Background: an optimization exercise with open tools, aiming at small area, a short achievable clock period and few clock cycles. Do not read the settings as production practice. At most, simulation tests tie the RTL to the original design; equivalence was not proved. The series may have gaps, and a smaller design here may also do less where the tests do not look. No functional check of the RTL was part of runs 2 to 4.

**Run 1: signal routing as the flow saved it**

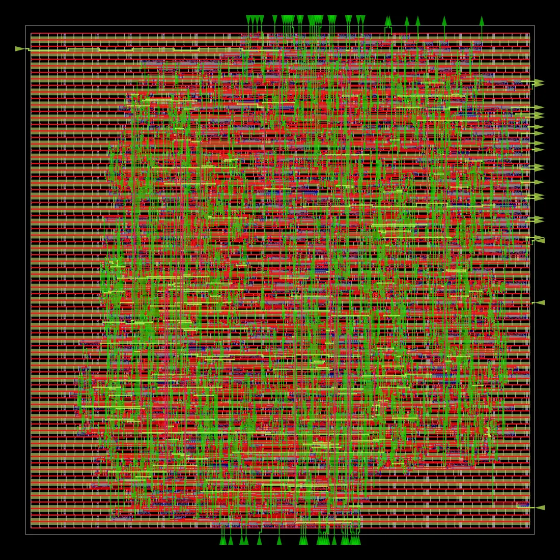
**Run 1: pin placement**

Scale: 2 px per um. Pins as bars across the die edge, other pins in grey.
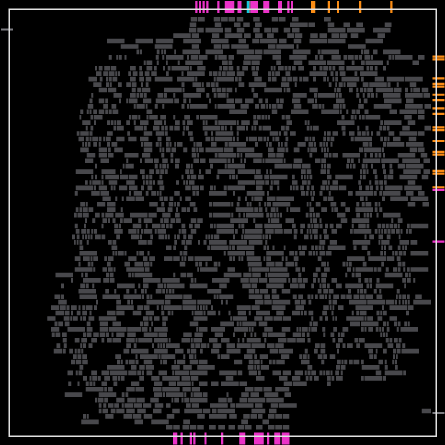
**Run 1: I/O nets highlighted**

Scale: 3 px per um.
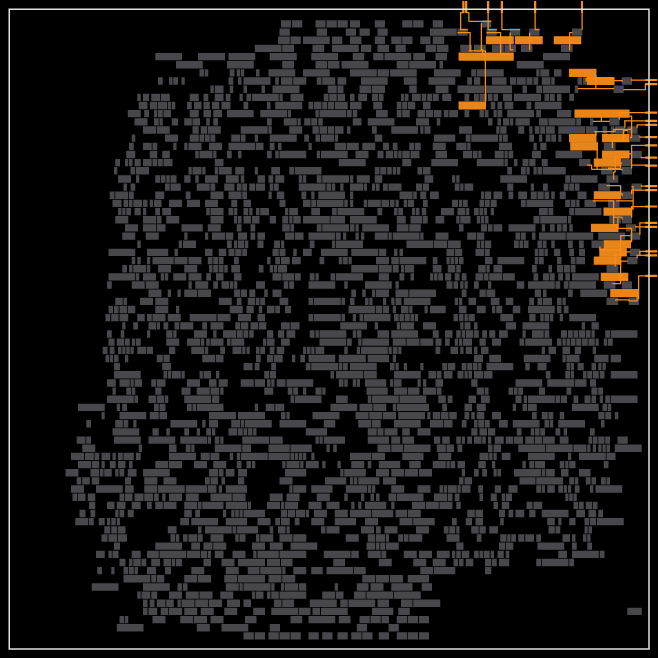
$ cat flow/design.v
module modular_reduction #(
    parameter DATA_WIDTH = 48,   
    parameter Q_WIDTH    = 23    
) (
    input  wire clk,
    input  wire rst_n,
    input  wire start,
    output reg  done,
    input  wire [DATA_WIDTH-1:0] data_in,
    output reg  [Q_WIDTH-1:0]    data_out
);
  localparam [22:0] Q = 23'd8380417;   
  localparam [5:0] K = 6'd24;   
  localparam IDLE = 2'b00;
  localparam COMPUTE = 2'b01;
  localparam FINISH = 2'b10;
  reg [1:0] state;
  reg [1:0] cycle_count;
  reg [DATA_WIDTH-1:0] x_reg;
  reg [49:0] temp1;   
  reg [47:0] temp2;   
  reg [47:0] result;
  function [49:0] mul_mu;
    input [23:0] x;  
    begin
      mul_mu = (x << 25) + (x << 15) + (x << 4) + (x << 3) + (x << 2);
    end
  endfunction
  function [47:0] mul_q;
    input [25:0] x;   
    begin
      mul_q = (x << 23) - (x << 13) + x;
    end
  endfunction
  always @(posedge clk or negedge rst_n) begin
    if (!rst_n) begin
      state <= IDLE;
      cycle_count <= 0;
      done <= 0;
      data_out <= 0;
      x_reg <= 0;
      temp1 <= 0;
      temp2 <= 0;
      result <= 0;
    end else begin
      case (state)
        IDLE: begin
          done <= 0;
          cycle_count <= 0;
          if (start) begin
            x_reg <= data_in;
            state <= COMPUTE;
          end
        end
        COMPUTE: begin
          case (cycle_count)
            2'b00: begin
              temp1 <= mul_mu(x_reg >> K);
              cycle_count <= 2'b01;
            end
            2'b01: begin
              temp2 <= mul_q(temp1 >> K);
              cycle_count <= 2'b10;
            end
            2'b10: begin
              result <= x_reg - temp2;
              cycle_count <= 2'b11;
            end
            2'b11: begin
              if (result >= Q) begin
                result <= result - Q;
              end else begin
                data_out <= result;
                state <= FINISH;
              end
            end
          endcase
        end
        FINISH: begin
          done  <= 1;
          state <= IDLE;
        end
      endcase
    end
  end
endmodule
$ cat flow/run.sh
#!/bin/bash
# synth_recipe.tcl (not shown) runs the flow's synth.tcl, then flattens the netlist and writes it again
# the make line also repeats each setting of config.mk as NAME=value (left out here)
make -C /OpenROAD-flow-scripts/flow DESIGN_CONFIG=/design/flow/config.mk WORK_HOME=/design/flow/orfs CLKGATE_MAP_FILE= SYNTH_SCRIPT=/design/flow/synth_recipe.tcl finish
$ cat flow/config.mk
export PLATFORM = sky130hd
export DESIGN_NAME = modular_reduction
export DESIGN_NICKNAME = modular_reduction
export VERILOG_FILES = /design/flow/design.v
export SDC_FILE = /design/flow/constraint.sdc
export NUM_CORES = 4
export LEC_CHECK = 0
export CAP_MARGIN = 20
export CORE_MARGIN = 2
export CORE_UTILIZATION = 40
export SLEW_MARGIN = 20
$ cat flow/constraint.sdc
create_clock -name core_clock -period 5.0 [get_ports {clk}]
set_input_delay 1.0000 -clock core_clock [delete_from_list [all_inputs] [get_ports {clk}]]
set_output_delay 1.0000 -clock core_clock [all_outputs]
set_load 0.01 [all_outputs]
==> impl_metrics.ini, run 1 <==
[cells_and_area]
syn2layout_area_growth_pct = 11.0
fin_area_mm2 = 0.0193
multi_input_area_mm2 = 0.0115
antennaDiodeCount = 0
area_dominant_class = multi-input gates
final-seq-area_mm2 = 0.00495
final_cell_mix = ha_1, dfrtp_1, nand2_1
layout_commonest_cell = ha_1
nFlopsAndLatches = 198
instances_no_fill = 2631
clockNetworkAreaShare_pct = 3.02
signal_buffer_area_fraction_pct = 4.74
nMultiInputCombCells = 1551
fillers = 4109

[setup_path]
arrival_ns = 4.89
cp_num_cells = 14
r2r-end = temp1[48]$_DFFE_PN0P_
crit_chain = fa_1, ha_1, ha_1, ha_1, and4_1, a31oi_1, nor3_1, o221ai_1, o211ai_1, a21oi_1, a211o_1, nor3_1, xnor2_1, o21ai_0
cp_top_family = compound AO/OA/AOI/OAI gates
crit_path_end = temp1[48]$_DFFE_PN0P_
reg2reg_slack_ns = 0.42
slowest_stage = o211ai_1
crit_path_start = x_reg[29]$_DFFE_PN0P_

[clock_tree]
cts_resized = 0
cts_tree = yes
clock_latency_ns = 0.46
post-cts-setup-buffer-count = 0
cts.clk_slew.worst_paths_ns = 0.07
clockBufferDepth = 2
cts_root_buf = clkbuf_16
cts_inserted_buffers = 17
cts_hold_buf = 0

[global_routing]
antenna_found_initial = 0
grt_pass1_vias = 14000
use_met3_pct = 3.69
met1_usage_pct = 32.0
overflow = 0
grt_util_all_layers_pct = 22.7

[sta]
setup_violations = 0
hold_violations = 0
slew_headroom_pct = 37.8
fin_crit_ns = 4.58
finalCritPeriodShare_pct = 91.7
worstMarginPinSlew_ns = 0.921

[detailed_routing]
route.detailed.drc = 0
wl_met3_um = 2130
drt_first_pass_iters = 5

[placed_design]
placedCellCount = 2599
place.gp.congestion = 0.927

[yosys]
synth_most_common_cell = ha_1
yosys-top-cells-area = dfrtp_1, ha_1, a21oi_1
ys_seq_area_share_pct = 28.4
yosys_warnings = 1
synth-xor-area-share_pct = 5.23
netlist_area_mm2 = 0.0174

[run]
drv_cap = 0

[status]
status = no timing/DRC/antenna violations

[hold_path]
whs_path_depth = 2
hold_path.class = register to register

[floorplan]
start_util_pct = 40.5
Testbench counts for the RTL of run 1, summed over its fixed seeds: cycles 111,948.
Notes on 'signal routing as the flow saved it' above:
final WL: 50100 um
DR WL met2: 22600 um

Notes on 'pin placement' above:
data_out: in orange, pins 23, direction output, edge 17 right, 6 top. start: in cyan, pins 1, direction input, edge top. data_in: in magenta, pins 48, direction input, edge 23 top, 23 bottom, 2 right.
All pins by edge: 31 top, 23 bottom, 20 right, 1 left.
Port Buffers: 74
Die X-Extent: 213 um
die extent in y: 213 um

Notes on 'I/O nets highlighted' above:
data_out: in orange, bits 23, direction output, edge 17 right, 6 top, end cells 23, buffers 23, wire 471 um.
IO Pins: 75

**Run 1: gate families picked out**

Scale: 2 px per um.
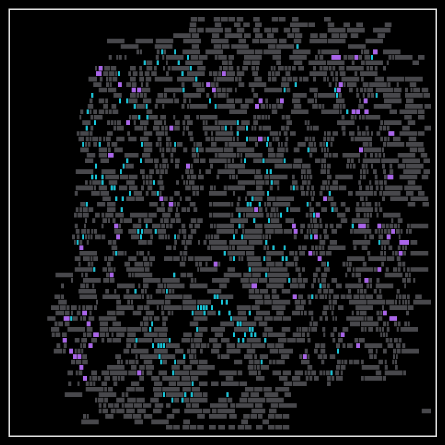

==> run 1 -> run 2 <==
==> flow/design.v (replaced) <==
module modular_reduction #(
    parameter DATA_WIDTH = 48,
    parameter Q_WIDTH    = 23
) (
    input  wire clk,
    input  wire rst_n,
    input  wire start,
    output reg  done,
    input  wire [DATA_WIDTH-1:0] data_in,
    output wire [Q_WIDTH-1:0]    data_out
);
  localparam [22:0] Q = 23'd8380417;
  wire [22:0] x0 = data_in[22:0];
  wire [9:0]  A  = data_in[32:23];   
  wire [9:0]  B  = data_in[42:33];   
  wire [2:0]  C  = data_in[45:43];   
  wire [1:0]  D  = data_in[47:46];   
  wire [19:0] M  = data_in[42:23];   
  localparam [25:0] KC = 26'd8314853;
  wire [25:0] y_next = {3'd0, x0} + {3'd0, A, 13'd0} + {3'd0, B, 13'd0}
                     + {10'd0, C, 13'd0} + {8'd0, D, 16'd0} + {24'd0, D}
                     + {6'd0, ~M} + {16'd0, ~B} + {23'd0, ~C}
                     + {13'd0, ~C, 10'd0} + {3'd0, ~C, 20'd0}
                     + {21'd0, ~D, 3'd0} + {10'd0, ~D, 14'd0}
                     + KC;
  reg [25:0] y;
  always @(posedge clk) begin
    y <= y_next;
  end
  always @(posedge clk or negedge rst_n) begin
    if (!rst_n) done <= 1'b0;
    else        done <= start;
  end
  wire [2:0]  yh = y[25:23];
  wire [22:0] yl = y[22:0];
  wire [15:0] c0 = yh * 16'd8191;
  wire [16:0] c1 = c0 + 17'd8191;
  wire [23:0] s0 = {1'b0, yl} + {8'd0, c0};
  wire [23:0] s1 = {1'b0, yl} + {7'd0, c1};   
  assign data_out = s1[23] ? s1[22:0] : s0[22:0];
endmodule
**Run 2: gate families picked out**

Scale: 4 px per um.
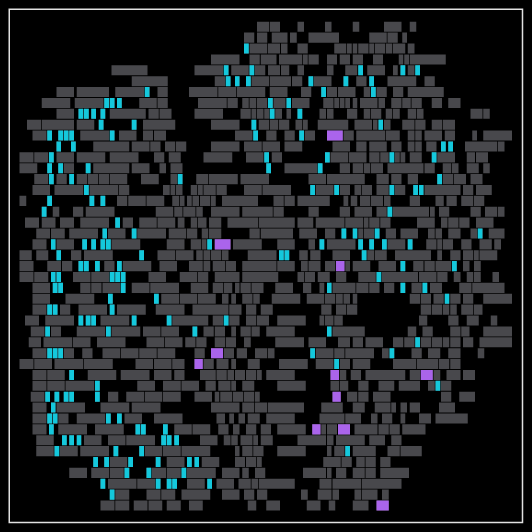
inverters: in cyan, cells 172, most used inv_1, where all over the die. AND and OR gates: in purple, cells 11, most used and3_1.
final cell count without fillers: 1149
multi-input combinational area share: 60.3%
most common cell after layout, fill and taps aside: buf_4

**Run 2: I/O nets highlighted**

Scale: 4 px per um.
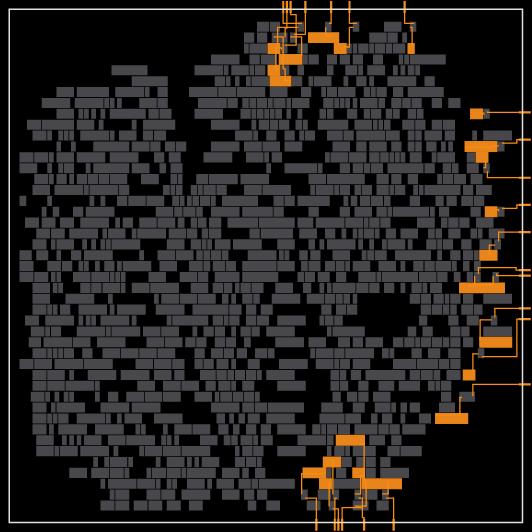
data_out: in orange, bits 23, direction output, edge 10 right, 7 top, 6 bottom, end cells 23, buffers 23, wire 351 um.

==> run 2 against run 1 <==
Net effect:
- the layout now fails its checks (negative setup slack)
- critical endpoint is now data_out[22]
- sequential share of layout area decreased by 19 points
- area after synthesis fell by 65%
- global-route usage shrank 2.8 points
- routed wire length fell by 67%
- via count decreased by 61%
- die area shrank 64%
- final cell count fell by 56%
- cell area decreased by 53%
==> impl_metrics.ini, run 2 <==
[placed_design]
placed_area_mm2 = 0.00847
placedCellCount = 1126
post-place-ws_ns = -1.11
place.gp.congestion = 0.921
port_buffers = 74

[floorplan]
start_util_pct = 40.7
die_h_um = 128
die_x_um = 128
taps = 188
io_pins = 75
core_area_mm2 = 0.0151

[setup_path]
cp_num_buf_inv = 5
slowest_stage = fa_1
crit_path_end = data_out[22]
worstPathRequired_ns = 4.00
cp_num_cells = 19
crit_path_start = y[23]$_DFF_P_
cp_top_family = adder cells
arrival_ns = 4.96
max_stage_delay_ns = 0.56
path_max_fanout = 5
start_kind = register
crit_chain = fa_2, ha_4, fa_2, fa_2, fa_1, inv_2, ha_4, inv_2, ha_4, a21o_1, a221oi_2, o2bb2ai_2, a2111oi_4, buf_4, nor2_4, buf_6, a211o_4, o221a_4, buf_6

[sta]
rsz0062_at_grt = yes
hold_violations = 0
finalSetupTns_ns = -19.68
slew_headroom_pct = 61.5
layout_setup_ws_ns = -0.964
finalCritPeriodShare_pct = 119
fin_crit_ns = 5.96
fmax_mhz = 168
worstMarginPinSlew_ns = 0.571
setup_violations = 23

[cells_and_area]
final-seq-area_um2 = 552
antennaDiodeCount = 0
syn2layout_area_growth_pct = 46.5
fin_area_mm2 = 0.00900
fin_util_pct = 59.7
fillers = 1312
final_cell_mix = buf_4, inv_1, ha_1
top_register = y
clockNetworkAreaShare_pct = 0.889
nClkBuffers = 3
signal_buffer_area_fraction_pct = 22.9
multi_input_area_mm2 = 0.00543
area_dominant_class = multi-input gates
nMultiInputCombCells = 510
final_net_count = 1201
nFlopsAndLatches = 27
final_layout_size_suffix_gt1_share_pct = 32.3
inv_count = 172

[global_routing]
grt_busiest_layer = met2
grt_max_degree = 16
overflow = 0
use_met3_pct = 0.876
grt_util_all_layers_pct = 19.9
met1_usage_pct = 22.2
gr-usage-met2_pct = 39.2
antenna_found_initial = 0
grt_pass1_vias = 6051

[yosys]
synth_most_common_cell = inv_1
yosys_warnings = 1
synth-seq-cells = 27
synthArstFlopShare_pct = 3.70
syn_inst = 716
yosys-top-cells-area = ha_1, fa_1, inv_1
synth_top_cell_by_area = ha_1
synth-xor-area-share_pct = 6.68
ys_seq_area_share_pct = 8.88
netlist_area_mm2 = 0.00615
synth_compound_area_share_pct = 17.6
synth_top_area_share_pct = 26.7
synth-edff-count = 0
yosys-mux-area-fraction_pct = 0.835
synthTopCellsByCount = inv_1, ha_1, fa_1, a21oi_1, nor2_1

[detailed_routing]
vias = 5659
wl_met2_um = 8610
route.detailed.drc = 0
top_layer_used = met4
wl_um = 16400
drtIter0Drc = 233
ant_nets = 0
wl_met3_um = 407
drt_first_pass_iters = 5
vias_per_cell = 4.93

[clock_tree]
cts_inserted_buffers = 3
cts_hold_buf = 0
cts_resized = 135
cts_root_buf = clkbuf_16
cts.clk_slew.worst_paths_ns = 0.06
cts.sinks = 27
cts_tree = yes
clockBufferDepth = 2
post-cts-setup-buffer-count = 12

[status]
status = failed layout checks
so_faults = negative setup slack

[run]
drv_cap = 0

[hold_path]
hold_path.class = input pin to asynchronous set/reset pin
**Run 2: pin placement**

Scale: 4 px per um. Pins as bars across the die edge, other pins in grey.
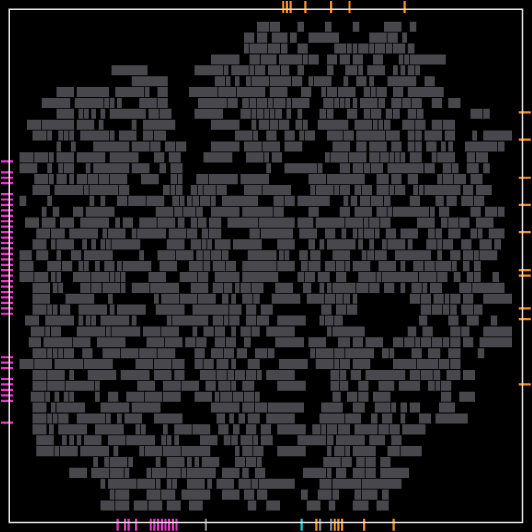

==> run 2 -> run 3 <==
==> flow/design.v (replaced) <==
module modular_reduction #(
    parameter DATA_WIDTH = 48,
    parameter Q_WIDTH    = 23
) (
    input  wire clk,
    input  wire rst_n,
    input  wire start,
    output reg  done,
    input  wire [DATA_WIDTH-1:0] data_in,
    output wire [Q_WIDTH-1:0]    data_out
);
  wire [22:0] x0 = data_in[22:0];
  wire [9:0]  A  = data_in[32:23];   
  wire [9:0]  B  = data_in[42:33];   
  wire [2:0]  C  = data_in[45:43];   
  wire [1:0]  D  = data_in[47:46];   
  wire [19:0] M  = data_in[42:23];   
  wire [25:0] p0 = {3'd0, x0};
  wire [25:0] p1 = {3'd0, A, 13'd0};
  wire [25:0] p2 = {3'd0, B, 13'd0};
  wire [25:0] p3 = {8'd0, D, C, 11'd0, D};
  wire [25:0] n0 = {6'd0, M};
  wire [25:0] n1 = {16'd0, B};
  wire [25:0] n2 = {3'd0, C, 4'd0, D, 1'd0, C, 5'd0, D, C};
  function [51:0] csa;
    input [25:0] a, b, c;
    begin
      csa[25:0]  = a ^ b ^ c;
      csa[51:26] = {((a & b) | (a & c) | (b & c)), 1'b0};
    end
  endfunction
  wire [51:0] pa = csa(p0, p1, p2);
  wire [51:0] pb = csa(pa[25:0], pa[51:26], p3);
  wire [51:0] na = csa(n0, n1, n2);
  localparam [25:0] KN = 26'd16760836;
  wire [51:0] nb = csa(~na[25:0], ~na[51:26], KN);
  wire [51:0] ya = csa(pb[25:0], pb[51:26], nb[25:0]);
  wire [51:0] yb = csa(ya[25:0], ya[51:26], nb[51:26]);
  wire [25:0] y_next = yb[25:0] + yb[51:26];
  reg [25:0] y;
  always @(posedge clk) begin
    y <= y_next;
  end
  always @(posedge clk or negedge rst_n) begin
    if (!rst_n) done <= 1'b0;
    else        done <= start;
  end
  wire [2:0]  yh = y[25:23];
  wire [22:0] yl = y[22:0];
  reg  [15:0] thr;
  always @(*) begin
    case (yh)
      3'd0: thr = 16'hE001;   
      3'd1: thr = 16'hC002;
      3'd2: thr = 16'hA003;
      3'd3: thr = 16'h8004;
      3'd4: thr = 16'h6005;
      default: thr = 16'h4006;
    endcase
  end
  wire        up = (&yl[22:16]) & (yl[15:0] >= thr);
  wire [3:0]  k  = {1'b0, yh} + {3'd0, up};
  wire [15:0] kq = k * 16'd8191;
  wire [22:0] r  = yl + {7'd0, kq};
  assign data_out = r;
endmodule
**Run 3: pin placement**

Scale: 4 px per um. Pins as bars across the die edge, other pins in grey.
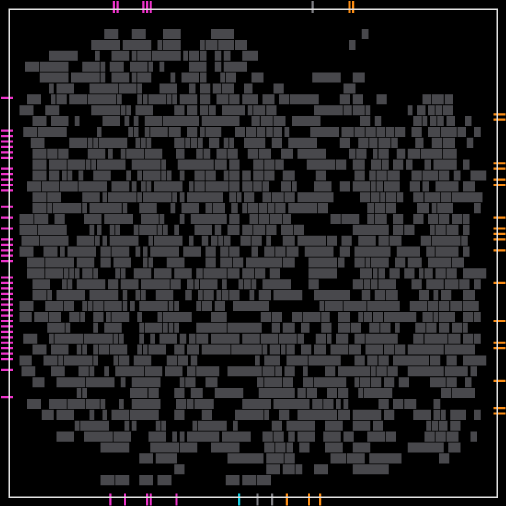
data_out: in orange, pins 23, direction output, edge 18 right, 3 bottom, 2 top. start: in cyan, pins 1, direction input, edge bottom. data_in: in magenta, pins 48, direction input, edge 38 left, 5 bottom, 5 top.
All pins by edge: 38 left, 18 right, 11 bottom, 8 top.
Die X-Extent: 122 um
die extent in y: 122 um

==> run 3 against run 2 <==
Net effect:
- the layout still fails its checks (negative setup slack)
- core utilization is 2.2 points higher
- first-iteration DRC count is 28% lower
- final cell count is 8.5% lower
- largest cell class unchanged
- highest routed layer unchanged
==> impl_metrics.ini, run 3 <==
[global_routing]
antenna_found_initial = 0
grt_max_degree = 15
grt_pass1_vias = 5336
gr-usage-met2_pct = 38.3

[cells_and_area]
signal_buffer_area_fraction_pct = 23.5
nClkBuffers = 4
multi_input_area_mm2 = 0.00490
fin_util_pct = 61.9
final_net_count = 1096
fillers = 1171
nMultiInputCombCells = 443
final_layout_size_suffix_gt1_share_pct = 33.5
nFlopsAndLatches = 27
clockNetworkAreaShare_pct = 0.951
final-seq-area_um2 = 554
syn2layout_area_growth_pct = 49.9

[placed_design]
placed_area_mm2 = 0.00777
placedCellCount = 1030

[yosys]
synth_top_cell_by_area = ha_1
synthArstFlopShare_pct = 3.70
yosys-mux-area-fraction_pct = 0.204
synthTopCellsByCount = inv_1, ha_1, fa_1, a21oi_1, o21ai_0
synth_most_common_cell = inv_1
synth-xor-area-share_pct = 6.81
yosys-top-cells-area = ha_1, fa_1, inv_1
synth_compound_area_share_pct = 15.3
syn_inst = 635

[floorplan]
core_area_mm2 = 0.0134
taps = 176

[sta]
layout_setup_ws_ns = -2.29
setup_violations = 20
finalCritPeriodShare_pct = 146
fmax_mhz = 137
worstMarginPinSlew_ns = 0.382
finalSetupTns_ns = -38.17

[status]
so_faults = negative setup slack
status = failed layout checks

[detailed_routing]
vias_per_cell = 4.76
drt_first_pass_iters = 4
vias = 4998
ant_nets = 0

[setup_path]
cp_num_cells = 26
slowest_stage = fa_2

[clock_tree]
clockBufferDepth = 2
**Run 3: gate families picked out**

Scale: 4 px per um.
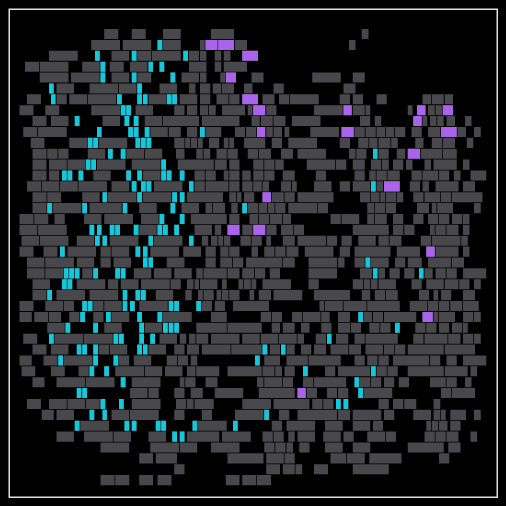
inverters: in cyan, cells 156, most used inv_1. AND and OR gates: in purple, cells 21, most used and3_1.
final cell count without fillers: 1051
multi-input combinational area share: 59.1%

**Run 3: drive-strength map**

Scale: 4 px per um.
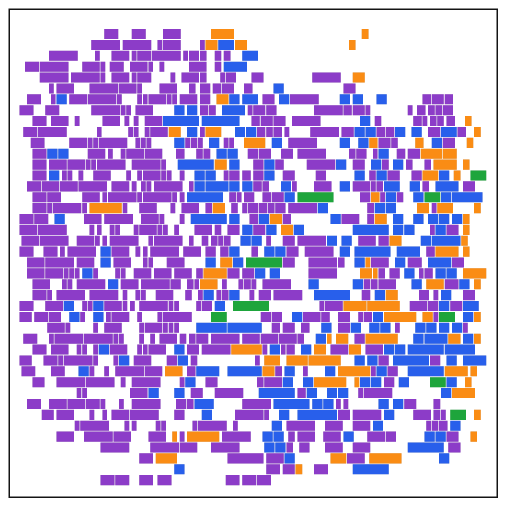

==> run 4: a larger rewrite; changed files in full <==
==> flow/design.v <==
module modular_reduction #(
    parameter DATA_WIDTH = 48,
    parameter Q_WIDTH    = 23
) (
    input  wire clk,
    input  wire rst_n,
    input  wire start,
    output reg  done,
    input  wire [DATA_WIDTH-1:0] data_in,
    output wire [Q_WIDTH-1:0]    data_out
);
  wire [47:0] x = data_in;
  wire [47:0] nx = ~data_in;
  wire hs0, hc0, hs1, hc1, hs2, hc2, fs0, fc0, hs3, hc3, fs1, fc1, fs2, fc2, hs4, hc4, fs3, fc3, fs4, fc4, hs5, hc5, fs5, fc5, fs6, fc6, fs7, fc7, fs8, fc8, fs9, fc9, fs10, fc10, fs11, fc11, hs6, hc6, fs12, fc12, hs7, hc7, fs13, fc13, hs8, hc8, fs14, fc14, hs9, hc9, fs15, fc15, hs10, hc10, hs11, hc11, fs16, fc16, fs17, fc17, fs18, fc18, fs19, fc19, fs20, fc20, fs21, fc21, fs22, fc22, fs23, fc23, fs24, fc24, fs25, fc25, fs26, fc26, fs27, fc27, fs28, fc28, fs29, fc29, fs30, fc30, fs31, fc31, fs32, fc32, fs33, fc33, fs34, fc34, fs35, fc35, fs36, fc36, fs37, fc37, hs12, hc12, hs13, hc13, fs38, fc38, fs39, fc39, fs40, fc40, fs41, fc41, fs42, fc42, fs43, fc43, fs44, fc44, fs45, fc45, fs46, fc46, fs47, fc47, fs48, fc48, fs49, fc49, fs50, fc50, fs51, fc51, fs52, fc52, fs53, fc53, fs54, fc54, fs55, fc55, fs56, fc56, fs57, fc57, fs58, fc58, fs59, fc59, fs60, fc60;
  assign hs0 = x[15] ^ x[25];
  assign hc0 = x[15] & x[25];
  assign hs1 = x[16] ^ x[26];
  assign hc1 = x[16] & x[26];
  assign hs2 = x[0] ^ x[23];
  assign hc2 = x[0] & x[23];
  assign fs0 = x[1] ^ x[47] ^ nx[23];
  assign fc0 = (x[1] & x[47]) | (x[1] & nx[23]) | (x[47] & nx[23]);
  assign hs3 = nx[24] ^ nx[34];
  assign hc3 = nx[24] & nx[34];
  assign fs1 = x[25] ^ x[2] ^ nx[35];
  assign fc1 = (x[25] & x[2]) | (x[25] & nx[35]) | (x[2] & nx[35]);
  assign fs2 = x[3] ^ nx[25] ^ nx[26];
  assign fc2 = (x[3] & nx[25]) | (x[3] & nx[26]) | (nx[25] & nx[26]);
  assign hs4 = x[4] ^ nx[27];
  assign hc4 = x[4] & nx[27];
  assign fs3 = x[13] ^ x[23] ^ x[33];
  assign fc3 = (x[13] & x[23]) | (x[13] & x[33]) | (x[23] & x[33]);
  assign fs4 = x[14] ^ x[24] ^ x[34];
  assign fc4 = (x[14] & x[24]) | (x[14] & x[34]) | (x[24] & x[34]);
  assign hs5 = x[37] ^ x[44];
  assign hc5 = x[37] & x[44];
  assign fs5 = x[35] ^ x[38] ^ x[45];
  assign fc5 = (x[35] & x[38]) | (x[35] & x[45]) | (x[38] & x[45]);
  assign fs6 = nx[37] ^ nx[47] ^ hs0;
  assign fc6 = (nx[37] & nx[47]) | (nx[37] & hs0) | (nx[47] & hs0);
  assign fs7 = x[36] ^ x[46] ^ nx[38];
  assign fc7 = (x[36] & x[46]) | (x[36] & nx[38]) | (x[46] & nx[38]);
  assign fs8 = nx[39] ^ hc0 ^ hs1;
  assign fc8 = (nx[39] & hc0) | (nx[39] & hs1) | (hc0 & hs1);
  assign fs9 = x[17] ^ x[27] ^ x[37];
  assign fc9 = (x[17] & x[27]) | (x[17] & x[37]) | (x[27] & x[37]);
  assign fs10 = x[40] ^ x[47] ^ hc1;
  assign fc10 = (x[40] & x[47]) | (x[40] & hc1) | (x[47] & hc1);
  assign fs11 = x[18] ^ x[28] ^ x[38];
  assign fc11 = (x[18] & x[28]) | (x[18] & x[38]) | (x[28] & x[38]);
  assign hs6 = x[41] ^ nx[40];
  assign hc6 = x[41] & nx[40];
  assign fs12 = x[19] ^ x[29] ^ x[39];
  assign fc12 = (x[19] & x[29]) | (x[19] & x[39]) | (x[29] & x[39]);
  assign hs7 = x[42] ^ nx[41];
  assign hc7 = x[42] & nx[41];
  assign fs13 = x[20] ^ x[30] ^ x[40];
  assign fc13 = (x[20] & x[30]) | (x[20] & x[40]) | (x[30] & x[40]);
  assign hs8 = x[43] ^ nx[42];
  assign hc8 = x[43] & nx[42];
  assign fs14 = x[21] ^ x[31] ^ x[41];
  assign fc14 = (x[21] & x[31]) | (x[21] & x[41]) | (x[31] & x[41]);
  assign hs9 = x[44] ^ nx[43];
  assign hc9 = x[44] & nx[43];
  assign fs15 = x[22] ^ x[32] ^ x[42];
  assign fc15 = (x[22] & x[32]) | (x[22] & x[42]) | (x[32] & x[42]);
  assign hs10 = x[45] ^ nx[44];
  assign hc10 = x[45] & nx[44];
  assign hs11 = x[46] ^ nx[33];
  assign hc11 = x[46] & nx[33];
  assign fs16 = nx[44] ^ hc2 ^ hs3;
  assign fc16 = (nx[44] & hc2) | (nx[44] & hs3) | (hc2 & hs3);
  assign fs17 = nx[45] ^ hc3 ^ fc0;
  assign fc17 = (nx[45] & hc3) | (nx[45] & fc0) | (hc3 & fc0);
  assign fs18 = nx[36] ^ nx[46] ^ fc1;
  assign fc18 = (nx[36] & nx[46]) | (nx[36] & fc1) | (nx[46] & fc1);
  assign fs19 = nx[37] ^ nx[47] ^ hs4;
  assign fc19 = (nx[37] & nx[47]) | (nx[37] & hs4) | (nx[47] & hs4);
  assign fs20 = x[28] ^ x[5] ^ nx[38];
  assign fc20 = (x[28] & x[5]) | (x[28] & nx[38]) | (x[5] & nx[38]);
  assign fs21 = x[29] ^ x[6] ^ nx[28];
  assign fc21 = (x[29] & x[6]) | (x[29] & nx[28]) | (x[6] & nx[28]);
  assign fs22 = x[30] ^ x[7] ^ nx[29];
  assign fc22 = (x[30] & x[7]) | (x[30] & nx[29]) | (x[7] & nx[29]);
  assign fs23 = x[31] ^ x[8] ^ nx[30];
  assign fc23 = (x[31] & x[8]) | (x[31] & nx[30]) | (x[8] & nx[30]);
  assign fs24 = x[32] ^ x[9] ^ nx[31];
  assign fc24 = (x[32] & x[9]) | (x[32] & nx[31]) | (x[9] & nx[31]);
  assign fs25 = x[10] ^ x[33] ^ nx[32];
  assign fc25 = (x[10] & x[33]) | (x[10] & nx[32]) | (x[33] & nx[32]);
  assign fs26 = x[11] ^ x[34] ^ nx[33];
  assign fc26 = (x[11] & x[34]) | (x[11] & nx[33]) | (x[34] & nx[33]);
  assign fs27 = x[12] ^ x[35] ^ nx[34];
  assign fc27 = (x[12] & x[35]) | (x[12] & nx[34]) | (x[35] & nx[34]);
  assign fs28 = x[43] ^ nx[35] ^ nx[36];
  assign fc28 = (x[43] & nx[35]) | (x[43] & nx[36]) | (nx[35] & nx[36]);
  assign fs29 = nx[46] ^ hs5 ^ fc3;
  assign fc29 = (nx[46] & hs5) | (nx[46] & fc3) | (hs5 & fc3);
  assign fs30 = hc5 ^ fc4 ^ fs5;
  assign fc30 = (hc5 & fc4) | (hc5 & fs5) | (fc4 & fs5);
  assign fs31 = fc5 ^ fs7 ^ fc6;
  assign fc31 = (fc5 & fs7) | (fc5 & fc6) | (fs7 & fc6);
  assign fs32 = fc7 ^ fs9 ^ fc8;
  assign fc32 = (fc7 & fs9) | (fc7 & fc8) | (fs9 & fc8);
  assign fs33 = hs6 ^ fc9 ^ fs11;
  assign fc33 = (hs6 & fc9) | (hs6 & fs11) | (fc9 & fs11);
  assign fs34 = hc6 ^ hs7 ^ fc11;
  assign fc34 = (hc6 & hs7) | (hc6 & fc11) | (hs7 & fc11);
  assign fs35 = hc7 ^ hs8 ^ fc12;
  assign fc35 = (hc7 & hs8) | (hc7 & fc12) | (hs8 & fc12);
  assign fs36 = hc8 ^ hs9 ^ fc13;
  assign fc36 = (hc8 & hs9) | (hc8 & fc13) | (hs9 & fc13);
  assign fs37 = hc9 ^ hs10 ^ fc14;
  assign fc37 = (hc9 & hs10) | (hc9 & fc14) | (hs10 & fc14);
  assign hs12 = nx[45] ^ hc10;
  assign hc12 = nx[45] & hc10;
  assign hs13 = nx[43] ^ hs2;
  assign hc13 = nx[43] & hs2;
  assign fs38 = hc11 ^ fs0 ^ fs16;
  assign fc38 = (hc11 & fs0) | (hc11 & fs16) | (fs0 & fs16);
  assign fs39 = fs1 ^ fc16 ^ fs17;
  assign fc39 = (fs1 & fc16) | (fs1 & fs17) | (fc16 & fs17);
  assign fs40 = fs2 ^ fc17 ^ fs18;
  assign fc40 = (fs2 & fc17) | (fs2 & fs18) | (fc17 & fs18);
  assign fs41 = fc2 ^ fs19 ^ fc18;
  assign fc41 = (fc2 & fs19) | (fc2 & fc18) | (fs19 & fc18);
  assign fs42 = hc4 ^ fs20 ^ fc19;
  assign fc42 = (hc4 & fs20) | (hc4 & fc19) | (fs20 & fc19);
  assign fs43 = nx[39] ^ fc20 ^ fs21;
  assign fc43 = (nx[39] & fc20) | (nx[39] & fs21) | (fc20 & fs21);
  assign fs44 = nx[40] ^ fc21 ^ fs22;
  assign fc44 = (nx[40] & fc21) | (nx[40] & fs22) | (fc21 & fs22);
  assign fs45 = nx[41] ^ fc22 ^ fs23;
  assign fc45 = (nx[41] & fc22) | (nx[41] & fs23) | (fc22 & fs23);
  assign fs46 = nx[42] ^ fc23 ^ fs24;
  assign fc46 = (nx[42] & fc23) | (nx[42] & fs24) | (fc23 & fs24);
  assign fs47 = nx[43] ^ fc24 ^ fs25;
  assign fc47 = (nx[43] & fc24) | (nx[43] & fs25) | (fc24 & fs25);
  assign fs48 = nx[44] ^ fc25 ^ fs26;
  assign fc48 = (nx[44] & fc25) | (nx[44] & fs26) | (fc25 & fs26);
  assign fs49 = nx[45] ^ fc26 ^ fs27;
  assign fc49 = (nx[45] & fc26) | (nx[45] & fs27) | (fc26 & fs27);
  assign fs50 = fc27 ^ fs3 ^ fs28;
  assign fc50 = (fc27 & fs3) | (fc27 & fs28) | (fs3 & fs28);
  assign fs51 = fc28 ^ fs4 ^ fs29;
  assign fc51 = (fc28 & fs4) | (fc28 & fs29) | (fs4 & fs29);
  assign fs52 = fs6 ^ fc29 ^ fs30;
  assign fc52 = (fs6 & fc29) | (fs6 & fs30) | (fc29 & fs30);
  assign fs53 = fs8 ^ fc30 ^ fs31;
  assign fc53 = (fs8 & fc30) | (fs8 & fs31) | (fc30 & fs31);
  assign fs54 = fs10 ^ fc31 ^ fs32;
  assign fc54 = (fs10 & fc31) | (fs10 & fs32) | (fc31 & fs32);
  assign fs55 = fc10 ^ fs33 ^ fc32;
  assign fc55 = (fc10 & fs33) | (fc10 & fc32) | (fs33 & fc32);
  assign fs56 = fs12 ^ fc33 ^ fs34;
  assign fc56 = (fs12 & fc33) | (fs12 & fs34) | (fc33 & fs34);
  assign fs57 = fs13 ^ fc34 ^ fs35;
  assign fc57 = (fs13 & fc34) | (fs13 & fs35) | (fc34 & fs35);
  assign fs58 = fs14 ^ fc35 ^ fs36;
  assign fc58 = (fs14 & fc35) | (fs14 & fs36) | (fc35 & fs36);
  assign fs59 = fs15 ^ fc36 ^ fs37;
  assign fc59 = (fs15 & fc36) | (fs15 & fs37) | (fc36 & fs37);
  assign fs60 = fc15 ^ hs12 ^ fc37;
  assign fc60 = (fc15 & hs12) | (fc15 & fc37) | (hs12 & fc37);
  wire [25:0] ra = {1'b0, fc60, fc59, fc58, fc57, fc56, fc55, fc54, fc53, fc52, fc51, fc50, fc49, fc48, fc47, fc46, fc45, fc44, fc43, fc42, fc41, fc40, fc39, fc38, hc13, hs13};
  wire [25:0] rb = {1'b0, hc12, fs60, fs59, fs58, fs57, fs56, fs55, fs54, fs53, fs52, fs51, fs50, fs49, fs48, fs47, fs46, fs45, fs44, fs43, fs42, fs41, fs40, fs39, fs38, hs11};
  wire [25:0] g0 = ra & rb;
  wire [25:0] p0 = ra ^ rb;
  wire G0_1 = g0[1] | (p0[1] & g0[0]);
  wire G0_3 = g0[3] | (p0[3] & g0[2]);
  wire P0_3 = p0[3] & p0[2];
  wire G0_5 = g0[5] | (p0[5] & g0[4]);
  wire P0_5 = p0[5] & p0[4];
  wire G0_7 = g0[7] | (p0[7] & g0[6]);
  wire P0_7 = p0[7] & p0[6];
  wire G0_9 = g0[9] | (p0[9] & g0[8]);
  wire P0_9 = p0[9] & p0[8];
  wire G0_11 = g0[11] | (p0[11] & g0[10]);
  wire P0_11 = p0[11] & p0[10];
  wire G0_13 = g0[13] | (p0[13] & g0[12]);
  wire P0_13 = p0[13] & p0[12];
  wire G0_15 = g0[15] | (p0[15] & g0[14]);
  wire P0_15 = p0[15] & p0[14];
  wire G0_17 = g0[17] | (p0[17] & g0[16]);
  wire P0_17 = p0[17] & p0[16];
  wire G0_19 = g0[19] | (p0[19] & g0[18]);
  wire P0_19 = p0[19] & p0[18];
  wire G0_21 = g0[21] | (p0[21] & g0[20]);
  wire P0_21 = p0[21] & p0[20];
  wire G0_23 = g0[23] | (p0[23] & g0[22]);
  wire P0_23 = p0[23] & p0[22];
  wire G0_25 = g0[25] | (p0[25] & g0[24]);
  wire P0_25 = p0[25] & p0[24];
  wire G1_3 = G0_3 | (P0_3 & G0_1);
  wire G1_7 = G0_7 | (P0_7 & G0_5);
  wire P1_7 = P0_7 & P0_5;
  wire G1_11 = G0_11 | (P0_11 & G0_9);
  wire P1_11 = P0_11 & P0_9;
  wire G1_15 = G0_15 | (P0_15 & G0_13);
  wire P1_15 = P0_15 & P0_13;
  wire G1_19 = G0_19 | (P0_19 & G0_17);
  wire P1_19 = P0_19 & P0_17;
  wire G1_23 = G0_23 | (P0_23 & G0_21);
  wire P1_23 = P0_23 & P0_21;
  wire G2_7 = G1_7 | (P1_7 & G1_3);
  wire G2_15 = G1_15 | (P1_15 & G1_11);
  wire P2_15 = P1_15 & P1_11;
  wire G2_23 = G1_23 | (P1_23 & G1_19);
  wire P2_23 = P1_23 & P1_19;
  wire G3_15 = G2_15 | (P2_15 & G2_7);
  wire G6_23 = G2_23 | (P2_23 & G3_15);
  wire G7_11 = G1_11 | (P1_11 & G2_7);
  wire G7_19 = G1_19 | (P1_19 & G3_15);
  wire G8_5 = G0_5 | (P0_5 & G1_3);
  wire G8_9 = G0_9 | (P0_9 & G2_7);
  wire G8_13 = G0_13 | (P0_13 & G7_11);
  wire G8_17 = G0_17 | (P0_17 & G3_15);
  wire G8_21 = G0_21 | (P0_21 & G7_19);
  wire G8_25 = G0_25 | (P0_25 & G6_23);
  wire G9_2 = g0[2] | (p0[2] & G0_1);
  wire G9_4 = g0[4] | (p0[4] & G1_3);
  wire G9_6 = g0[6] | (p0[6] & G8_5);
  wire G9_8 = g0[8] | (p0[8] & G2_7);
  wire G9_10 = g0[10] | (p0[10] & G8_9);
  wire G9_12 = g0[12] | (p0[12] & G7_11);
  wire G9_14 = g0[14] | (p0[14] & G8_13);
  wire G9_16 = g0[16] | (p0[16] & G3_15);
  wire G9_18 = g0[18] | (p0[18] & G8_17);
  wire G9_20 = g0[20] | (p0[20] & G7_19);
  wire G9_22 = g0[22] | (p0[22] & G8_21);
  wire G9_24 = g0[24] | (p0[24] & G6_23);
  wire [25:0] cy = {G9_24, G6_23, G9_22, G8_21, G9_20, G7_19, G9_18, G8_17, G9_16, G3_15, G9_14, G8_13, G9_12, G7_11, G9_10, G8_9, G9_8, G2_7, G9_6, G8_5, G9_4, G1_3, G9_2, G0_1, g0[0], 1'b0};
  wire [25:0] y_next = p0 ^ cy;
  reg [25:0] y;
  always @(posedge clk) begin
    y <= y_next;
  end
  always @(posedge clk or negedge rst_n) begin
    if (!rst_n) done <= 1'b0;
    else        done <= start;
  end
  wire [2:0]  yh = y[25:23];
  wire [9:0]  H  = y[22:13];
  wire [12:0] L  = y[12:0];
  wire        allH = &H[9:3];
  wire        Lnz  = |L[12:3];
  wire gt, eq, lge, up, b3, b13, c16;
  wire [2:0] l3, h3;
  wire tge_new_n9, tge_new_n10, tge_new_n11, tge_new_n12, tge_new_n13, tge_new_n14, tge_new_n15, tge_new_n16, tge_new_n17, tge_new_n18, tge_new_n19, tge_new_n21, tge_new_n22, tge_new_n23, tge_new_n24, tge_new_n25, tge_new_n26;
  assign tge_new_n9 = yh[1] & H[2];
  assign tge_new_n10 = ~yh[2] & tge_new_n9;
  assign tge_new_n11 = yh[0] & H[0];
  assign tge_new_n12 = ~H[1] & ~tge_new_n11;
  assign tge_new_n13 = tge_new_n10 & ~tge_new_n12;
  assign tge_new_n14 = yh[2] & H[2];
  assign tge_new_n15 = ~yh[2] & ~H[2];
  assign tge_new_n16 = H[1] & ~tge_new_n15;
  assign tge_new_n17 = tge_new_n11 & tge_new_n16;
  assign tge_new_n18 = ~tge_new_n14 & ~tge_new_n17;
  assign tge_new_n19 = ~yh[1] & ~tge_new_n18;
  assign gt = tge_new_n13 | tge_new_n19;
  assign tge_new_n21 = ~yh[0] & ~H[0];
  assign tge_new_n22 = ~H[1] & tge_new_n10;
  assign tge_new_n23 = ~tge_new_n14 & tge_new_n16;
  assign tge_new_n24 = ~yh[1] & tge_new_n23;
  assign tge_new_n25 = ~tge_new_n22 & ~tge_new_n24;
  assign tge_new_n26 = ~tge_new_n11 & ~tge_new_n25;
  assign eq = ~tge_new_n21 & tge_new_n26;
  wire tlg_new_n8, tlg_new_n9, tlg_new_n10, tlg_new_n11, tlg_new_n12, tlg_new_n13, tlg_new_n14, tlg_new_n15;
  assign tlg_new_n8 = ~yh[0] & L[0];
  assign tlg_new_n9 = L[1] & tlg_new_n8;
  assign tlg_new_n10 = ~L[2] & ~tlg_new_n9;
  assign tlg_new_n11 = ~yh[2] & ~tlg_new_n10;
  assign tlg_new_n12 = ~L[1] & ~tlg_new_n8;
  assign tlg_new_n13 = yh[2] & ~L[2];
  assign tlg_new_n14 = ~yh[1] & ~tlg_new_n13;
  assign tlg_new_n15 = ~tlg_new_n12 & tlg_new_n14;
  assign lge = tlg_new_n11 | tlg_new_n15;
  assign up = allH & (gt | (eq & (Lnz | lge)));
  wire tl3_new_n12, tl3_new_n13, tl3_new_n14, tl3_new_n15, tl3_new_n16, tl3_new_n17, tl3_new_n18, tl3_new_n19, tl3_new_n20, tl3_new_n21, tl3_new_n22, tl3_new_n23, tl3_new_n24, tl3_new_n26, tl3_new_n27, tl3_new_n28, tl3_new_n29, tl3_new_n30, tl3_new_n31, tl3_new_n32, tl3_new_n33, tl3_new_n35, tl3_new_n36, tl3_new_n37, tl3_new_n38, tl3_new_n40, tl3_new_n41, tl3_new_n42, tl3_new_n43, tl3_new_n44;
  assign tl3_new_n12 = ~yh[2] & ~L[2];
  assign tl3_new_n13 = ~yh[0] & L[0];
  assign tl3_new_n14 = yh[0] & ~L[0];
  assign tl3_new_n15 = ~up & ~tl3_new_n14;
  assign tl3_new_n16 = ~tl3_new_n13 & ~tl3_new_n15;
  assign tl3_new_n17 = ~L[1] & tl3_new_n16;
  assign tl3_new_n18 = ~yh[1] & ~tl3_new_n17;
  assign tl3_new_n19 = L[1] & ~tl3_new_n16;
  assign tl3_new_n20 = ~tl3_new_n18 & ~tl3_new_n19;
  assign tl3_new_n21 = tl3_new_n12 & tl3_new_n20;
  assign tl3_new_n22 = L[2] & ~tl3_new_n17;
  assign tl3_new_n23 = yh[2] & ~yh[1];
  assign tl3_new_n24 = ~tl3_new_n22 & tl3_new_n23;
  assign b3 = tl3_new_n21 | tl3_new_n24;
  assign tl3_new_n26 = yh[2] & L[2];
  assign tl3_new_n27 = tl3_new_n17 & tl3_new_n26;
  assign tl3_new_n28 = ~yh[1] & tl3_new_n27;
  assign tl3_new_n29 = ~yh[2] & tl3_new_n19;
  assign tl3_new_n30 = ~tl3_new_n18 & ~tl3_new_n29;
  assign tl3_new_n31 = ~tl3_new_n12 & ~tl3_new_n26;
  assign tl3_new_n32 = ~tl3_new_n30 & tl3_new_n31;
  assign tl3_new_n33 = ~tl3_new_n21 & ~tl3_new_n32;
  assign l3[2] = tl3_new_n28 | ~tl3_new_n33;
  assign tl3_new_n35 = ~tl3_new_n17 & ~tl3_new_n19;
  assign tl3_new_n36 = ~yh[2] & yh[1];
  assign tl3_new_n37 = tl3_new_n35 & ~tl3_new_n36;
  assign tl3_new_n38 = yh[1] & ~tl3_new_n35;
  assign l3[1] = ~tl3_new_n37 & ~tl3_new_n38;
  assign tl3_new_n40 = yh[2] & yh[1];
  assign tl3_new_n41 = ~tl3_new_n13 & ~tl3_new_n14;
  assign tl3_new_n42 = up & tl3_new_n41;
  assign tl3_new_n43 = ~up & ~tl3_new_n41;
  assign tl3_new_n44 = ~tl3_new_n42 & ~tl3_new_n43;
  assign l3[0] = ~tl3_new_n40 & ~tl3_new_n44;
  assign b13 = b3 & ~Lnz;
  wire th3_new_n13, th3_new_n14, th3_new_n15, th3_new_n16, th3_new_n17, th3_new_n18, th3_new_n19, th3_new_n20, th3_new_n21, th3_new_n22, th3_new_n23, th3_new_n24, th3_new_n25, th3_new_n26, th3_new_n27, th3_new_n28, th3_new_n29, th3_new_n30, th3_new_n31, th3_new_n32, th3_new_n33, th3_new_n34, th3_new_n35, th3_new_n37, th3_new_n38, th3_new_n39, th3_new_n40, th3_new_n41, th3_new_n42, th3_new_n43, th3_new_n44, th3_new_n45, th3_new_n46, th3_new_n47, th3_new_n48, th3_new_n49, th3_new_n50, th3_new_n51, th3_new_n52, th3_new_n53, th3_new_n54, th3_new_n55, th3_new_n56, th3_new_n57, th3_new_n58, th3_new_n59, th3_new_n61, th3_new_n62, th3_new_n63, th3_new_n64, th3_new_n65, th3_new_n66, th3_new_n68, th3_new_n69, th3_new_n70, th3_new_n71, th3_new_n72, th3_new_n73, th3_new_n74, th3_new_n75;
  assign th3_new_n13 = b13 & ~H[0];
  assign th3_new_n14 = ~up & ~yh[0];
  assign th3_new_n15 = th3_new_n13 & th3_new_n14;
  assign th3_new_n16 = yh[1] & H[1];
  assign th3_new_n17 = H[2] & th3_new_n16;
  assign th3_new_n18 = ~th3_new_n15 & th3_new_n17;
  assign th3_new_n19 = ~yh[2] & th3_new_n18;
  assign th3_new_n20 = ~yh[1] & ~H[1];
  assign th3_new_n21 = yh[2] & yh[1];
  assign th3_new_n22 = ~th3_new_n20 & ~th3_new_n21;
  assign th3_new_n23 = ~yh[2] & ~H[2];
  assign th3_new_n24 = ~b13 & H[0];
  assign th3_new_n25 = ~th3_new_n14 & th3_new_n24;
  assign th3_new_n26 = up & yh[0];
  assign th3_new_n27 = ~th3_new_n13 & th3_new_n26;
  assign th3_new_n28 = ~th3_new_n25 & ~th3_new_n27;
  assign th3_new_n29 = ~th3_new_n23 & ~th3_new_n28;
  assign th3_new_n30 = th3_new_n22 & th3_new_n29;
  assign th3_new_n31 = ~H[1] & th3_new_n15;
  assign th3_new_n32 = yh[2] & H[2];
  assign th3_new_n33 = ~yh[1] & th3_new_n32;
  assign th3_new_n34 = ~th3_new_n31 & th3_new_n33;
  assign th3_new_n35 = ~th3_new_n30 & ~th3_new_n34;
  assign c16 = th3_new_n19 | ~th3_new_n35;
  assign th3_new_n37 = ~th3_new_n15 & th3_new_n28;
  assign th3_new_n38 = H[1] & th3_new_n13;
  assign th3_new_n39 = ~H[1] & ~th3_new_n13;
  assign th3_new_n40 = ~th3_new_n38 & ~th3_new_n39;
  assign th3_new_n41 = ~th3_new_n37 & th3_new_n40;
  assign th3_new_n42 = th3_new_n32 & ~th3_new_n41;
  assign th3_new_n43 = ~yh[2] & th3_new_n20;
  assign th3_new_n44 = yh[2] & H[1];
  assign th3_new_n45 = ~H[2] & ~th3_new_n44;
  assign th3_new_n46 = ~th3_new_n43 & ~th3_new_n45;
  assign th3_new_n47 = ~H[2] & th3_new_n43;
  assign th3_new_n48 = ~th3_new_n15 & ~th3_new_n47;
  assign th3_new_n49 = ~th3_new_n46 & ~th3_new_n48;
  assign th3_new_n50 = ~th3_new_n42 & ~th3_new_n49;
  assign th3_new_n51 = th3_new_n23 & th3_new_n28;
  assign th3_new_n52 = ~th3_new_n16 & th3_new_n51;
  assign th3_new_n53 = ~th3_new_n18 & ~th3_new_n21;
  assign th3_new_n54 = ~th3_new_n52 & th3_new_n53;
  assign th3_new_n55 = yh[1] & H[2];
  assign th3_new_n56 = H[1] & ~th3_new_n32;
  assign th3_new_n57 = ~th3_new_n55 & ~th3_new_n56;
  assign th3_new_n58 = th3_new_n29 & ~th3_new_n57;
  assign th3_new_n59 = th3_new_n54 & ~th3_new_n58;
  assign h3[2] = th3_new_n50 & th3_new_n59;
  assign th3_new_n61 = th3_new_n20 & ~th3_new_n51;
  assign th3_new_n62 = ~yh[2] & th3_new_n16;
  assign th3_new_n63 = ~th3_new_n61 & ~th3_new_n62;
  assign th3_new_n64 = ~th3_new_n37 & ~th3_new_n63;
  assign th3_new_n65 = ~th3_new_n16 & th3_new_n37;
  assign th3_new_n66 = th3_new_n22 & th3_new_n65;
  assign h3[1] = th3_new_n64 | th3_new_n66;
  assign th3_new_n68 = ~yh[0] & th3_new_n13;
  assign th3_new_n69 = th3_new_n47 & th3_new_n68;
  assign th3_new_n70 = ~th3_new_n21 & ~th3_new_n69;
  assign th3_new_n71 = ~th3_new_n14 & ~th3_new_n26;
  assign th3_new_n72 = ~th3_new_n13 & ~th3_new_n24;
  assign th3_new_n73 = th3_new_n71 & ~th3_new_n72;
  assign th3_new_n74 = ~th3_new_n71 & th3_new_n72;
  assign th3_new_n75 = ~th3_new_n73 & ~th3_new_n74;
  assign h3[0] = th3_new_n70 & th3_new_n75;
  wire [9:0]  fl;
  genvar gi;
  generate
    for (gi = 0; gi < 10; gi = gi + 1) begin : g_dec
      if (gi == 0) begin : g0
        assign fl[gi] = b3;
      end else begin : gn
        assign fl[gi] = b3 & ~|L[gi+2:3];
      end
    end
  endgenerate
  wire [9:0]  mid = L[12:3] ^ fl;
  wire [6:0]  fh;
  generate
    for (gi = 0; gi < 7; gi = gi + 1) begin : g_inc
      if (gi == 0) begin : g0
        assign fh[gi] = c16;
      end else begin : gn
        assign fh[gi] = c16 & (&H[gi+2:3]);
      end
    end
  endgenerate
  wire [6:0]  hi = H[9:3] ^ fh;
  assign data_out = {hi, h3, mid, l3};
endmodule
**Run 4: drive-strength map**

Scale: 4 px per um.
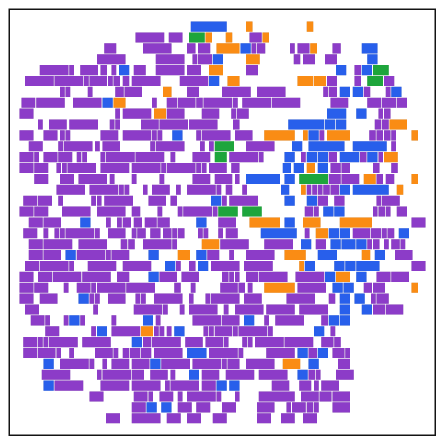
_6 and larger: in green, cells 8. _0 and _1 cells: in purple, cells 450, most used inv_1. _3 and _4 cells: in blue, cells 95, most used buf_4. _2 cells: in orange, cells 40, most used buf_2.
Finished Cell Area: 0.00589 mm2
non-clock buffer total of the final layout: 155
Worst Setup Slack, final: -0.374 ns

**Run 4: gate families picked out**

Scale: 4 px per um.
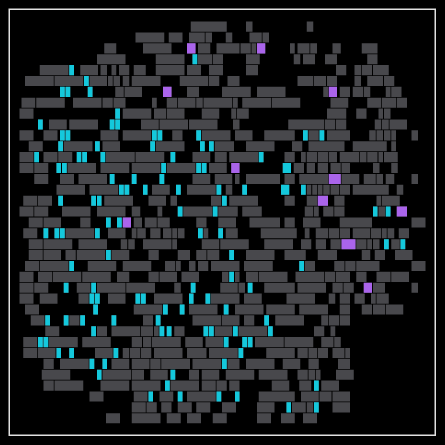
inverters: in cyan, cells 117, most used inv_1. AND and OR gates: in purple, cells 11, most used and3_1.
multi-input combinational area share: 56.7%
most common cell after layout, fill and taps aside: inv_1
final cell count without fillers: 729

==> run 4 against run 3 <==
Net effect:
- the layout still fails its checks (negative setup slack)
- core utilization is 4.3 points lower
- maximum frequency up 36%
- clock-buffer cell count down 1
- final cell count shrank 31%
- critical endpoint is now data_out[17]
- sequential cell count is the same
- non-clock buffer count decreased by 90
==> impl_metrics.ini, run 4 <==
[placed_design]
placed_area_mm2 = 0.00567
post-place-ws_ns = -0.590

[detailed_routing]
drtIter0Drc = 70
ant_nets = 0
wl_met2_um = 5340
vias = 3378
drt_first_pass_iters = 4

[floorplan]
taps = 136
start_util_pct = 40.8
io_pins = 75
core_area_mm2 = 0.0102
die_h_um = 106

[global_routing]
grt_max_degree = 18
use_met3_pct = 0.920
met1_usage_pct = 22.6
overflow = 0
grt_util_all_layers_pct = 18.9
grt_busiest_layer = met2

[setup_path]
crit_path_end = data_out[17]
cp_num_cells = 23
crit_path_start = y[23]$_DFF_P_
cp_num_buf_inv = 2
max_stage_delay_ns = 0.41
path_max_fanout = 6
cp_top_family = simple AND/OR/NAND/NOR gates
worstPathRequired_ns = 4.00
start_kind = register

[yosys]
ys_seq_area_share_pct = 13.1
synth_top_cell_by_area = fa_1
syn_inst = 438
synthTopCellsByCount = inv_1, fa_1, ha_1, dfxtp_1, a21oi_1
yosys-top-cells-area = fa_1, ha_1, dfxtp_1
synthArstFlopShare_pct = 3.70
yosys_warnings = 1
synth_top_area_share_pct = 36.0
yosys-mux-area-fraction_pct = 0
synth-xor-area-share_pct = 5.46
synth-edff-count = 0
netlist_area_mm2 = 0.00417
synth_most_common_cell = inv_1

[cells_and_area]
nFlopsAndLatches = 27
final-seq-area_um2 = 553
inv_count = 117
fin_util_pct = 57.6
syn2layout_area_growth_pct = 41.1
clockNetworkAreaShare_pct = 0.850
final_layout_size_suffix_gt1_share_pct = 24.1
multi_input_area_mm2 = 0.00334

[sta]
fmax_mhz = 186
setup_violations = 9
slew_headroom_pct = 74.9
hold_violations = 0
finalSetupTns_ns = -2.59
rsz0062_at_grt = yes
layout_setup_ws_ns = -0.374

[status]
so_faults = negative setup slack
status = failed layout checks

[clock_tree]
post-cts-setup-buffer-count = 6
clockBufferDepth = 2
cts_root_buf = clkbuf_8
cts.sinks = 27

[hold_path]
hold_path.class = input pin to asynchronous set/reset pin
**Run 4: signal routing as the flow saved it**

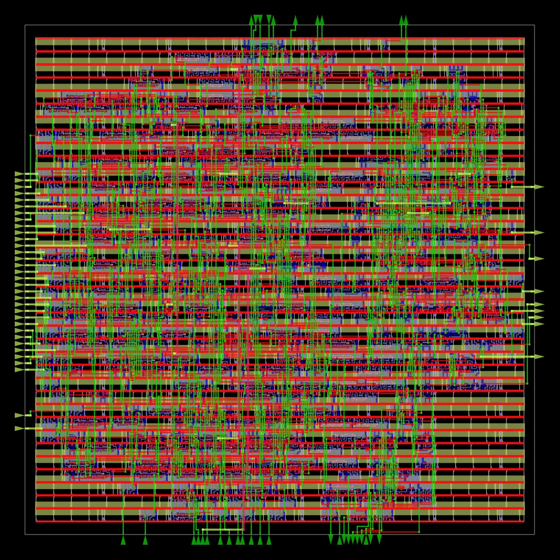

==> run 5: a larger rewrite; changed files in full <==
removed: flow/run.sh
==> flow/design.v <==
module modular_reduction #(
    parameter DATA_WIDTH = 48,
    parameter Q_WIDTH    = 23
) (
    input  wire clk,
    input  wire rst_n,
    input  wire start,
    output reg  done,
    input  wire [DATA_WIDTH-1:0] data_in,
    output wire [Q_WIDTH-1:0]    data_out
);
  wire [47:0] x = data_in;
  wire [47:0] nx = ~data_in;
  wire hs0, hc0, hs1, hc1, hs2, hc2, fs0, fc0, hs3, hc3, fs1, fc1, fs2, fc2, hs4, hc4, fs3, fc3, fs4, fc4, hs5, hc5, fs5, fc5, fs6, fc6, fs7, fc7, fs8, fc8, fs9, fc9, fs10, fc10, fs11, fc11, hs6, hc6, fs12, fc12, hs7, hc7, fs13, fc13, hs8, hc8, fs14, fc14, hs9, hc9, fs15, fc15, hs10, hc10, hs11, hc11, fs16, fc16, fs17, fc17, fs18, fc18, fs19, fc19, fs20, fc20, fs21, fc21, fs22, fc22, fs23, fc23, fs24, fc24, fs25, fc25, fs26, fc26, fs27, fc27, fs28, fc28, fs29, fc29, fs30, fc30, fs31, fc31, fs32, fc32, fs33, fc33, fs34, fc34, fs35, fc35, fs36, fc36, fs37, fc37, hs12, hc12, hs13, hc13, fs38, fc38, fs39, fc39, fs40, fc40, fs41, fc41, fs42, fc42, fs43, fc43, fs44, fc44, fs45, fc45, fs46, fc46, fs47, fc47, fs48, fc48, fs49, fc49, fs50, fc50, fs51, fc51, fs52, fc52, fs53, fc53, fs54, fc54, fs55, fc55, fs56, fc56, fs57, fc57, fs58, fc58, fs59, fc59, fs60, fc60;
  assign hs0 = x[15] ^ x[25];
  assign hc0 = x[15] & x[25];
  assign hs1 = x[16] ^ x[26];
  assign hc1 = x[16] & x[26];
  assign hs2 = x[0] ^ x[23];
  assign hc2 = x[0] & x[23];
  assign fs0 = x[1] ^ x[47] ^ nx[23];
  assign fc0 = (x[1] & x[47]) | (x[1] & nx[23]) | (x[47] & nx[23]);
  assign hs3 = nx[24] ^ nx[34];
  assign hc3 = nx[24] & nx[34];
  assign fs1 = x[25] ^ x[2] ^ nx[35];
  assign fc1 = (x[25] & x[2]) | (x[25] & nx[35]) | (x[2] & nx[35]);
  assign fs2 = x[3] ^ nx[25] ^ nx[26];
  assign fc2 = (x[3] & nx[25]) | (x[3] & nx[26]) | (nx[25] & nx[26]);
  assign hs4 = x[4] ^ nx[27];
  assign hc4 = x[4] & nx[27];
  assign fs3 = x[13] ^ x[23] ^ x[33];
  assign fc3 = (x[13] & x[23]) | (x[13] & x[33]) | (x[23] & x[33]);
  assign fs4 = x[14] ^ x[24] ^ x[34];
  assign fc4 = (x[14] & x[24]) | (x[14] & x[34]) | (x[24] & x[34]);
  assign hs5 = x[37] ^ x[44];
  assign hc5 = x[37] & x[44];
  assign fs5 = x[35] ^ x[38] ^ x[45];
  assign fc5 = (x[35] & x[38]) | (x[35] & x[45]) | (x[38] & x[45]);
  assign fs6 = nx[37] ^ nx[47] ^ hs0;
  assign fc6 = (nx[37] & nx[47]) | (nx[37] & hs0) | (nx[47] & hs0);
  assign fs7 = x[36] ^ x[46] ^ nx[38];
  assign fc7 = (x[36] & x[46]) | (x[36] & nx[38]) | (x[46] & nx[38]);
  assign fs8 = nx[39] ^ hc0 ^ hs1;
  assign fc8 = (nx[39] & hc0) | (nx[39] & hs1) | (hc0 & hs1);
  assign fs9 = x[17] ^ x[27] ^ x[37];
  assign fc9 = (x[17] & x[27]) | (x[17] & x[37]) | (x[27] & x[37]);
  assign fs10 = x[40] ^ x[47] ^ hc1;
  assign fc10 = (x[40] & x[47]) | (x[40] & hc1) | (x[47] & hc1);
  assign fs11 = x[18] ^ x[28] ^ x[38];
  assign fc11 = (x[18] & x[28]) | (x[18] & x[38]) | (x[28] & x[38]);
  assign hs6 = x[41] ^ nx[40];
  assign hc6 = x[41] & nx[40];
  assign fs12 = x[19] ^ x[29] ^ x[39];
  assign fc12 = (x[19] & x[29]) | (x[19] & x[39]) | (x[29] & x[39]);
  assign hs7 = x[42] ^ nx[41];
  assign hc7 = x[42] & nx[41];
  assign fs13 = x[20] ^ x[30] ^ x[40];
  assign fc13 = (x[20] & x[30]) | (x[20] & x[40]) | (x[30] & x[40]);
  assign hs8 = x[43] ^ nx[42];
  assign hc8 = x[43] & nx[42];
  assign fs14 = x[21] ^ x[31] ^ x[41];
  assign fc14 = (x[21] & x[31]) | (x[21] & x[41]) | (x[31] & x[41]);
  assign hs9 = x[44] ^ nx[43];
  assign hc9 = x[44] & nx[43];
  assign fs15 = x[22] ^ x[32] ^ x[42];
  assign fc15 = (x[22] & x[32]) | (x[22] & x[42]) | (x[32] & x[42]);
  assign hs10 = x[45] ^ nx[44];
  assign hc10 = x[45] & nx[44];
  assign hs11 = x[46] ^ nx[33];
  assign hc11 = x[46] & nx[33];
  assign fs16 = nx[44] ^ hc2 ^ hs3;
  assign fc16 = (nx[44] & hc2) | (nx[44] & hs3) | (hc2 & hs3);
  assign fs17 = nx[45] ^ hc3 ^ fc0;
  assign fc17 = (nx[45] & hc3) | (nx[45] & fc0) | (hc3 & fc0);
  assign fs18 = nx[36] ^ nx[46] ^ fc1;
  assign fc18 = (nx[36] & nx[46]) | (nx[36] & fc1) | (nx[46] & fc1);
  assign fs19 = nx[37] ^ nx[47] ^ hs4;
  assign fc19 = (nx[37] & nx[47]) | (nx[37] & hs4) | (nx[47] & hs4);
  assign fs20 = x[28] ^ x[5] ^ nx[38];
  assign fc20 = (x[28] & x[5]) | (x[28] & nx[38]) | (x[5] & nx[38]);
  assign fs21 = x[29] ^ x[6] ^ nx[28];
  assign fc21 = (x[29] & x[6]) | (x[29] & nx[28]) | (x[6] & nx[28]);
  assign fs22 = x[30] ^ x[7] ^ nx[29];
  assign fc22 = (x[30] & x[7]) | (x[30] & nx[29]) | (x[7] & nx[29]);
  assign fs23 = x[31] ^ x[8] ^ nx[30];
  assign fc23 = (x[31] & x[8]) | (x[31] & nx[30]) | (x[8] & nx[30]);
  assign fs24 = x[32] ^ x[9] ^ nx[31];
  assign fc24 = (x[32] & x[9]) | (x[32] & nx[31]) | (x[9] & nx[31]);
  assign fs25 = x[10] ^ x[33] ^ nx[32];
  assign fc25 = (x[10] & x[33]) | (x[10] & nx[32]) | (x[33] & nx[32]);
  assign fs26 = x[11] ^ x[34] ^ nx[33];
  assign fc26 = (x[11] & x[34]) | (x[11] & nx[33]) | (x[34] & nx[33]);
  assign fs27 = x[12] ^ x[35] ^ nx[34];
  assign fc27 = (x[12] & x[35]) | (x[12] & nx[34]) | (x[35] & nx[34]);
  assign fs28 = x[43] ^ nx[35] ^ nx[36];
  assign fc28 = (x[43] & nx[35]) | (x[43] & nx[36]) | (nx[35] & nx[36]);
  assign fs29 = nx[46] ^ hs5 ^ fc3;
  assign fc29 = (nx[46] & hs5) | (nx[46] & fc3) | (hs5 & fc3);
  assign fs30 = hc5 ^ fc4 ^ fs5;
  assign fc30 = (hc5 & fc4) | (hc5 & fs5) | (fc4 & fs5);
  assign fs31 = fc5 ^ fs7 ^ fc6;
  assign fc31 = (fc5 & fs7) | (fc5 & fc6) | (fs7 & fc6);
  assign fs32 = fc7 ^ fs9 ^ fc8;
  assign fc32 = (fc7 & fs9) | (fc7 & fc8) | (fs9 & fc8);
  assign fs33 = hs6 ^ fc9 ^ fs11;
  assign fc33 = (hs6 & fc9) | (hs6 & fs11) | (fc9 & fs11);
  assign fs34 = hc6 ^ hs7 ^ fc11;
  assign fc34 = (hc6 & hs7) | (hc6 & fc11) | (hs7 & fc11);
  assign fs35 = hc7 ^ hs8 ^ fc12;
  assign fc35 = (hc7 & hs8) | (hc7 & fc12) | (hs8 & fc12);
  assign fs36 = hc8 ^ hs9 ^ fc13;
  assign fc36 = (hc8 & hs9) | (hc8 & fc13) | (hs9 & fc13);
  assign fs37 = hc9 ^ hs10 ^ fc14;
  assign fc37 = (hc9 & hs10) | (hc9 & fc14) | (hs10 & fc14);
  assign hs12 = nx[45] ^ hc10;
  assign hc12 = nx[45] & hc10;
  assign hs13 = nx[43] ^ hs2;
  assign hc13 = nx[43] & hs2;
  assign fs38 = hc11 ^ fs0 ^ fs16;
  assign fc38 = (hc11 & fs0) | (hc11 & fs16) | (fs0 & fs16);
  assign fs39 = fs1 ^ fc16 ^ fs17;
  assign fc39 = (fs1 & fc16) | (fs1 & fs17) | (fc16 & fs17);
  assign fs40 = fs2 ^ fc17 ^ fs18;
  assign fc40 = (fs2 & fc17) | (fs2 & fs18) | (fc17 & fs18);
  assign fs41 = fc2 ^ fs19 ^ fc18;
  assign fc41 = (fc2 & fs19) | (fc2 & fc18) | (fs19 & fc18);
  assign fs42 = hc4 ^ fs20 ^ fc19;
  assign fc42 = (hc4 & fs20) | (hc4 & fc19) | (fs20 & fc19);
  assign fs43 = nx[39] ^ fc20 ^ fs21;
  assign fc43 = (nx[39] & fc20) | (nx[39] & fs21) | (fc20 & fs21);
  assign fs44 = nx[40] ^ fc21 ^ fs22;
  assign fc44 = (nx[40] & fc21) | (nx[40] & fs22) | (fc21 & fs22);
  assign fs45 = nx[41] ^ fc22 ^ fs23;
  assign fc45 = (nx[41] & fc22) | (nx[41] & fs23) | (fc22 & fs23);
  assign fs46 = nx[42] ^ fc23 ^ fs24;
  assign fc46 = (nx[42] & fc23) | (nx[42] & fs24) | (fc23 & fs24);
  assign fs47 = nx[43] ^ fc24 ^ fs25;
  assign fc47 = (nx[43] & fc24) | (nx[43] & fs25) | (fc24 & fs25);
  assign fs48 = nx[44] ^ fc25 ^ fs26;
  assign fc48 = (nx[44] & fc25) | (nx[44] & fs26) | (fc25 & fs26);
  assign fs49 = nx[45] ^ fc26 ^ fs27;
  assign fc49 = (nx[45] & fc26) | (nx[45] & fs27) | (fc26 & fs27);
  assign fs50 = fc27 ^ fs3 ^ fs28;
  assign fc50 = (fc27 & fs3) | (fc27 & fs28) | (fs3 & fs28);
  assign fs51 = fc28 ^ fs4 ^ fs29;
  assign fc51 = (fc28 & fs4) | (fc28 & fs29) | (fs4 & fs29);
  assign fs52 = fs6 ^ fc29 ^ fs30;
  assign fc52 = (fs6 & fc29) | (fs6 & fs30) | (fc29 & fs30);
  assign fs53 = fs8 ^ fc30 ^ fs31;
  assign fc53 = (fs8 & fc30) | (fs8 & fs31) | (fc30 & fs31);
  assign fs54 = fs10 ^ fc31 ^ fs32;
  assign fc54 = (fs10 & fc31) | (fs10 & fs32) | (fc31 & fs32);
  assign fs55 = fc10 ^ fs33 ^ fc32;
  assign fc55 = (fc10 & fs33) | (fc10 & fc32) | (fs33 & fc32);
  assign fs56 = fs12 ^ fc33 ^ fs34;
  assign fc56 = (fs12 & fc33) | (fs12 & fs34) | (fc33 & fs34);
  assign fs57 = fs13 ^ fc34 ^ fs35;
  assign fc57 = (fs13 & fc34) | (fs13 & fs35) | (fc34 & fs35);
  assign fs58 = fs14 ^ fc35 ^ fs36;
  assign fc58 = (fs14 & fc35) | (fs14 & fs36) | (fc35 & fs36);
  assign fs59 = fs15 ^ fc36 ^ fs37;
  assign fc59 = (fs15 & fc36) | (fs15 & fs37) | (fc36 & fs37);
  assign fs60 = fc15 ^ hs12 ^ fc37;
  assign fc60 = (fc15 & hs12) | (fc15 & fc37) | (hs12 & fc37);
  wire [25:0] ra = {1'b0, fc60, fc59, fc58, fc57, fc56, fc55, fc54, fc53, fc52, fc51, fc50, fc49, fc48, fc47, fc46, fc45, fc44, fc43, fc42, fc41, fc40, fc39, fc38, hc13, hs13};
  wire [25:0] rb = {1'b0, hc12, fs60, fs59, fs58, fs57, fs56, fs55, fs54, fs53, fs52, fs51, fs50, fs49, fs48, fs47, fs46, fs45, fs44, fs43, fs42, fs41, fs40, fs39, fs38, hs11};
  wire [25:0] g0 = ra & rb;
  wire [25:0] p0 = ra ^ rb;
  wire G0_1 = g0[1] | (p0[1] & g0[0]);
  wire G0_3 = g0[3] | (p0[3] & g0[2]);
  wire P0_3 = p0[3] & p0[2];
  wire G0_5 = g0[5] | (p0[5] & g0[4]);
  wire P0_5 = p0[5] & p0[4];
  wire G0_7 = g0[7] | (p0[7] & g0[6]);
  wire P0_7 = p0[7] & p0[6];
  wire G0_9 = g0[9] | (p0[9] & g0[8]);
  wire P0_9 = p0[9] & p0[8];
  wire G0_11 = g0[11] | (p0[11] & g0[10]);
  wire P0_11 = p0[11] & p0[10];
  wire G0_13 = g0[13] | (p0[13] & g0[12]);
  wire P0_13 = p0[13] & p0[12];
  wire G0_15 = g0[15] | (p0[15] & g0[14]);
  wire P0_15 = p0[15] & p0[14];
  wire G0_17 = g0[17] | (p0[17] & g0[16]);
  wire P0_17 = p0[17] & p0[16];
  wire G0_19 = g0[19] | (p0[19] & g0[18]);
  wire P0_19 = p0[19] & p0[18];
  wire G0_21 = g0[21] | (p0[21] & g0[20]);
  wire P0_21 = p0[21] & p0[20];
  wire G0_23 = g0[23] | (p0[23] & g0[22]);
  wire P0_23 = p0[23] & p0[22];
  wire G0_25 = g0[25] | (p0[25] & g0[24]);
  wire P0_25 = p0[25] & p0[24];
  wire G1_2 = g0[2] | (p0[2] & G0_1);
  wire G1_3 = G0_3 | (P0_3 & G0_1);
  wire G1_6 = g0[6] | (p0[6] & G0_5);
  wire P1_6 = p0[6] & P0_5;
  wire G1_7 = G0_7 | (P0_7 & G0_5);
  wire P1_7 = P0_7 & P0_5;
  wire G1_10 = g0[10] | (p0[10] & G0_9);
  wire P1_10 = p0[10] & P0_9;
  wire G1_11 = G0_11 | (P0_11 & G0_9);
  wire P1_11 = P0_11 & P0_9;
  wire G1_14 = g0[14] | (p0[14] & G0_13);
  wire P1_14 = p0[14] & P0_13;
  wire G1_15 = G0_15 | (P0_15 & G0_13);
  wire P1_15 = P0_15 & P0_13;
  wire G1_18 = g0[18] | (p0[18] & G0_17);
  wire P1_18 = p0[18] & P0_17;
  wire G1_19 = G0_19 | (P0_19 & G0_17);
  wire P1_19 = P0_19 & P0_17;
  wire G1_22 = g0[22] | (p0[22] & G0_21);
  wire P1_22 = p0[22] & P0_21;
  wire G1_23 = G0_23 | (P0_23 & G0_21);
  wire P1_23 = P0_23 & P0_21;
  wire G2_4 = g0[4] | (p0[4] & G1_3);
  wire G2_5 = G0_5 | (P0_5 & G1_3);
  wire G2_6 = G1_6 | (P1_6 & G1_3);
  wire G2_7 = G1_7 | (P1_7 & G1_3);
  wire G2_12 = g0[12] | (p0[12] & G1_11);
  wire P2_12 = p0[12] & P1_11;
  wire G2_13 = G0_13 | (P0_13 & G1_11);
  wire P2_13 = P0_13 & P1_11;
  wire G2_14 = G1_14 | (P1_14 & G1_11);
  wire P2_14 = P1_14 & P1_11;
  wire G2_15 = G1_15 | (P1_15 & G1_11);
  wire P2_15 = P1_15 & P1_11;
  wire G2_20 = g0[20] | (p0[20] & G1_19);
  wire P2_20 = p0[20] & P1_19;
  wire G2_21 = G0_21 | (P0_21 & G1_19);
  wire P2_21 = P0_21 & P1_19;
  wire G2_22 = G1_22 | (P1_22 & G1_19);
  wire P2_22 = P1_22 & P1_19;
  wire G2_23 = G1_23 | (P1_23 & G1_19);
  wire P2_23 = P1_23 & P1_19;
  wire G3_8 = g0[8] | (p0[8] & G2_7);
  wire G3_9 = G0_9 | (P0_9 & G2_7);
  wire G3_10 = G1_10 | (P1_10 & G2_7);
  wire G3_11 = G1_11 | (P1_11 & G2_7);
  wire G3_12 = G2_12 | (P2_12 & G2_7);
  wire G3_13 = G2_13 | (P2_13 & G2_7);
  wire G3_14 = G2_14 | (P2_14 & G2_7);
  wire G3_15 = G2_15 | (P2_15 & G2_7);
  wire G3_24 = g0[24] | (p0[24] & G2_23);
  wire P3_24 = p0[24] & P2_23;
  wire G3_25 = G0_25 | (P0_25 & G2_23);
  wire P3_25 = P0_25 & P2_23;
  wire G4_16 = g0[16] | (p0[16] & G3_15);
  wire G4_17 = G0_17 | (P0_17 & G3_15);
  wire G4_18 = G1_18 | (P1_18 & G3_15);
  wire G4_19 = G1_19 | (P1_19 & G3_15);
  wire G4_20 = G2_20 | (P2_20 & G3_15);
  wire G4_21 = G2_21 | (P2_21 & G3_15);
  wire G4_22 = G2_22 | (P2_22 & G3_15);
  wire G4_23 = G2_23 | (P2_23 & G3_15);
  wire G4_24 = G3_24 | (P3_24 & G3_15);
  wire G4_25 = G3_25 | (P3_25 & G3_15);
  wire [25:0] cy = {G4_24, G4_23, G4_22, G4_21, G4_20, G4_19, G4_18, G4_17, G4_16, G3_15, G3_14, G3_13, G3_12, G3_11, G3_10, G3_9, G3_8, G2_7, G2_6, G2_5, G2_4, G1_3, G1_2, G0_1, g0[0], 1'b0};
  wire [25:0] y_next = p0 ^ cy;
  reg [25:0] y;
  always @(posedge clk) begin
    y <= y_next;
  end
  always @(posedge clk or negedge rst_n) begin
    if (!rst_n) done <= 1'b0;
    else        done <= start;
  end
  wire [2:0]  yh = y[25:23];
  wire [9:0]  H  = y[22:13];
  wire [12:0] L  = y[12:0];
  wire        allH = &H[9:3];
  wire        Lnz  = |L[12:3];
  wire upc, up, b3, c16, b3_0, b3_1, b13_0, b13_1, c16_0, c16_1;
  wire [2:0] l3, h3, l3_0, l3_1, h3_0, h3_1;
  wire tup_new_n12, tup_new_n13, tup_new_n14, tup_new_n15, tup_new_n16, tup_new_n17, tup_new_n18, tup_new_n19, tup_new_n20, tup_new_n21, tup_new_n22, tup_new_n23, tup_new_n24, tup_new_n25, tup_new_n26, tup_new_n27, tup_new_n28, tup_new_n29, tup_new_n30, tup_new_n31, tup_new_n32, tup_new_n33, tup_new_n34;
  assign tup_new_n12 = ~yh[0] & ~H[0];
  assign tup_new_n13 = yh[0] & H[0];
  assign tup_new_n14 = ~Lnz & ~tup_new_n13;
  assign tup_new_n15 = ~L[2] & tup_new_n14;
  assign tup_new_n16 = H[0] & L[0];
  assign tup_new_n17 = L[1] & tup_new_n16;
  assign tup_new_n18 = tup_new_n15 & ~tup_new_n17;
  assign tup_new_n19 = ~tup_new_n12 & ~tup_new_n18;
  assign tup_new_n20 = ~H[1] & ~tup_new_n19;
  assign tup_new_n21 = ~yh[2] & ~tup_new_n20;
  assign tup_new_n22 = yh[1] & ~tup_new_n21;
  assign tup_new_n23 = ~yh[2] & ~yh[1];
  assign tup_new_n24 = H[2] & ~tup_new_n23;
  assign tup_new_n25 = yh[2] & ~tup_new_n15;
  assign tup_new_n26 = ~H[2] & ~tup_new_n25;
  assign tup_new_n27 = H[2] & L[2];
  assign tup_new_n28 = ~L[1] & tup_new_n14;
  assign tup_new_n29 = ~tup_new_n16 & tup_new_n28;
  assign tup_new_n30 = ~tup_new_n27 & tup_new_n29;
  assign tup_new_n31 = ~tup_new_n12 & ~tup_new_n30;
  assign tup_new_n32 = H[1] & tup_new_n31;
  assign tup_new_n33 = ~tup_new_n26 & tup_new_n32;
  assign tup_new_n34 = ~tup_new_n24 & ~tup_new_n33;
  assign upc = ~tup_new_n22 & ~tup_new_n34;
  assign up = allH & upc;
  wire tl0_new_n11, tl0_new_n12, tl0_new_n13, tl0_new_n14, tl0_new_n15, tl0_new_n16, tl0_new_n17, tl0_new_n18, tl0_new_n19, tl0_new_n20, tl0_new_n21, tl0_new_n23, tl0_new_n24, tl0_new_n25, tl0_new_n26, tl0_new_n27, tl0_new_n29, tl0_new_n30, tl0_new_n31, tl0_new_n33, tl0_new_n34;
  assign tl0_new_n11 = yh[0] & ~L[0];
  assign tl0_new_n12 = ~L[1] & tl0_new_n11;
  assign tl0_new_n13 = yh[2] & tl0_new_n12;
  assign tl0_new_n14 = ~yh[1] & tl0_new_n13;
  assign tl0_new_n15 = yh[2] & yh[1];
  assign tl0_new_n16 = L[1] & ~tl0_new_n11;
  assign tl0_new_n17 = yh[1] & ~tl0_new_n16;
  assign tl0_new_n18 = ~yh[2] & ~tl0_new_n12;
  assign tl0_new_n19 = ~tl0_new_n17 & tl0_new_n18;
  assign tl0_new_n20 = ~L[2] & ~tl0_new_n19;
  assign tl0_new_n21 = ~tl0_new_n15 & tl0_new_n20;
  assign b3_0 = tl0_new_n14 | tl0_new_n21;
  assign tl0_new_n23 = ~tl0_new_n14 & ~tl0_new_n19;
  assign tl0_new_n24 = L[2] & ~tl0_new_n23;
  assign tl0_new_n25 = ~yh[2] & ~L[2];
  assign tl0_new_n26 = tl0_new_n12 & ~tl0_new_n25;
  assign tl0_new_n27 = tl0_new_n21 & ~tl0_new_n26;
  assign l3_0[2] = tl0_new_n24 | tl0_new_n27;
  assign tl0_new_n29 = ~tl0_new_n12 & ~tl0_new_n16;
  assign tl0_new_n30 = ~yh[1] & ~tl0_new_n29;
  assign tl0_new_n31 = tl0_new_n17 & tl0_new_n18;
  assign l3_0[1] = tl0_new_n30 | tl0_new_n31;
  assign tl0_new_n33 = ~yh[0] & L[0];
  assign tl0_new_n34 = ~tl0_new_n11 & ~tl0_new_n33;
  assign l3_0[0] = ~tl0_new_n15 & ~tl0_new_n34;
  assign b13_0 = b3_0 & ~Lnz;
  wire th0_new_n12, th0_new_n13, th0_new_n14, th0_new_n15, th0_new_n16, th0_new_n17, th0_new_n18, th0_new_n19, th0_new_n20, th0_new_n21, th0_new_n22, th0_new_n23, th0_new_n24, th0_new_n25, th0_new_n26, th0_new_n27, th0_new_n28, th0_new_n29, th0_new_n30, th0_new_n32, th0_new_n33, th0_new_n34, th0_new_n35, th0_new_n36, th0_new_n37, th0_new_n38, th0_new_n39, th0_new_n40, th0_new_n41, th0_new_n42, th0_new_n43, th0_new_n44, th0_new_n45, th0_new_n46, th0_new_n47, th0_new_n48, th0_new_n49, th0_new_n50, th0_new_n51, th0_new_n52, th0_new_n54, th0_new_n55, th0_new_n56, th0_new_n57, th0_new_n58, th0_new_n59, th0_new_n61, th0_new_n62, th0_new_n63, th0_new_n64, th0_new_n65, th0_new_n66;
  assign th0_new_n12 = ~yh[1] & ~H[1];
  assign th0_new_n13 = yh[2] & yh[1];
  assign th0_new_n14 = ~th0_new_n12 & ~th0_new_n13;
  assign th0_new_n15 = yh[0] & ~b13_0;
  assign th0_new_n16 = H[0] & th0_new_n15;
  assign th0_new_n17 = ~yh[2] & ~H[2];
  assign th0_new_n18 = th0_new_n16 & ~th0_new_n17;
  assign th0_new_n19 = th0_new_n14 & th0_new_n18;
  assign th0_new_n20 = ~yh[0] & b13_0;
  assign th0_new_n21 = ~H[0] & th0_new_n20;
  assign th0_new_n22 = ~H[1] & th0_new_n21;
  assign th0_new_n23 = yh[2] & H[2];
  assign th0_new_n24 = ~th0_new_n22 & th0_new_n23;
  assign th0_new_n25 = ~yh[1] & th0_new_n24;
  assign th0_new_n26 = yh[1] & H[1];
  assign th0_new_n27 = ~yh[2] & th0_new_n26;
  assign th0_new_n28 = ~th0_new_n21 & th0_new_n27;
  assign th0_new_n29 = H[2] & th0_new_n28;
  assign th0_new_n30 = ~th0_new_n25 & ~th0_new_n29;
  assign c16_0 = th0_new_n19 | ~th0_new_n30;
  assign th0_new_n32 = H[1] & th0_new_n18;
  assign th0_new_n33 = ~th0_new_n23 & th0_new_n32;
  assign th0_new_n34 = H[1] & th0_new_n16;
  assign th0_new_n35 = th0_new_n24 & ~th0_new_n34;
  assign th0_new_n36 = ~th0_new_n13 & ~th0_new_n35;
  assign th0_new_n37 = ~th0_new_n33 & th0_new_n36;
  assign th0_new_n38 = ~th0_new_n16 & th0_new_n17;
  assign th0_new_n39 = ~th0_new_n26 & th0_new_n38;
  assign th0_new_n40 = ~yh[2] & th0_new_n12;
  assign th0_new_n41 = ~H[2] & th0_new_n40;
  assign th0_new_n42 = ~th0_new_n39 & ~th0_new_n41;
  assign th0_new_n43 = yh[1] & th0_new_n16;
  assign th0_new_n44 = ~th0_new_n21 & th0_new_n26;
  assign th0_new_n45 = ~th0_new_n43 & ~th0_new_n44;
  assign th0_new_n46 = H[2] & ~th0_new_n45;
  assign th0_new_n47 = yh[2] & H[1];
  assign th0_new_n48 = ~H[2] & ~th0_new_n47;
  assign th0_new_n49 = ~th0_new_n40 & ~th0_new_n48;
  assign th0_new_n50 = th0_new_n21 & ~th0_new_n49;
  assign th0_new_n51 = ~th0_new_n46 & ~th0_new_n50;
  assign th0_new_n52 = th0_new_n42 & th0_new_n51;
  assign h3_0[2] = th0_new_n37 & th0_new_n52;
  assign th0_new_n54 = ~th0_new_n16 & ~th0_new_n21;
  assign th0_new_n55 = th0_new_n12 & ~th0_new_n38;
  assign th0_new_n56 = ~th0_new_n27 & ~th0_new_n55;
  assign th0_new_n57 = ~th0_new_n54 & th0_new_n56;
  assign th0_new_n58 = th0_new_n14 & ~th0_new_n26;
  assign th0_new_n59 = th0_new_n54 & ~th0_new_n58;
  assign h3_0[1] = ~th0_new_n57 & ~th0_new_n59;
  assign th0_new_n61 = th0_new_n20 & ~th0_new_n41;
  assign th0_new_n62 = ~H[0] & ~th0_new_n15;
  assign th0_new_n63 = ~th0_new_n61 & th0_new_n62;
  assign th0_new_n64 = H[0] & th0_new_n20;
  assign th0_new_n65 = ~th0_new_n13 & ~th0_new_n16;
  assign th0_new_n66 = ~th0_new_n64 & th0_new_n65;
  assign h3_0[0] = ~th0_new_n63 & th0_new_n66;
  wire tl1_new_n11, tl1_new_n12, tl1_new_n13, tl1_new_n14, tl1_new_n15, tl1_new_n16, tl1_new_n17, tl1_new_n18, tl1_new_n19, tl1_new_n20, tl1_new_n21, tl1_new_n23, tl1_new_n24, tl1_new_n25, tl1_new_n26, tl1_new_n27, tl1_new_n29, tl1_new_n30, tl1_new_n31, tl1_new_n32, tl1_new_n34, tl1_new_n35, tl1_new_n36;
  assign tl1_new_n11 = ~yh[0] & L[0];
  assign tl1_new_n12 = L[1] & tl1_new_n11;
  assign tl1_new_n13 = ~L[1] & ~tl1_new_n11;
  assign tl1_new_n14 = ~yh[1] & ~tl1_new_n13;
  assign tl1_new_n15 = ~tl1_new_n12 & ~tl1_new_n14;
  assign tl1_new_n16 = ~yh[2] & ~tl1_new_n15;
  assign tl1_new_n17 = L[2] & ~tl1_new_n13;
  assign tl1_new_n18 = yh[2] & ~tl1_new_n17;
  assign tl1_new_n19 = ~yh[1] & tl1_new_n18;
  assign tl1_new_n20 = ~yh[2] & ~L[2];
  assign tl1_new_n21 = ~tl1_new_n19 & ~tl1_new_n20;
  assign b3_1 = ~tl1_new_n16 & ~tl1_new_n21;
  assign tl1_new_n23 = ~tl1_new_n16 & tl1_new_n21;
  assign tl1_new_n24 = ~L[2] & tl1_new_n16;
  assign tl1_new_n25 = ~L[2] & ~tl1_new_n14;
  assign tl1_new_n26 = ~tl1_new_n20 & tl1_new_n25;
  assign tl1_new_n27 = ~tl1_new_n24 & ~tl1_new_n26;
  assign l3_1[2] = ~tl1_new_n23 & tl1_new_n27;
  assign tl1_new_n29 = ~tl1_new_n12 & ~tl1_new_n13;
  assign tl1_new_n30 = ~yh[2] & yh[1];
  assign tl1_new_n31 = tl1_new_n29 & tl1_new_n30;
  assign tl1_new_n32 = ~yh[1] & ~tl1_new_n29;
  assign l3_1[1] = tl1_new_n31 | tl1_new_n32;
  assign tl1_new_n34 = yh[2] & yh[1];
  assign tl1_new_n35 = yh[0] & ~L[0];
  assign tl1_new_n36 = ~tl1_new_n11 & ~tl1_new_n35;
  assign l3_1[0] = ~tl1_new_n34 & tl1_new_n36;
  assign b13_1 = b3_1 & ~Lnz;
  wire th1_new_n12, th1_new_n13, th1_new_n14, th1_new_n15, th1_new_n16, th1_new_n17, th1_new_n18, th1_new_n19, th1_new_n20, th1_new_n21, th1_new_n22, th1_new_n23, th1_new_n24, th1_new_n26, th1_new_n27, th1_new_n28, th1_new_n29, th1_new_n30, th1_new_n31, th1_new_n32, th1_new_n33, th1_new_n34, th1_new_n35, th1_new_n37, th1_new_n38, th1_new_n39, th1_new_n40, th1_new_n42, th1_new_n43, th1_new_n44, th1_new_n45, th1_new_n46;
  assign th1_new_n12 = ~yh[2] & H[2];
  assign th1_new_n13 = b13_1 & ~H[0];
  assign th1_new_n14 = ~b13_1 & H[0];
  assign th1_new_n15 = ~yh[0] & ~th1_new_n14;
  assign th1_new_n16 = ~th1_new_n13 & ~th1_new_n15;
  assign th1_new_n17 = ~H[1] & ~th1_new_n16;
  assign th1_new_n18 = H[1] & th1_new_n16;
  assign th1_new_n19 = ~yh[1] & ~th1_new_n18;
  assign th1_new_n20 = ~th1_new_n17 & ~th1_new_n19;
  assign th1_new_n21 = th1_new_n12 & th1_new_n20;
  assign th1_new_n22 = ~H[2] & ~th1_new_n18;
  assign th1_new_n23 = yh[2] & ~yh[1];
  assign th1_new_n24 = ~th1_new_n22 & th1_new_n23;
  assign c16_1 = th1_new_n21 | th1_new_n24;
  assign th1_new_n26 = ~yh[2] & ~H[2];
  assign th1_new_n27 = th1_new_n20 & th1_new_n26;
  assign th1_new_n28 = yh[2] & H[2];
  assign th1_new_n29 = ~th1_new_n26 & ~th1_new_n28;
  assign th1_new_n30 = th1_new_n19 & th1_new_n29;
  assign th1_new_n31 = th1_new_n12 & th1_new_n17;
  assign th1_new_n32 = th1_new_n18 & th1_new_n28;
  assign th1_new_n33 = ~yh[1] & th1_new_n32;
  assign th1_new_n34 = ~th1_new_n31 & ~th1_new_n33;
  assign th1_new_n35 = ~th1_new_n30 & th1_new_n34;
  assign h3_1[2] = th1_new_n27 | ~th1_new_n35;
  assign th1_new_n37 = ~th1_new_n17 & ~th1_new_n18;
  assign th1_new_n38 = ~yh[2] & yh[1];
  assign th1_new_n39 = ~th1_new_n37 & th1_new_n38;
  assign th1_new_n40 = ~yh[1] & th1_new_n37;
  assign h3_1[1] = th1_new_n39 | th1_new_n40;
  assign th1_new_n42 = yh[2] & yh[1];
  assign th1_new_n43 = ~th1_new_n13 & ~th1_new_n14;
  assign th1_new_n44 = yh[0] & th1_new_n43;
  assign th1_new_n45 = ~yh[0] & ~th1_new_n43;
  assign th1_new_n46 = ~th1_new_n44 & ~th1_new_n45;
  assign h3_1[0] = ~th1_new_n42 & th1_new_n46;
  assign b3 = up ? b3_1 : b3_0;
  assign l3 = up ? l3_1 : l3_0;
  assign c16 = up ? c16_1 : c16_0;
  assign h3 = up ? h3_1 : h3_0;
  wire [9:0]  fl;
  genvar gi;
  generate
    for (gi = 0; gi < 10; gi = gi + 1) begin : g_dec
      if (gi == 0) begin : g0
        assign fl[gi] = b3;
      end else begin : gn
        assign fl[gi] = b3 & ~|L[gi+2:3];
      end
    end
  endgenerate
  wire [9:0]  mid = L[12:3] ^ fl;
  wire [6:0]  fh;
  generate
    for (gi = 0; gi < 7; gi = gi + 1) begin : g_inc
      if (gi == 0) begin : g0
        assign fh[gi] = c16;
      end else begin : gn
        assign fh[gi] = c16 & (&H[gi+2:3]);
      end
    end
  endgenerate
  wire [6:0]  hi = H[9:3] ^ fh;
  assign data_out = {hi, h3, mid, l3};
endmodule
==> flow/flow/run.sh <==
#!/bin/bash
# Own layout flow: the standard flow (standard synthesis included), with
# plain sky130_fd_sc_hd__buf_1 cells as the port buffers instead of the
# buffer that buffer_ports picks by itself (a 0.5 ns clkdlybuf4s50_1).
set -euo pipefail
bash standard.sh "BUFFER_PORTS_ARGS=-buffer_cell sky130_fd_sc_hd__buf_1" finish > standard.log 2>&1
==> flow/standard.sh <==
#!/bin/bash
# synth_recipe.tcl (not shown) runs the flow's synth.tcl, then flattens the netlist and writes it again
# the make line also repeats each setting of config.mk as NAME=value (left out here)
make -C /OpenROAD-flow-scripts/flow DESIGN_CONFIG=/design/flow/config.mk WORK_HOME=/design/flow/orfs CLKGATE_MAP_FILE= SYNTH_SCRIPT=/design/flow/synth_recipe.tcl "${@:-finish}"
**Run 5: signal routing as the flow saved it**

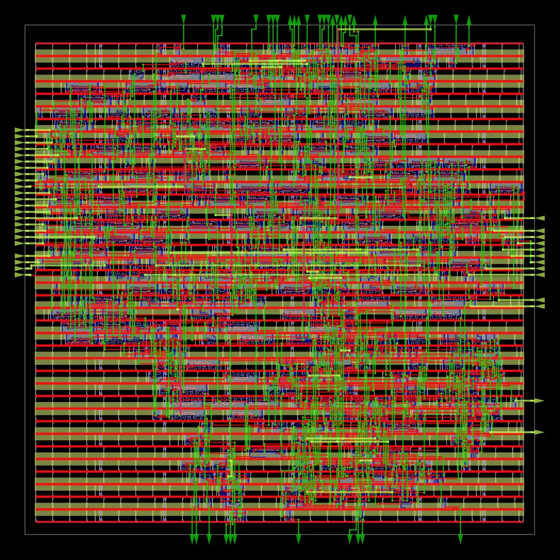
top sig layer: met4
Tot GR Track Use: 17.4%
vias post-DR: 3577

==> run 5 against run 4 <==
Net effect:
- now clean on timing, DRC and antenna
- synthesized cell count increased by 16%
- sequential cell count unchanged
- routed wire length rose by 2.7%
- die area grew 7.5%
- critical endpoint is now y[23]$_DFF_P_
==> impl_metrics.ini, run 5 <==
[status]
status = no timing/DRC/antenna violations

[global_routing]
grt_busiest_layer = met2
grt_max_degree = 17
antenna_found_initial = 0

[cells_and_area]
antennaDiodeCount = 0
fillers = 1106
layout_commonest_cell = inv_1
fin_util_pct = 46.3
fin_area_mm2 = 0.00504
final_layout_size_suffix_gt1_share_pct = 4.78
final-seq-area_um2 = 546

[sta]
setup_violations = 0
rsz0062_at_grt = no
layout_setup_ws_ns = 0.348

[setup_path]
cp_num_cells = 15
max_stage_delay_ns = 0.49
arrival_ns = 4.81
crit_path_end = y[23]$_DFF_P_

[yosys]
synth_most_common_cell = inv_1
synth_top_area_share_pct = 29.4
syn_inst = 507
synth-seq-cells = 27
synth-xor-area-share_pct = 6.98

[floorplan]
start_util_pct = 41.3
core_area_mm2 = 0.0109

[placed_design]
placedCellCount = 722
place.gp.congestion = 0.927

[clock_tree]
post-cts-setup-buffer-count = 0
cts_inserted_buffers = 3
clockBufferDepth = 2
cts_resized = 0
cts.sinks = 27
cts.clk_slew.worst_paths_ns = 0.09

[detailed_routing]
wl_met3_um = 581
drt_first_pass_iters = 4
drtIter0Drc = 159
Testbench counts for the RTL of run 5, summed over its fixed seeds: cycles 16,000.
**Run 5: pin placement**

Scale: 4 px per um. Pins as bars across the die edge, other pins in grey.
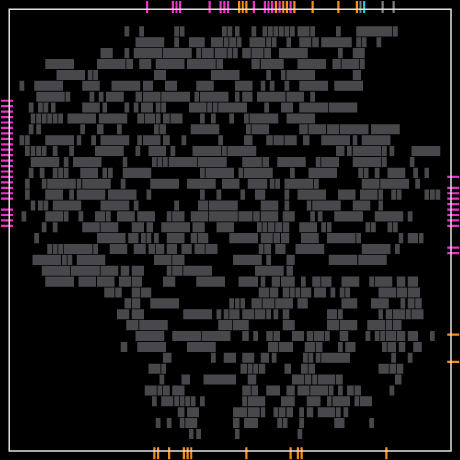
start: in cyan, pins 1, direction input, edge top. data_out: in orange, pins 23, direction output, edge 11 bottom, 10 top, 2 right. data_in: in magenta, pins 48, direction input, edge 23 left, 14 top, 11 right.
All pins by edge: 28 top, 23 left, 13 right, 11 bottom.
Die X-Extent: 110 um
die extent in y: 110 um

==> run 5 -> run 6 <==
--- a/flow/config.mk
+++ b/flow/config.mk
@@ -5,6 +5,7 @@
 export SDC_FILE = /design/flow/constraint.sdc
 export NUM_CORES = 4
 export LEC_CHECK = 0
+export ABC_CLOCK_PERIOD_IN_PS = 2500
 export CAP_MARGIN = 20
 export CORE_MARGIN = 2
 export CORE_UTILIZATION = 40
**Run 6: gate families picked out**

Scale: 4 px per um.
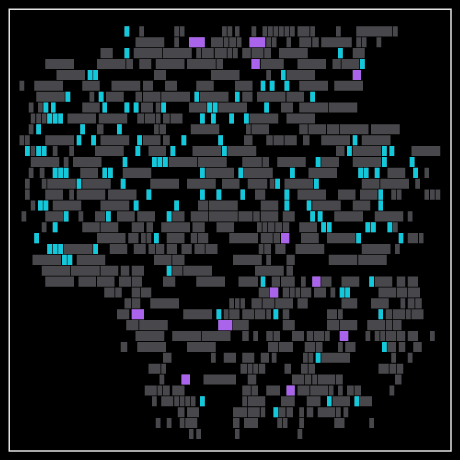
AND and OR gates: in purple, cells 12, most used or2_2. inverters: in cyan, cells 120, most used inv_1.
multi-input combinational area share: 68.6%
final cell count without fillers: 726

**Run 6: drive-strength map**

Scale: 4 px per um.
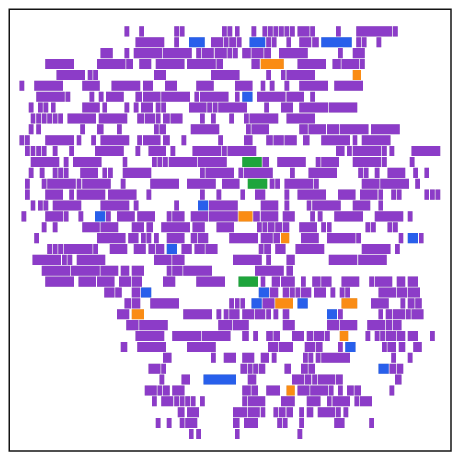
_6 and larger: in green, cells 3, most used clkbuf_8. _3 and _4 cells: in blue, cells 16, most used buf_4. _2 cells: in orange, cells 9, most used or2_2. _0 and _1 cells: in purple, cells 558, most used inv_1.
Worst Setup Slack, final: 0.348 ns
Finished Cell Area: 0.00504 mm2
area added between synthesis and finish: 11.9%

==> run 6 against run 5 <==
Net effect:
- sequential share of layout area is the same
- cell area is the same
- routed wire length is the same
- first-iteration DRC count is the same
- setup slack is the same
- largest cell class unchanged
==> impl_metrics.ini, run 6 <==
[cells_and_area]
final_layout_size_suffix_gt1_share_pct = 4.78
area_dominant_class = multi-input gates
top_register = y
layout_commonest_cell = inv_1
antennaDiodeCount = 0
fillers = 1106
final-seq-area_um2 = 546
multi_input_area_mm2 = 0.00346
fin_util_pct = 46.3
signal_buffer_area_fraction_pct = 7.15
buffers = 85
final_cell_mix = inv_1, buf_1, fa_1

[global_routing]
antenna_found_initial = 0
gr-usage-met2_pct = 28.9
overflow = 0
met1_usage_pct = 24.8
grt_busiest_layer = met2
grt_pass1_vias = 3585
grt_util_all_layers_pct = 17.4
grt_max_degree = 17

[yosys]
yosys-top-cells-area = fa_1, ha_1, dfxtp_1
synth-xor-area-share_pct = 6.98
synth_top_area_share_pct = 29.4
netlist_area_mm2 = 0.00450
synth_top_cell_by_area = fa_1
yosys-mux-area-fraction_pct = 1.20
synthTopCellsByCount = inv_1, fa_1, ha_1, nor2_1
synth_most_common_cell = inv_1
yosys_warnings = 1

[placed_design]
post-place-ws_ns = 0.0624
place.gp.congestion = 0.927

[sta]
worstMarginPinSlew_ns = 0.614
finalSetupTns_ns = 0
setup_violations = 0
fmax_mhz = 215
hold_violations = 0
finalCritPeriodShare_pct = 93.0
slew_headroom_pct = 58.9
fin_crit_ns = 4.65

[setup_path]
arrival_ns = 4.81
cp_num_buf_inv = 3
cp_top_family = adder cells
crit_path_start = data_in[24]
crit_chain = buf_1, inv_1, ha_1, fa_1, fa_1, inv_1, fa_1, nor2b_1, o2111ai_1, a31oi_1, a21bo_2, a41oi_1, a21oi_1, a211oi_1, or3b_2
crit_path_end = y[23]$_DFF_P_
slowest_stage = fa_1
worstPathRequired_ns = 5.16

[clock_tree]
cts_tree = yes
cts_resized = 0
cts.sinks = 27
cts_hold_buf = 0
cts_root_buf = clkbuf_8
cts_inserted_buffers = 3

[detailed_routing]
drt_first_pass_iters = 4
top_layer_used = met4
route.detailed.drc = 0

[floorplan]
core_area_mm2 = 0.0109
io_pins = 75
taps = 140

[status]
status = no timing/DRC/antenna violations

[hold_path]
hold_path.class = input pin to asynchronous set/reset pin
**Run 6: I/O nets highlighted**

Scale: 4 px per um.
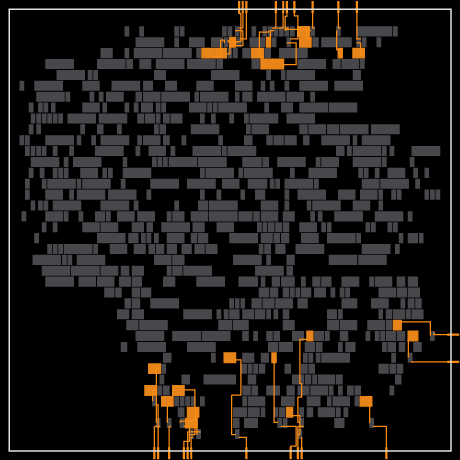

==> run 6 -> run 7 <==
--- a/flow/config.mk
+++ b/flow/config.mk
@@ -5,8 +5,8 @@
 export SDC_FILE = /design/flow/constraint.sdc
 export NUM_CORES = 4
 export LEC_CHECK = 0
-export ABC_CLOCK_PERIOD_IN_PS = 2500
 export CAP_MARGIN = 20
 export CORE_MARGIN = 2
 export CORE_UTILIZATION = 40
+export SETUP_SLACK_MARGIN = 0.6
 export SLEW_MARGIN = 20
**Run 7: I/O nets highlighted**

Scale: 4 px per um.
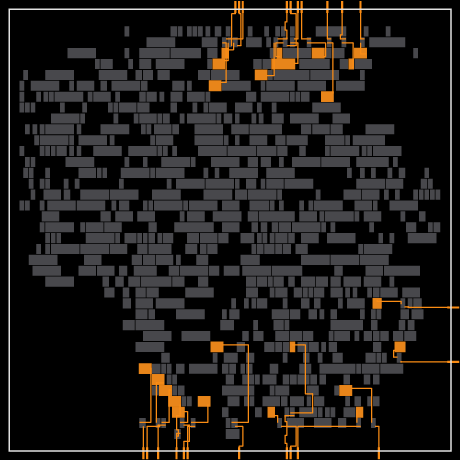
data_out: in orange, bits 23, direction output, edge 11 bottom, 10 top, 2 right, end cells 23, buffers 23, wire 450 um.

**Run 7: gate families picked out**

Scale: 4 px per um.
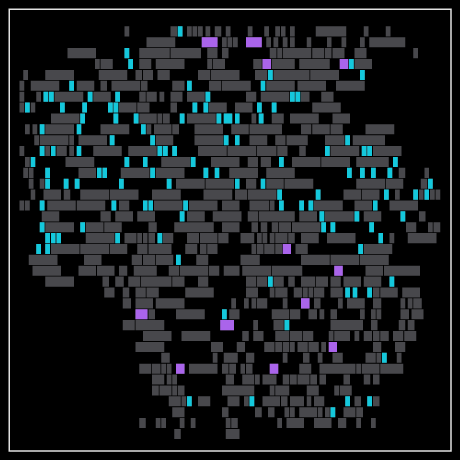
AND and OR gates: in purple, cells 12, most used or2_2. inverters: in cyan, cells 120, most used inv_1.
final cell count without fillers: 736
multi-input combinational area share: 68.3%

==> run 7 against run 6 <==
Net effect:
- highest routed layer unchanged
- routed wire length is 7.3% higher
- critical endpoint is now data_out[22]
- non-clock buffer count up 10
- synthesized cell count is the same
- hold slack worse by 0.015 ns
- cell area grew 5.2%
==> impl_metrics.ini, run 7 <==
[clock_tree]
cts.clk_slew.worst_paths_ns = 0.10
cts_tree = yes
cts_hold_buf = 0
cts_root_buf = clkbuf_8
clockBufferDepth = 2
cts_resized = 16
cts_inserted_buffers = 3

[yosys]
synth-edff-count = 0
synth_most_common_cell = inv_1
syn_inst = 507
synth-xor-area-share_pct = 6.98
ys_seq_area_share_pct = 12.1
synth-seq-cells = 27
yosys_warnings = 1
synthTopCellsByCount = inv_1, fa_1, ha_1, nor2_1
yosys-top-cells-area = fa_1, ha_1, dfxtp_1
netlist_area_mm2 = 0.00450
synth_top_cell_by_area = fa_1
synth_top_area_share_pct = 29.4
synthArstFlopShare_pct = 3.70

[sta]
finalSetupTns_ns = 0
whs_ns = 0.453
fmax_mhz = 231
hold_violations = 0
rsz0062_at_grt = yes
finalCritPeriodShare_pct = 86.4
slew_headroom_pct = 64.2
setup_violations = 0
worstMarginPinSlew_ns = 0.534
layout_setup_ws_ns = 0.679
fin_crit_ns = 4.32

[global_routing]
overflow = 0
use_met3_pct = 1.29
grt_max_degree = 17
gr-usage-met2_pct = 31.3
grt_util_all_layers_pct = 18.5
antenna_found_initial = 0

[detailed_routing]
top_layer_used = met4
wl_met3_um = 356
route.detailed.drc = 0
drtIter0Drc = 75
vias_per_cell = 4.98
vias = 3666
wl_um = 10900
wl_met2_um = 5360
ant_nets = 0

[cells_and_area]
fillers = 1061
top_register = y
clockNetworkAreaShare_pct = 0.920
nClkBuffers = 3
layout_commonest_cell = inv_1
final_net_count = 764
fin_area_mm2 = 0.00530
syn2layout_area_growth_pct = 17.8
area_dominant_class = multi-input gates
signal_buffer_area_fraction_pct = 8.57
final_cell_mix = inv_1, buf_1, fa_1
nMultiInputCombCells = 350
nFlopsAndLatches = 27
fin_util_pct = 48.7
final_layout_size_suffix_gt1_share_pct = 14.8
inv_count = 120
antennaDiodeCount = 0

[status]
status = no timing/DRC/antenna violations

[floorplan]
start_util_pct = 41.3
die_x_um = 110
core_area_mm2 = 0.0109
io_pins = 75
taps = 140

[placed_design]
placed_area_mm2 = 0.00498
place.gp.congestion = 0.880
port_buffers = 74
placedCellCount = 719
post-place-ws_ns = 0.106

[setup_path]
cp_top_family = simple AND/OR/NAND/NOR gates
path_max_fanout = 7
start_kind = register
worstPathRequired_ns = 4.00
crit_path_start = y[6]$_DFF_P_
crit_chain = or4_4, nor4_4, nand2_1, fa_2, ha_4, nor2_2, nor2_1, nand2_1, o21ai_2, mux2i_4, nor2_1, xnor2_1, buf_2
max_stage_delay_ns = 0.57
cp_num_cells = 13

[run]
drv_cap = 0

[hold_path]
hold_path.class = input pin to asynchronous set/reset pin
**Run 7: signal routing as the flow saved it**

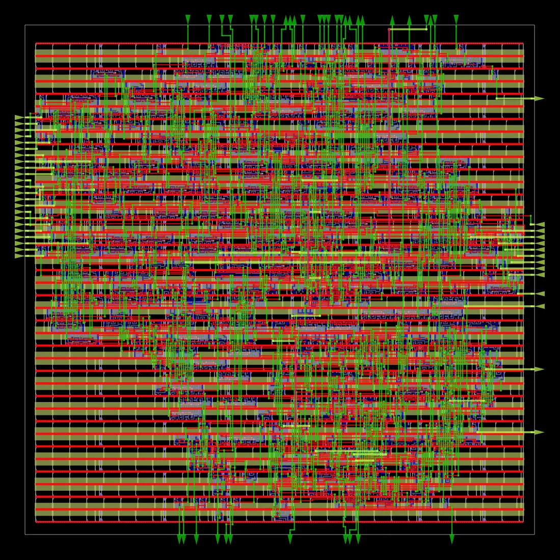

==> run 7 -> run 8 <==
--- a/flow/config.mk
+++ b/flow/config.mk
@@ -8,5 +8,5 @@
 export CAP_MARGIN = 20
 export CORE_MARGIN = 2
 export CORE_UTILIZATION = 40
-export SETUP_SLACK_MARGIN = 0.6
+export SETUP_SLACK_MARGIN = 1.0
 export SLEW_MARGIN = 20
**Run 8: signal routing as the flow saved it**

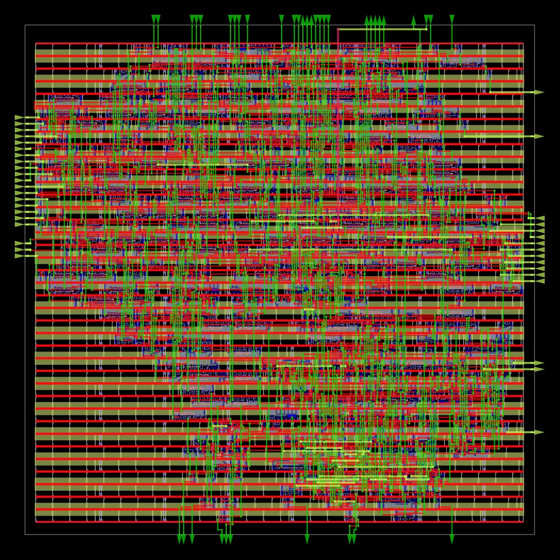
DR WL/cell: 14.4 um
Post-Route M1 WL: 5140 um
DR WL met2: 5190 um
final WL: 10800 um

**Run 8: drive-strength map**

Scale: 4 px per um.
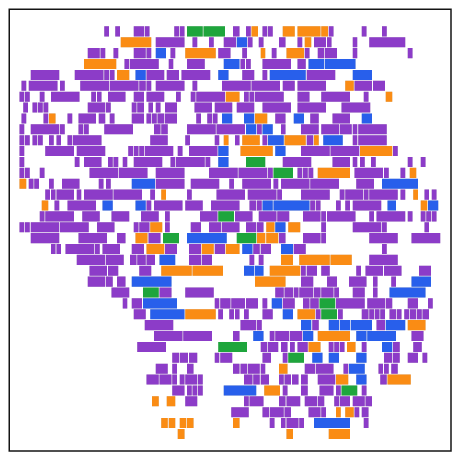
_6 and larger: in green, cells 13, most used buf_6. _0 and _1 cells: in purple, cells 474, most used inv_1. _3 and _4 cells: in blue, cells 59, most used buf_4. _2 cells: in orange, cells 67, most used buf_2.
area added between synthesis and finish: 25.3%
Worst Setup Slack, final: 0.791 ns

==> run 8 against run 7 <==
Net effect:
- still clean
- setup slack better by 0.11 ns
- first-iteration DRC count up 59%
- global-route usage decreased by 0.40 points
- maximum frequency is 2.7% higher
==> impl_metrics.ini, run 8 <==
[status]
status = no timing/DRC/antenna violations

[sta]
finalSetupTns_ns = 0
worstMarginPinSlew_ns = 0.618
fmax_mhz = 238
slew_violations = 0
whs_ns = 0.455
rsz0062_at_grt = yes
hold_violations = 0
fin_crit_ns = 4.21
finalCritPeriodShare_pct = 84.2
slew_headroom_pct = 58.7
setup_violations = 0

[setup_path]
cp_num_buf_inv = 2
cp_top_family = simple AND/OR/NAND/NOR gates
arrival_ns = 3.21
path_max_fanout = 6
crit_chain = or4_4, nor4_4, nand2_1, fa_2, ha_4, nor2_4, nor2_2, nand2_1, o21ai_2, mux2i_4, buf_12, nor2_1, xor2_1, buf_2
start_kind = register
crit_path_end = data_out[21]
worstPathRequired_ns = 4.00
cp_num_cells = 14
max_stage_delay_ns = 0.55
crit_path_start = y[6]$_DFF_P_

[cells_and_area]
antennaDiodeCount = 0
area_dominant_class = multi-input gates
nFlopsAndLatches = 27
top_register = y
final_cell_mix = inv_1, fa_1, buf_1
fin_util_pct = 51.8
final_net_count = 781
multi_input_area_mm2 = 0.00375
nMultiInputCombCells = 351
final-seq-area_um2 = 563
fin_area_mm2 = 0.00564
buffers = 111
inv_count = 120
final_layout_size_suffix_gt1_share_pct = 22.7
instances_no_fill = 753
fillers = 1029
clockNetworkAreaShare_pct = 0.865
layout_commonest_cell = inv_1
multi_input_area_share_pct = 66.5

[yosys]
synth-seq-cells = 27
yosys-top-cells-area = fa_1, ha_1, dfxtp_1
synthTopCellsByCount = inv_1, fa_1, ha_1, nor2_1
synth-edff-count = 0
yosys_warnings = 1
synth_top_area_share_pct = 29.4
synth_most_common_cell = inv_1
syn_inst = 507
synthArstFlopShare_pct = 3.70
synth_compound_area_share_pct = 14.2
ys_seq_area_share_pct = 12.1
yosys-mux-area-fraction_pct = 1.20
synth_top_cell_by_area = fa_1
netlist_area_mm2 = 0.00450
synth-xor-area-share_pct = 6.98

[global_routing]
grt_pass1_vias = 3607
grt_busiest_layer = met2
gr-usage-met2_pct = 29.0
met1_usage_pct = 27.5
antenna_found_initial = 0
grt_util_all_layers_pct = 18.0
use_met3_pct = 1.12
overflow = 0
grt_max_degree = 17

[floorplan]
die_h_um = 110
core_area_mm2 = 0.0109
io_pins = 75
die_x_um = 110
die-area_mm2 = 0.0121

[placed_design]
placed_area_mm2 = 0.00500
place.gp.congestion = 0.890
port_buffers = 74
post-place-ws_ns = 0.0185
placedCellCount = 718

[clock_tree]
post-cts-setup-buffer-count = 16
cts_resized = 65
cts_tree = yes
cts_root_buf = clkbuf_8
cts_hold_buf = 0
cts.clk_slew.worst_paths_ns = 0.10
clockBufferDepth = 2

[detailed_routing]
vias_per_cell = 4.99
vias = 3756
drtIter0Drc = 119
drt_first_pass_iters = 5
ant_nets = 0
top_layer_used = met4
wl_met3_um = 466
route.detailed.drc = 0

[run]
drv_cap = 0
**Run 8: I/O nets highlighted**

Scale: 4 px per um.
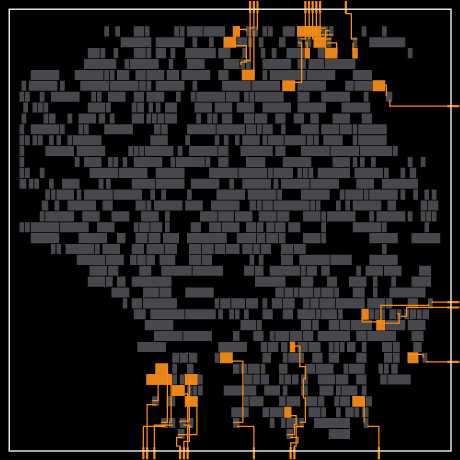

==> run 8 -> run 9 <==
--- a/flow/config.mk
+++ b/flow/config.mk
@@ -8,5 +8,5 @@
 export CAP_MARGIN = 20
 export CORE_MARGIN = 2
 export CORE_UTILIZATION = 40
-export SETUP_SLACK_MARGIN = 1.0
+export SETUP_SLACK_MARGIN = 1.5
 export SLEW_MARGIN = 20
**Run 9: I/O nets highlighted**

Scale: 4 px per um.
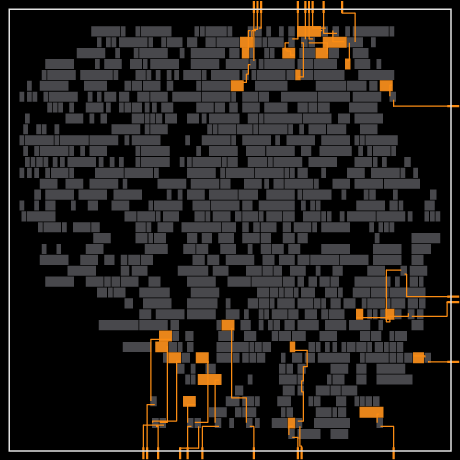
data_out: in orange, bits 23, direction output, edge 10 bottom, 9 top, 4 right, end cells 23, buffers 23, wire 450 um.

==> run 9 against run 8 <==
Net effect:
- via count is 2.7% higher
- final cell count is 1.3% higher
- critical path depth is 1 higher
- first-iteration DRC count is 91% higher
- hold slack better by 0.012 ns
- maximum frequency is 1.4% lower
- highest routed layer unchanged
- routed wire length is 6.0% higher
- sequential share of layout area is 0.64 points lower
- non-clock buffer count is 11 higher
==> impl_metrics.ini, run 9 <==
[status]
status = no timing/DRC/antenna violations

[setup_path]
worstPathRequired_ns = 5.16
cp_top_family = adder cells
crit_path_end = y[23]$_DFF_P_
start_kind = input pin
cp_num_buf_inv = 3
cp_num_cells = 15

[cells_and_area]
syn2layout_area_growth_pct = 32.3
nClkBuffers = 3
layout_commonest_cell = inv_1
final_layout_size_suffix_gt1_share_pct = 28.7
final_net_count = 791
top_register = y
fin_area_mm2 = 0.00596
area_dominant_class = multi-input gates

[floorplan]
die_x_um = 110
taps = 140
die_h_um = 110

[detailed_routing]
wl_met3_um = 503
top_layer_used = met4
wl_um = 11500
drt_first_pass_iters = 5
met1_length_um = 5310

[yosys]
synth-seq-cells = 27
netlist_area_mm2 = 0.00450
ys_seq_area_share_pct = 12.1
synthTopCellsByCount = inv_1, fa_1, ha_1, nor2_1
synth_compound_area_share_pct = 14.2
yosys-top-cells-area = fa_1, ha_1, dfxtp_1
yosys_warnings = 1
synthArstFlopShare_pct = 3.70
synth_top_cell_by_area = fa_1

[global_routing]
grt_busiest_layer = met2
overflow = 0

[sta]
finalSetupTns_ns = 0
rsz0062_at_grt = yes
layout_setup_ws_ns = 0.732
whs_ns = 0.467
fin_crit_ns = 4.27

[clock_tree]
cts_hold_buf = 0
cts_tree = yes
cts_inserted_buffers = 3
cts.sinks = 27
cts_root_buf = clkbuf_8

[hold_path]
hold_path.class = input pin to asynchronous set/reset pin

[placed_design]
port_buffers = 74
**Run 9: gate families picked out**

Scale: 4 px per um.
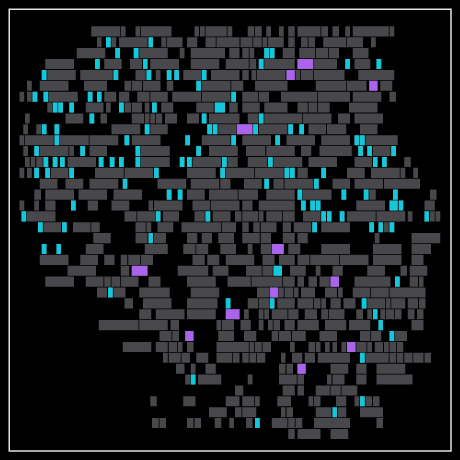
AND and OR gates: in purple, cells 12, most used or2_2. inverters: in cyan, cells 120, most used inv_1.
multi-input combinational area share: 65.8%
final cell count without fillers: 763

**Run 9: drive-strength map**

Scale: 4 px per um.
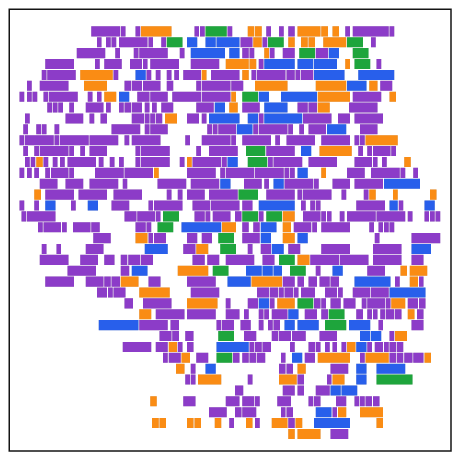

==> run 9 -> run 10 <==
--- a/flow/config.mk
+++ b/flow/config.mk
@@ -5,8 +5,9 @@
 export SDC_FILE = /design/flow/constraint.sdc
 export NUM_CORES = 4
 export LEC_CHECK = 0
+export ABC_AREA = 1
 export CAP_MARGIN = 20
 export CORE_MARGIN = 2
 export CORE_UTILIZATION = 40
-export SETUP_SLACK_MARGIN = 1.5
+export SETUP_SLACK_MARGIN = 0.6
 export SLEW_MARGIN = 20
**Run 10: drive-strength map**

Scale: 4 px per um.
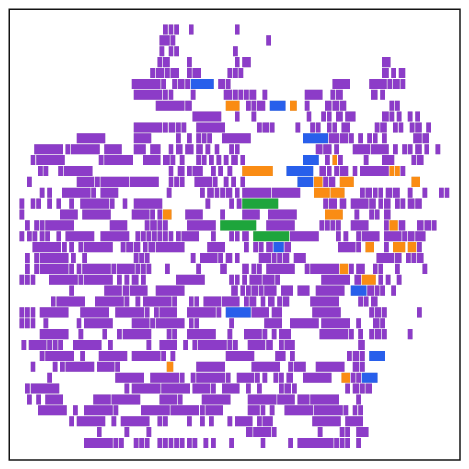
_3 and _4 cells: in blue, cells 11. _0 and _1 cells: in purple, cells 654, most used inv_1. _6 and larger: in green, cells 3, most used clkbuf_16. _2 cells: in orange, cells 21.
non-clock buffer total of the final layout: 75
area added between synthesis and finish: 10.9%
Finished Cell Area: 0.00520 mm2

**Run 10: pin placement**

Scale: 4 px per um. Pins as bars across the die edge, other pins in grey.
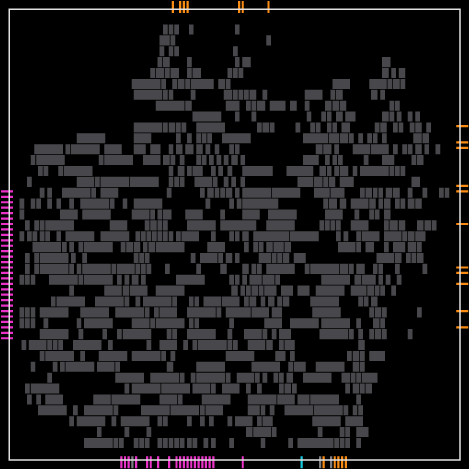
data_out: in orange, pins 23, direction output, edge 11 right, 7 top, 5 bottom. data_in: in magenta, pins 48, direction input, edge 28 left, 20 bottom. start: in cyan, pins 1, direction input, edge bottom.
All pins by edge: 29 bottom, 28 left, 11 right, 7 top.
Die X-Extent: 112 um
die extent in y: 112 um

==> run 10 against run 9 <==
Net effect:
- via count grew 2.8%
- sequential cell count is the same
- routed wire length shrank 8.9%
- global-route usage shrank 0.79 points
- final cell count grew 9.0%
- cell area shrank 13%
- hold slack gained 0.033 ns
- area after synthesis grew 4.3%
- maximum frequency grew 1.5%
- critical path type unchanged
- critical endpoint is now y[17]$_DFF_P_
- highest routed layer unchanged
==> impl_metrics.ini, run 10 <==
[floorplan]
die-area_mm2 = 0.0126
taps = 143
io_pins = 75
start_util_pct = 41.1

[yosys]
synth_most_common_cell = inv_1
synthTopCellsByCount = inv_1, nand2_1, fa_1, ha_1, nor2_1
synth-edff-count = 0
syn_inst = 615
ys_seq_area_share_pct = 11.6
yosys-mux-area-fraction_pct = 0
netlist_area_mm2 = 0.00469
synthArstFlopShare_pct = 3.70
synth-seq-cells = 27
yosys_warnings = 1
synth-xor-area-share_pct = 2.43
synth_top_cell_by_area = fa_1

[cells_and_area]
fillers = 1172
instances_no_fill = 832
top_register = y
nFlopsAndLatches = 27
area_dominant_class = multi-input gates
final-seq-area_um2 = 547
clockNetworkAreaShare_pct = 1.51
final_net_count = 857
final_cell_mix = inv_1, nand2_1, buf_1
inv_count = 170
fin_util_pct = 45.6
final_layout_size_suffix_gt1_share_pct = 5.08
nMultiInputCombCells = 413
signal_buffer_area_fraction_pct = 5.51
multi_input_area_share_pct = 66.7
layout_commonest_cell = inv_1

[setup_path]
crit_path_end = y[17]$_DFF_P_
max_stage_delay_ns = 0.49
start_kind = input pin
path_max_fanout = 9
crit_path_start = data_in[34]
cp_num_cells = 17
cp_top_family = adder cells
cp_num_buf_inv = 4
crit_chain = buf_1, inv_1, ha_1, fa_1, fa_1, inv_1, fa_1, inv_1, nand3_1, o211ai_1, nand2_1, o211ai_1, nand3_1, nand3_4, nand2_1, o21ai_0, nor2_1
slowest_stage = fa_1
worstPathRequired_ns = 5.14

[detailed_routing]
wl_um = 10500
ant_nets = 0
vias_per_cell = 4.77
top_layer_used = met4
met1_length_um = 4690
drtIter0Drc = 241
wl_met2_um = 5040
wl_per_cell_um = 12.6

[clock_tree]
cts_root_buf = clkbuf_16
clockBufferDepth = 2
cts.sinks = 27
post-cts-setup-buffer-count = 0
cts_resized = 0
cts_inserted_buffers = 3

[placed_design]
place.gp.congestion = 0.967
placed_area_mm2 = 0.00510
port_buffers = 74

[global_routing]
overflow = 0
gr-usage-met2_pct = 30.2
antenna_found_initial = 0
grt_pass1_vias = 4038
use_met3_pct = 2.92
grt_busiest_layer = met2
met1_usage_pct = 23.4

[sta]
slew_violations = 0
worstMarginPinSlew_ns = 0.456
fmax_mhz = 238
setup_violations = 0
slew_headroom_pct = 69.6
finalCritPeriodShare_pct = 84.1
finalSetupTns_ns = 0
fin_crit_ns = 4.20
whs_ns = 0.500
layout_setup_ws_ns = 0.796

[hold_path]
hold_path.class = input pin to asynchronous set/reset pin

[status]
status = no timing/DRC/antenna violations

==> notes/layouts.md <==
Pictures saved along the way, in no particular order.

I/O nets highlighted.
Scale: 4 px per um.
shot_01.png
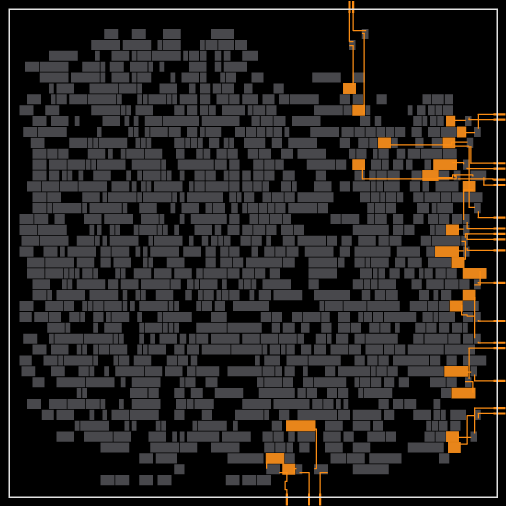
shot_02.png
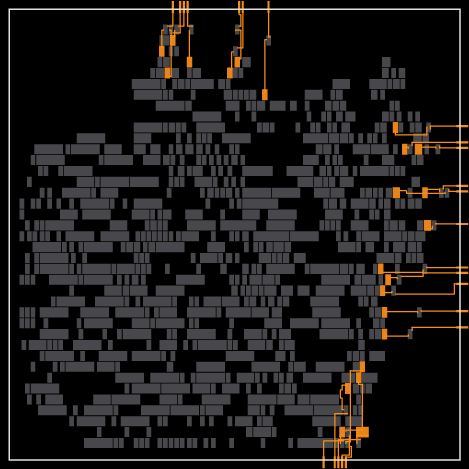
Run 3 is shot_01.png.
Run 10 is shot_02.png.

Key to shot_02.png:
data_out: in orange, bits 23, direction output, edge 11 right, 7 top, 5 bottom, end cells 23, buffers 23, wire 365 um.


## Gallery

Signal routing as the flow saved it.
(a)
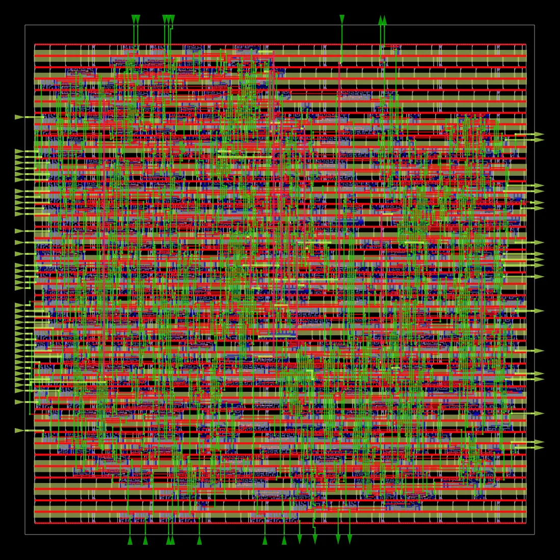
(b)
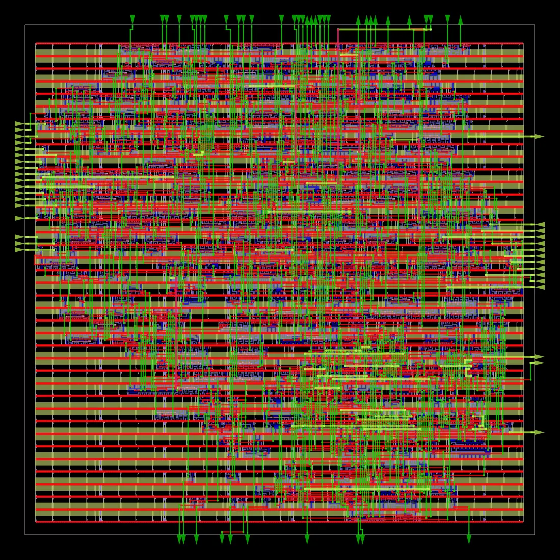
(c)
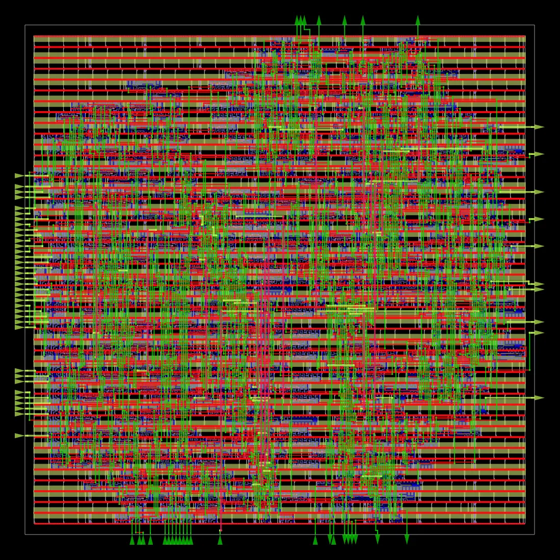
(d)
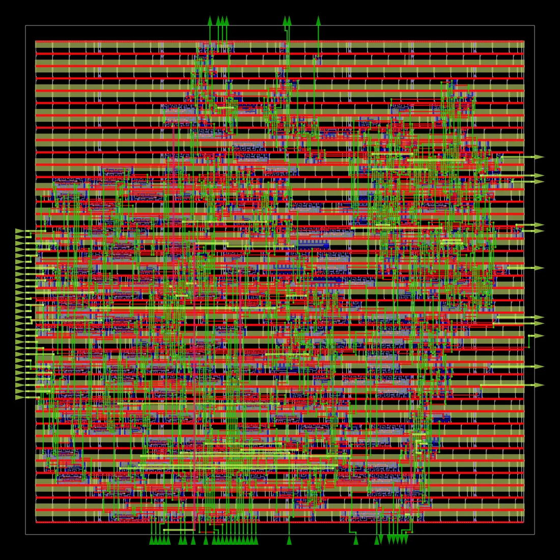
For run 9, see (b).
For run 10, see (d).
For run 3, see (a).
For run 2, see (c).
Of these, most wire: (c)

-- separate check: timing with driven ports --
No port has a modelled driver above. Below, the same layouts with a new extraction and two added sets of constraints.
Step 1: set_driving_cell puts a clkbuf_16 on clk and a buf_2 on each other input, an assumption about the parent block.
Step 2 moves the port delays by t, midway between the first and last clock arrival at a register: inputs arrive t later, outputs are due t later. That takes back most of the time a late clock gives input paths.
Three values: ideal, step 1, step 2; two values: the first two.
| run | t, ns | setup slack, ns | hold slack, ns | worst data-port slew with drivers (ns) |
|---|---|---|---|---|
| run 1 | 0.512 | 0.416 / 0.416 / 0.416 | 0.480 / 0.480 / 0.480 | 0.04 |
| run 2 | 0.290 | -0.964 / -0.998 / -0.708 | 0.886 / 0.875 / 1.165 | 0.03 |
| run 3 | 0.289 | -2.293 / -2.328 / -2.039 | 0.881 / 0.869 / 1.158 | 0.05 |
| run 4 | 0.297 | -0.374 / -0.404 / -0.107 | 0.859 / 0.858 / 1.155 | 0.04 |
| run 5 | 0.300 | 0.348 / 0.350 / 0.050 | 0.468 / 0.464 / 0.764 | 0.04 |
| run 6 | 0.300 | 0.348 / 0.350 / 0.050 | 0.468 / 0.464 / 0.764 | 0.04 |
| run 7 | 0.309 | 0.679 / 0.648 / 0.396 | 0.453 / 0.445 / 0.754 | 0.04 |
| run 8 | 0.305 | 0.791 / 0.764 / 0.498 | 0.455 / 0.451 / 0.756 | 0.05 |
| run 9 | 0.296 | 0.732 / 0.711 / 0.415 | 0.467 / 0.464 / 0.760 | 0.05 |
| run 10 | 0.289 | 0.796 / 0.813 / 0.524 | 0.500 / 0.485 / 0.774 | 0.04 |
For run 9, which loses most, drivers alone change the setup slack by -0.021 ns; drivers and shift together by -0.317 ns.
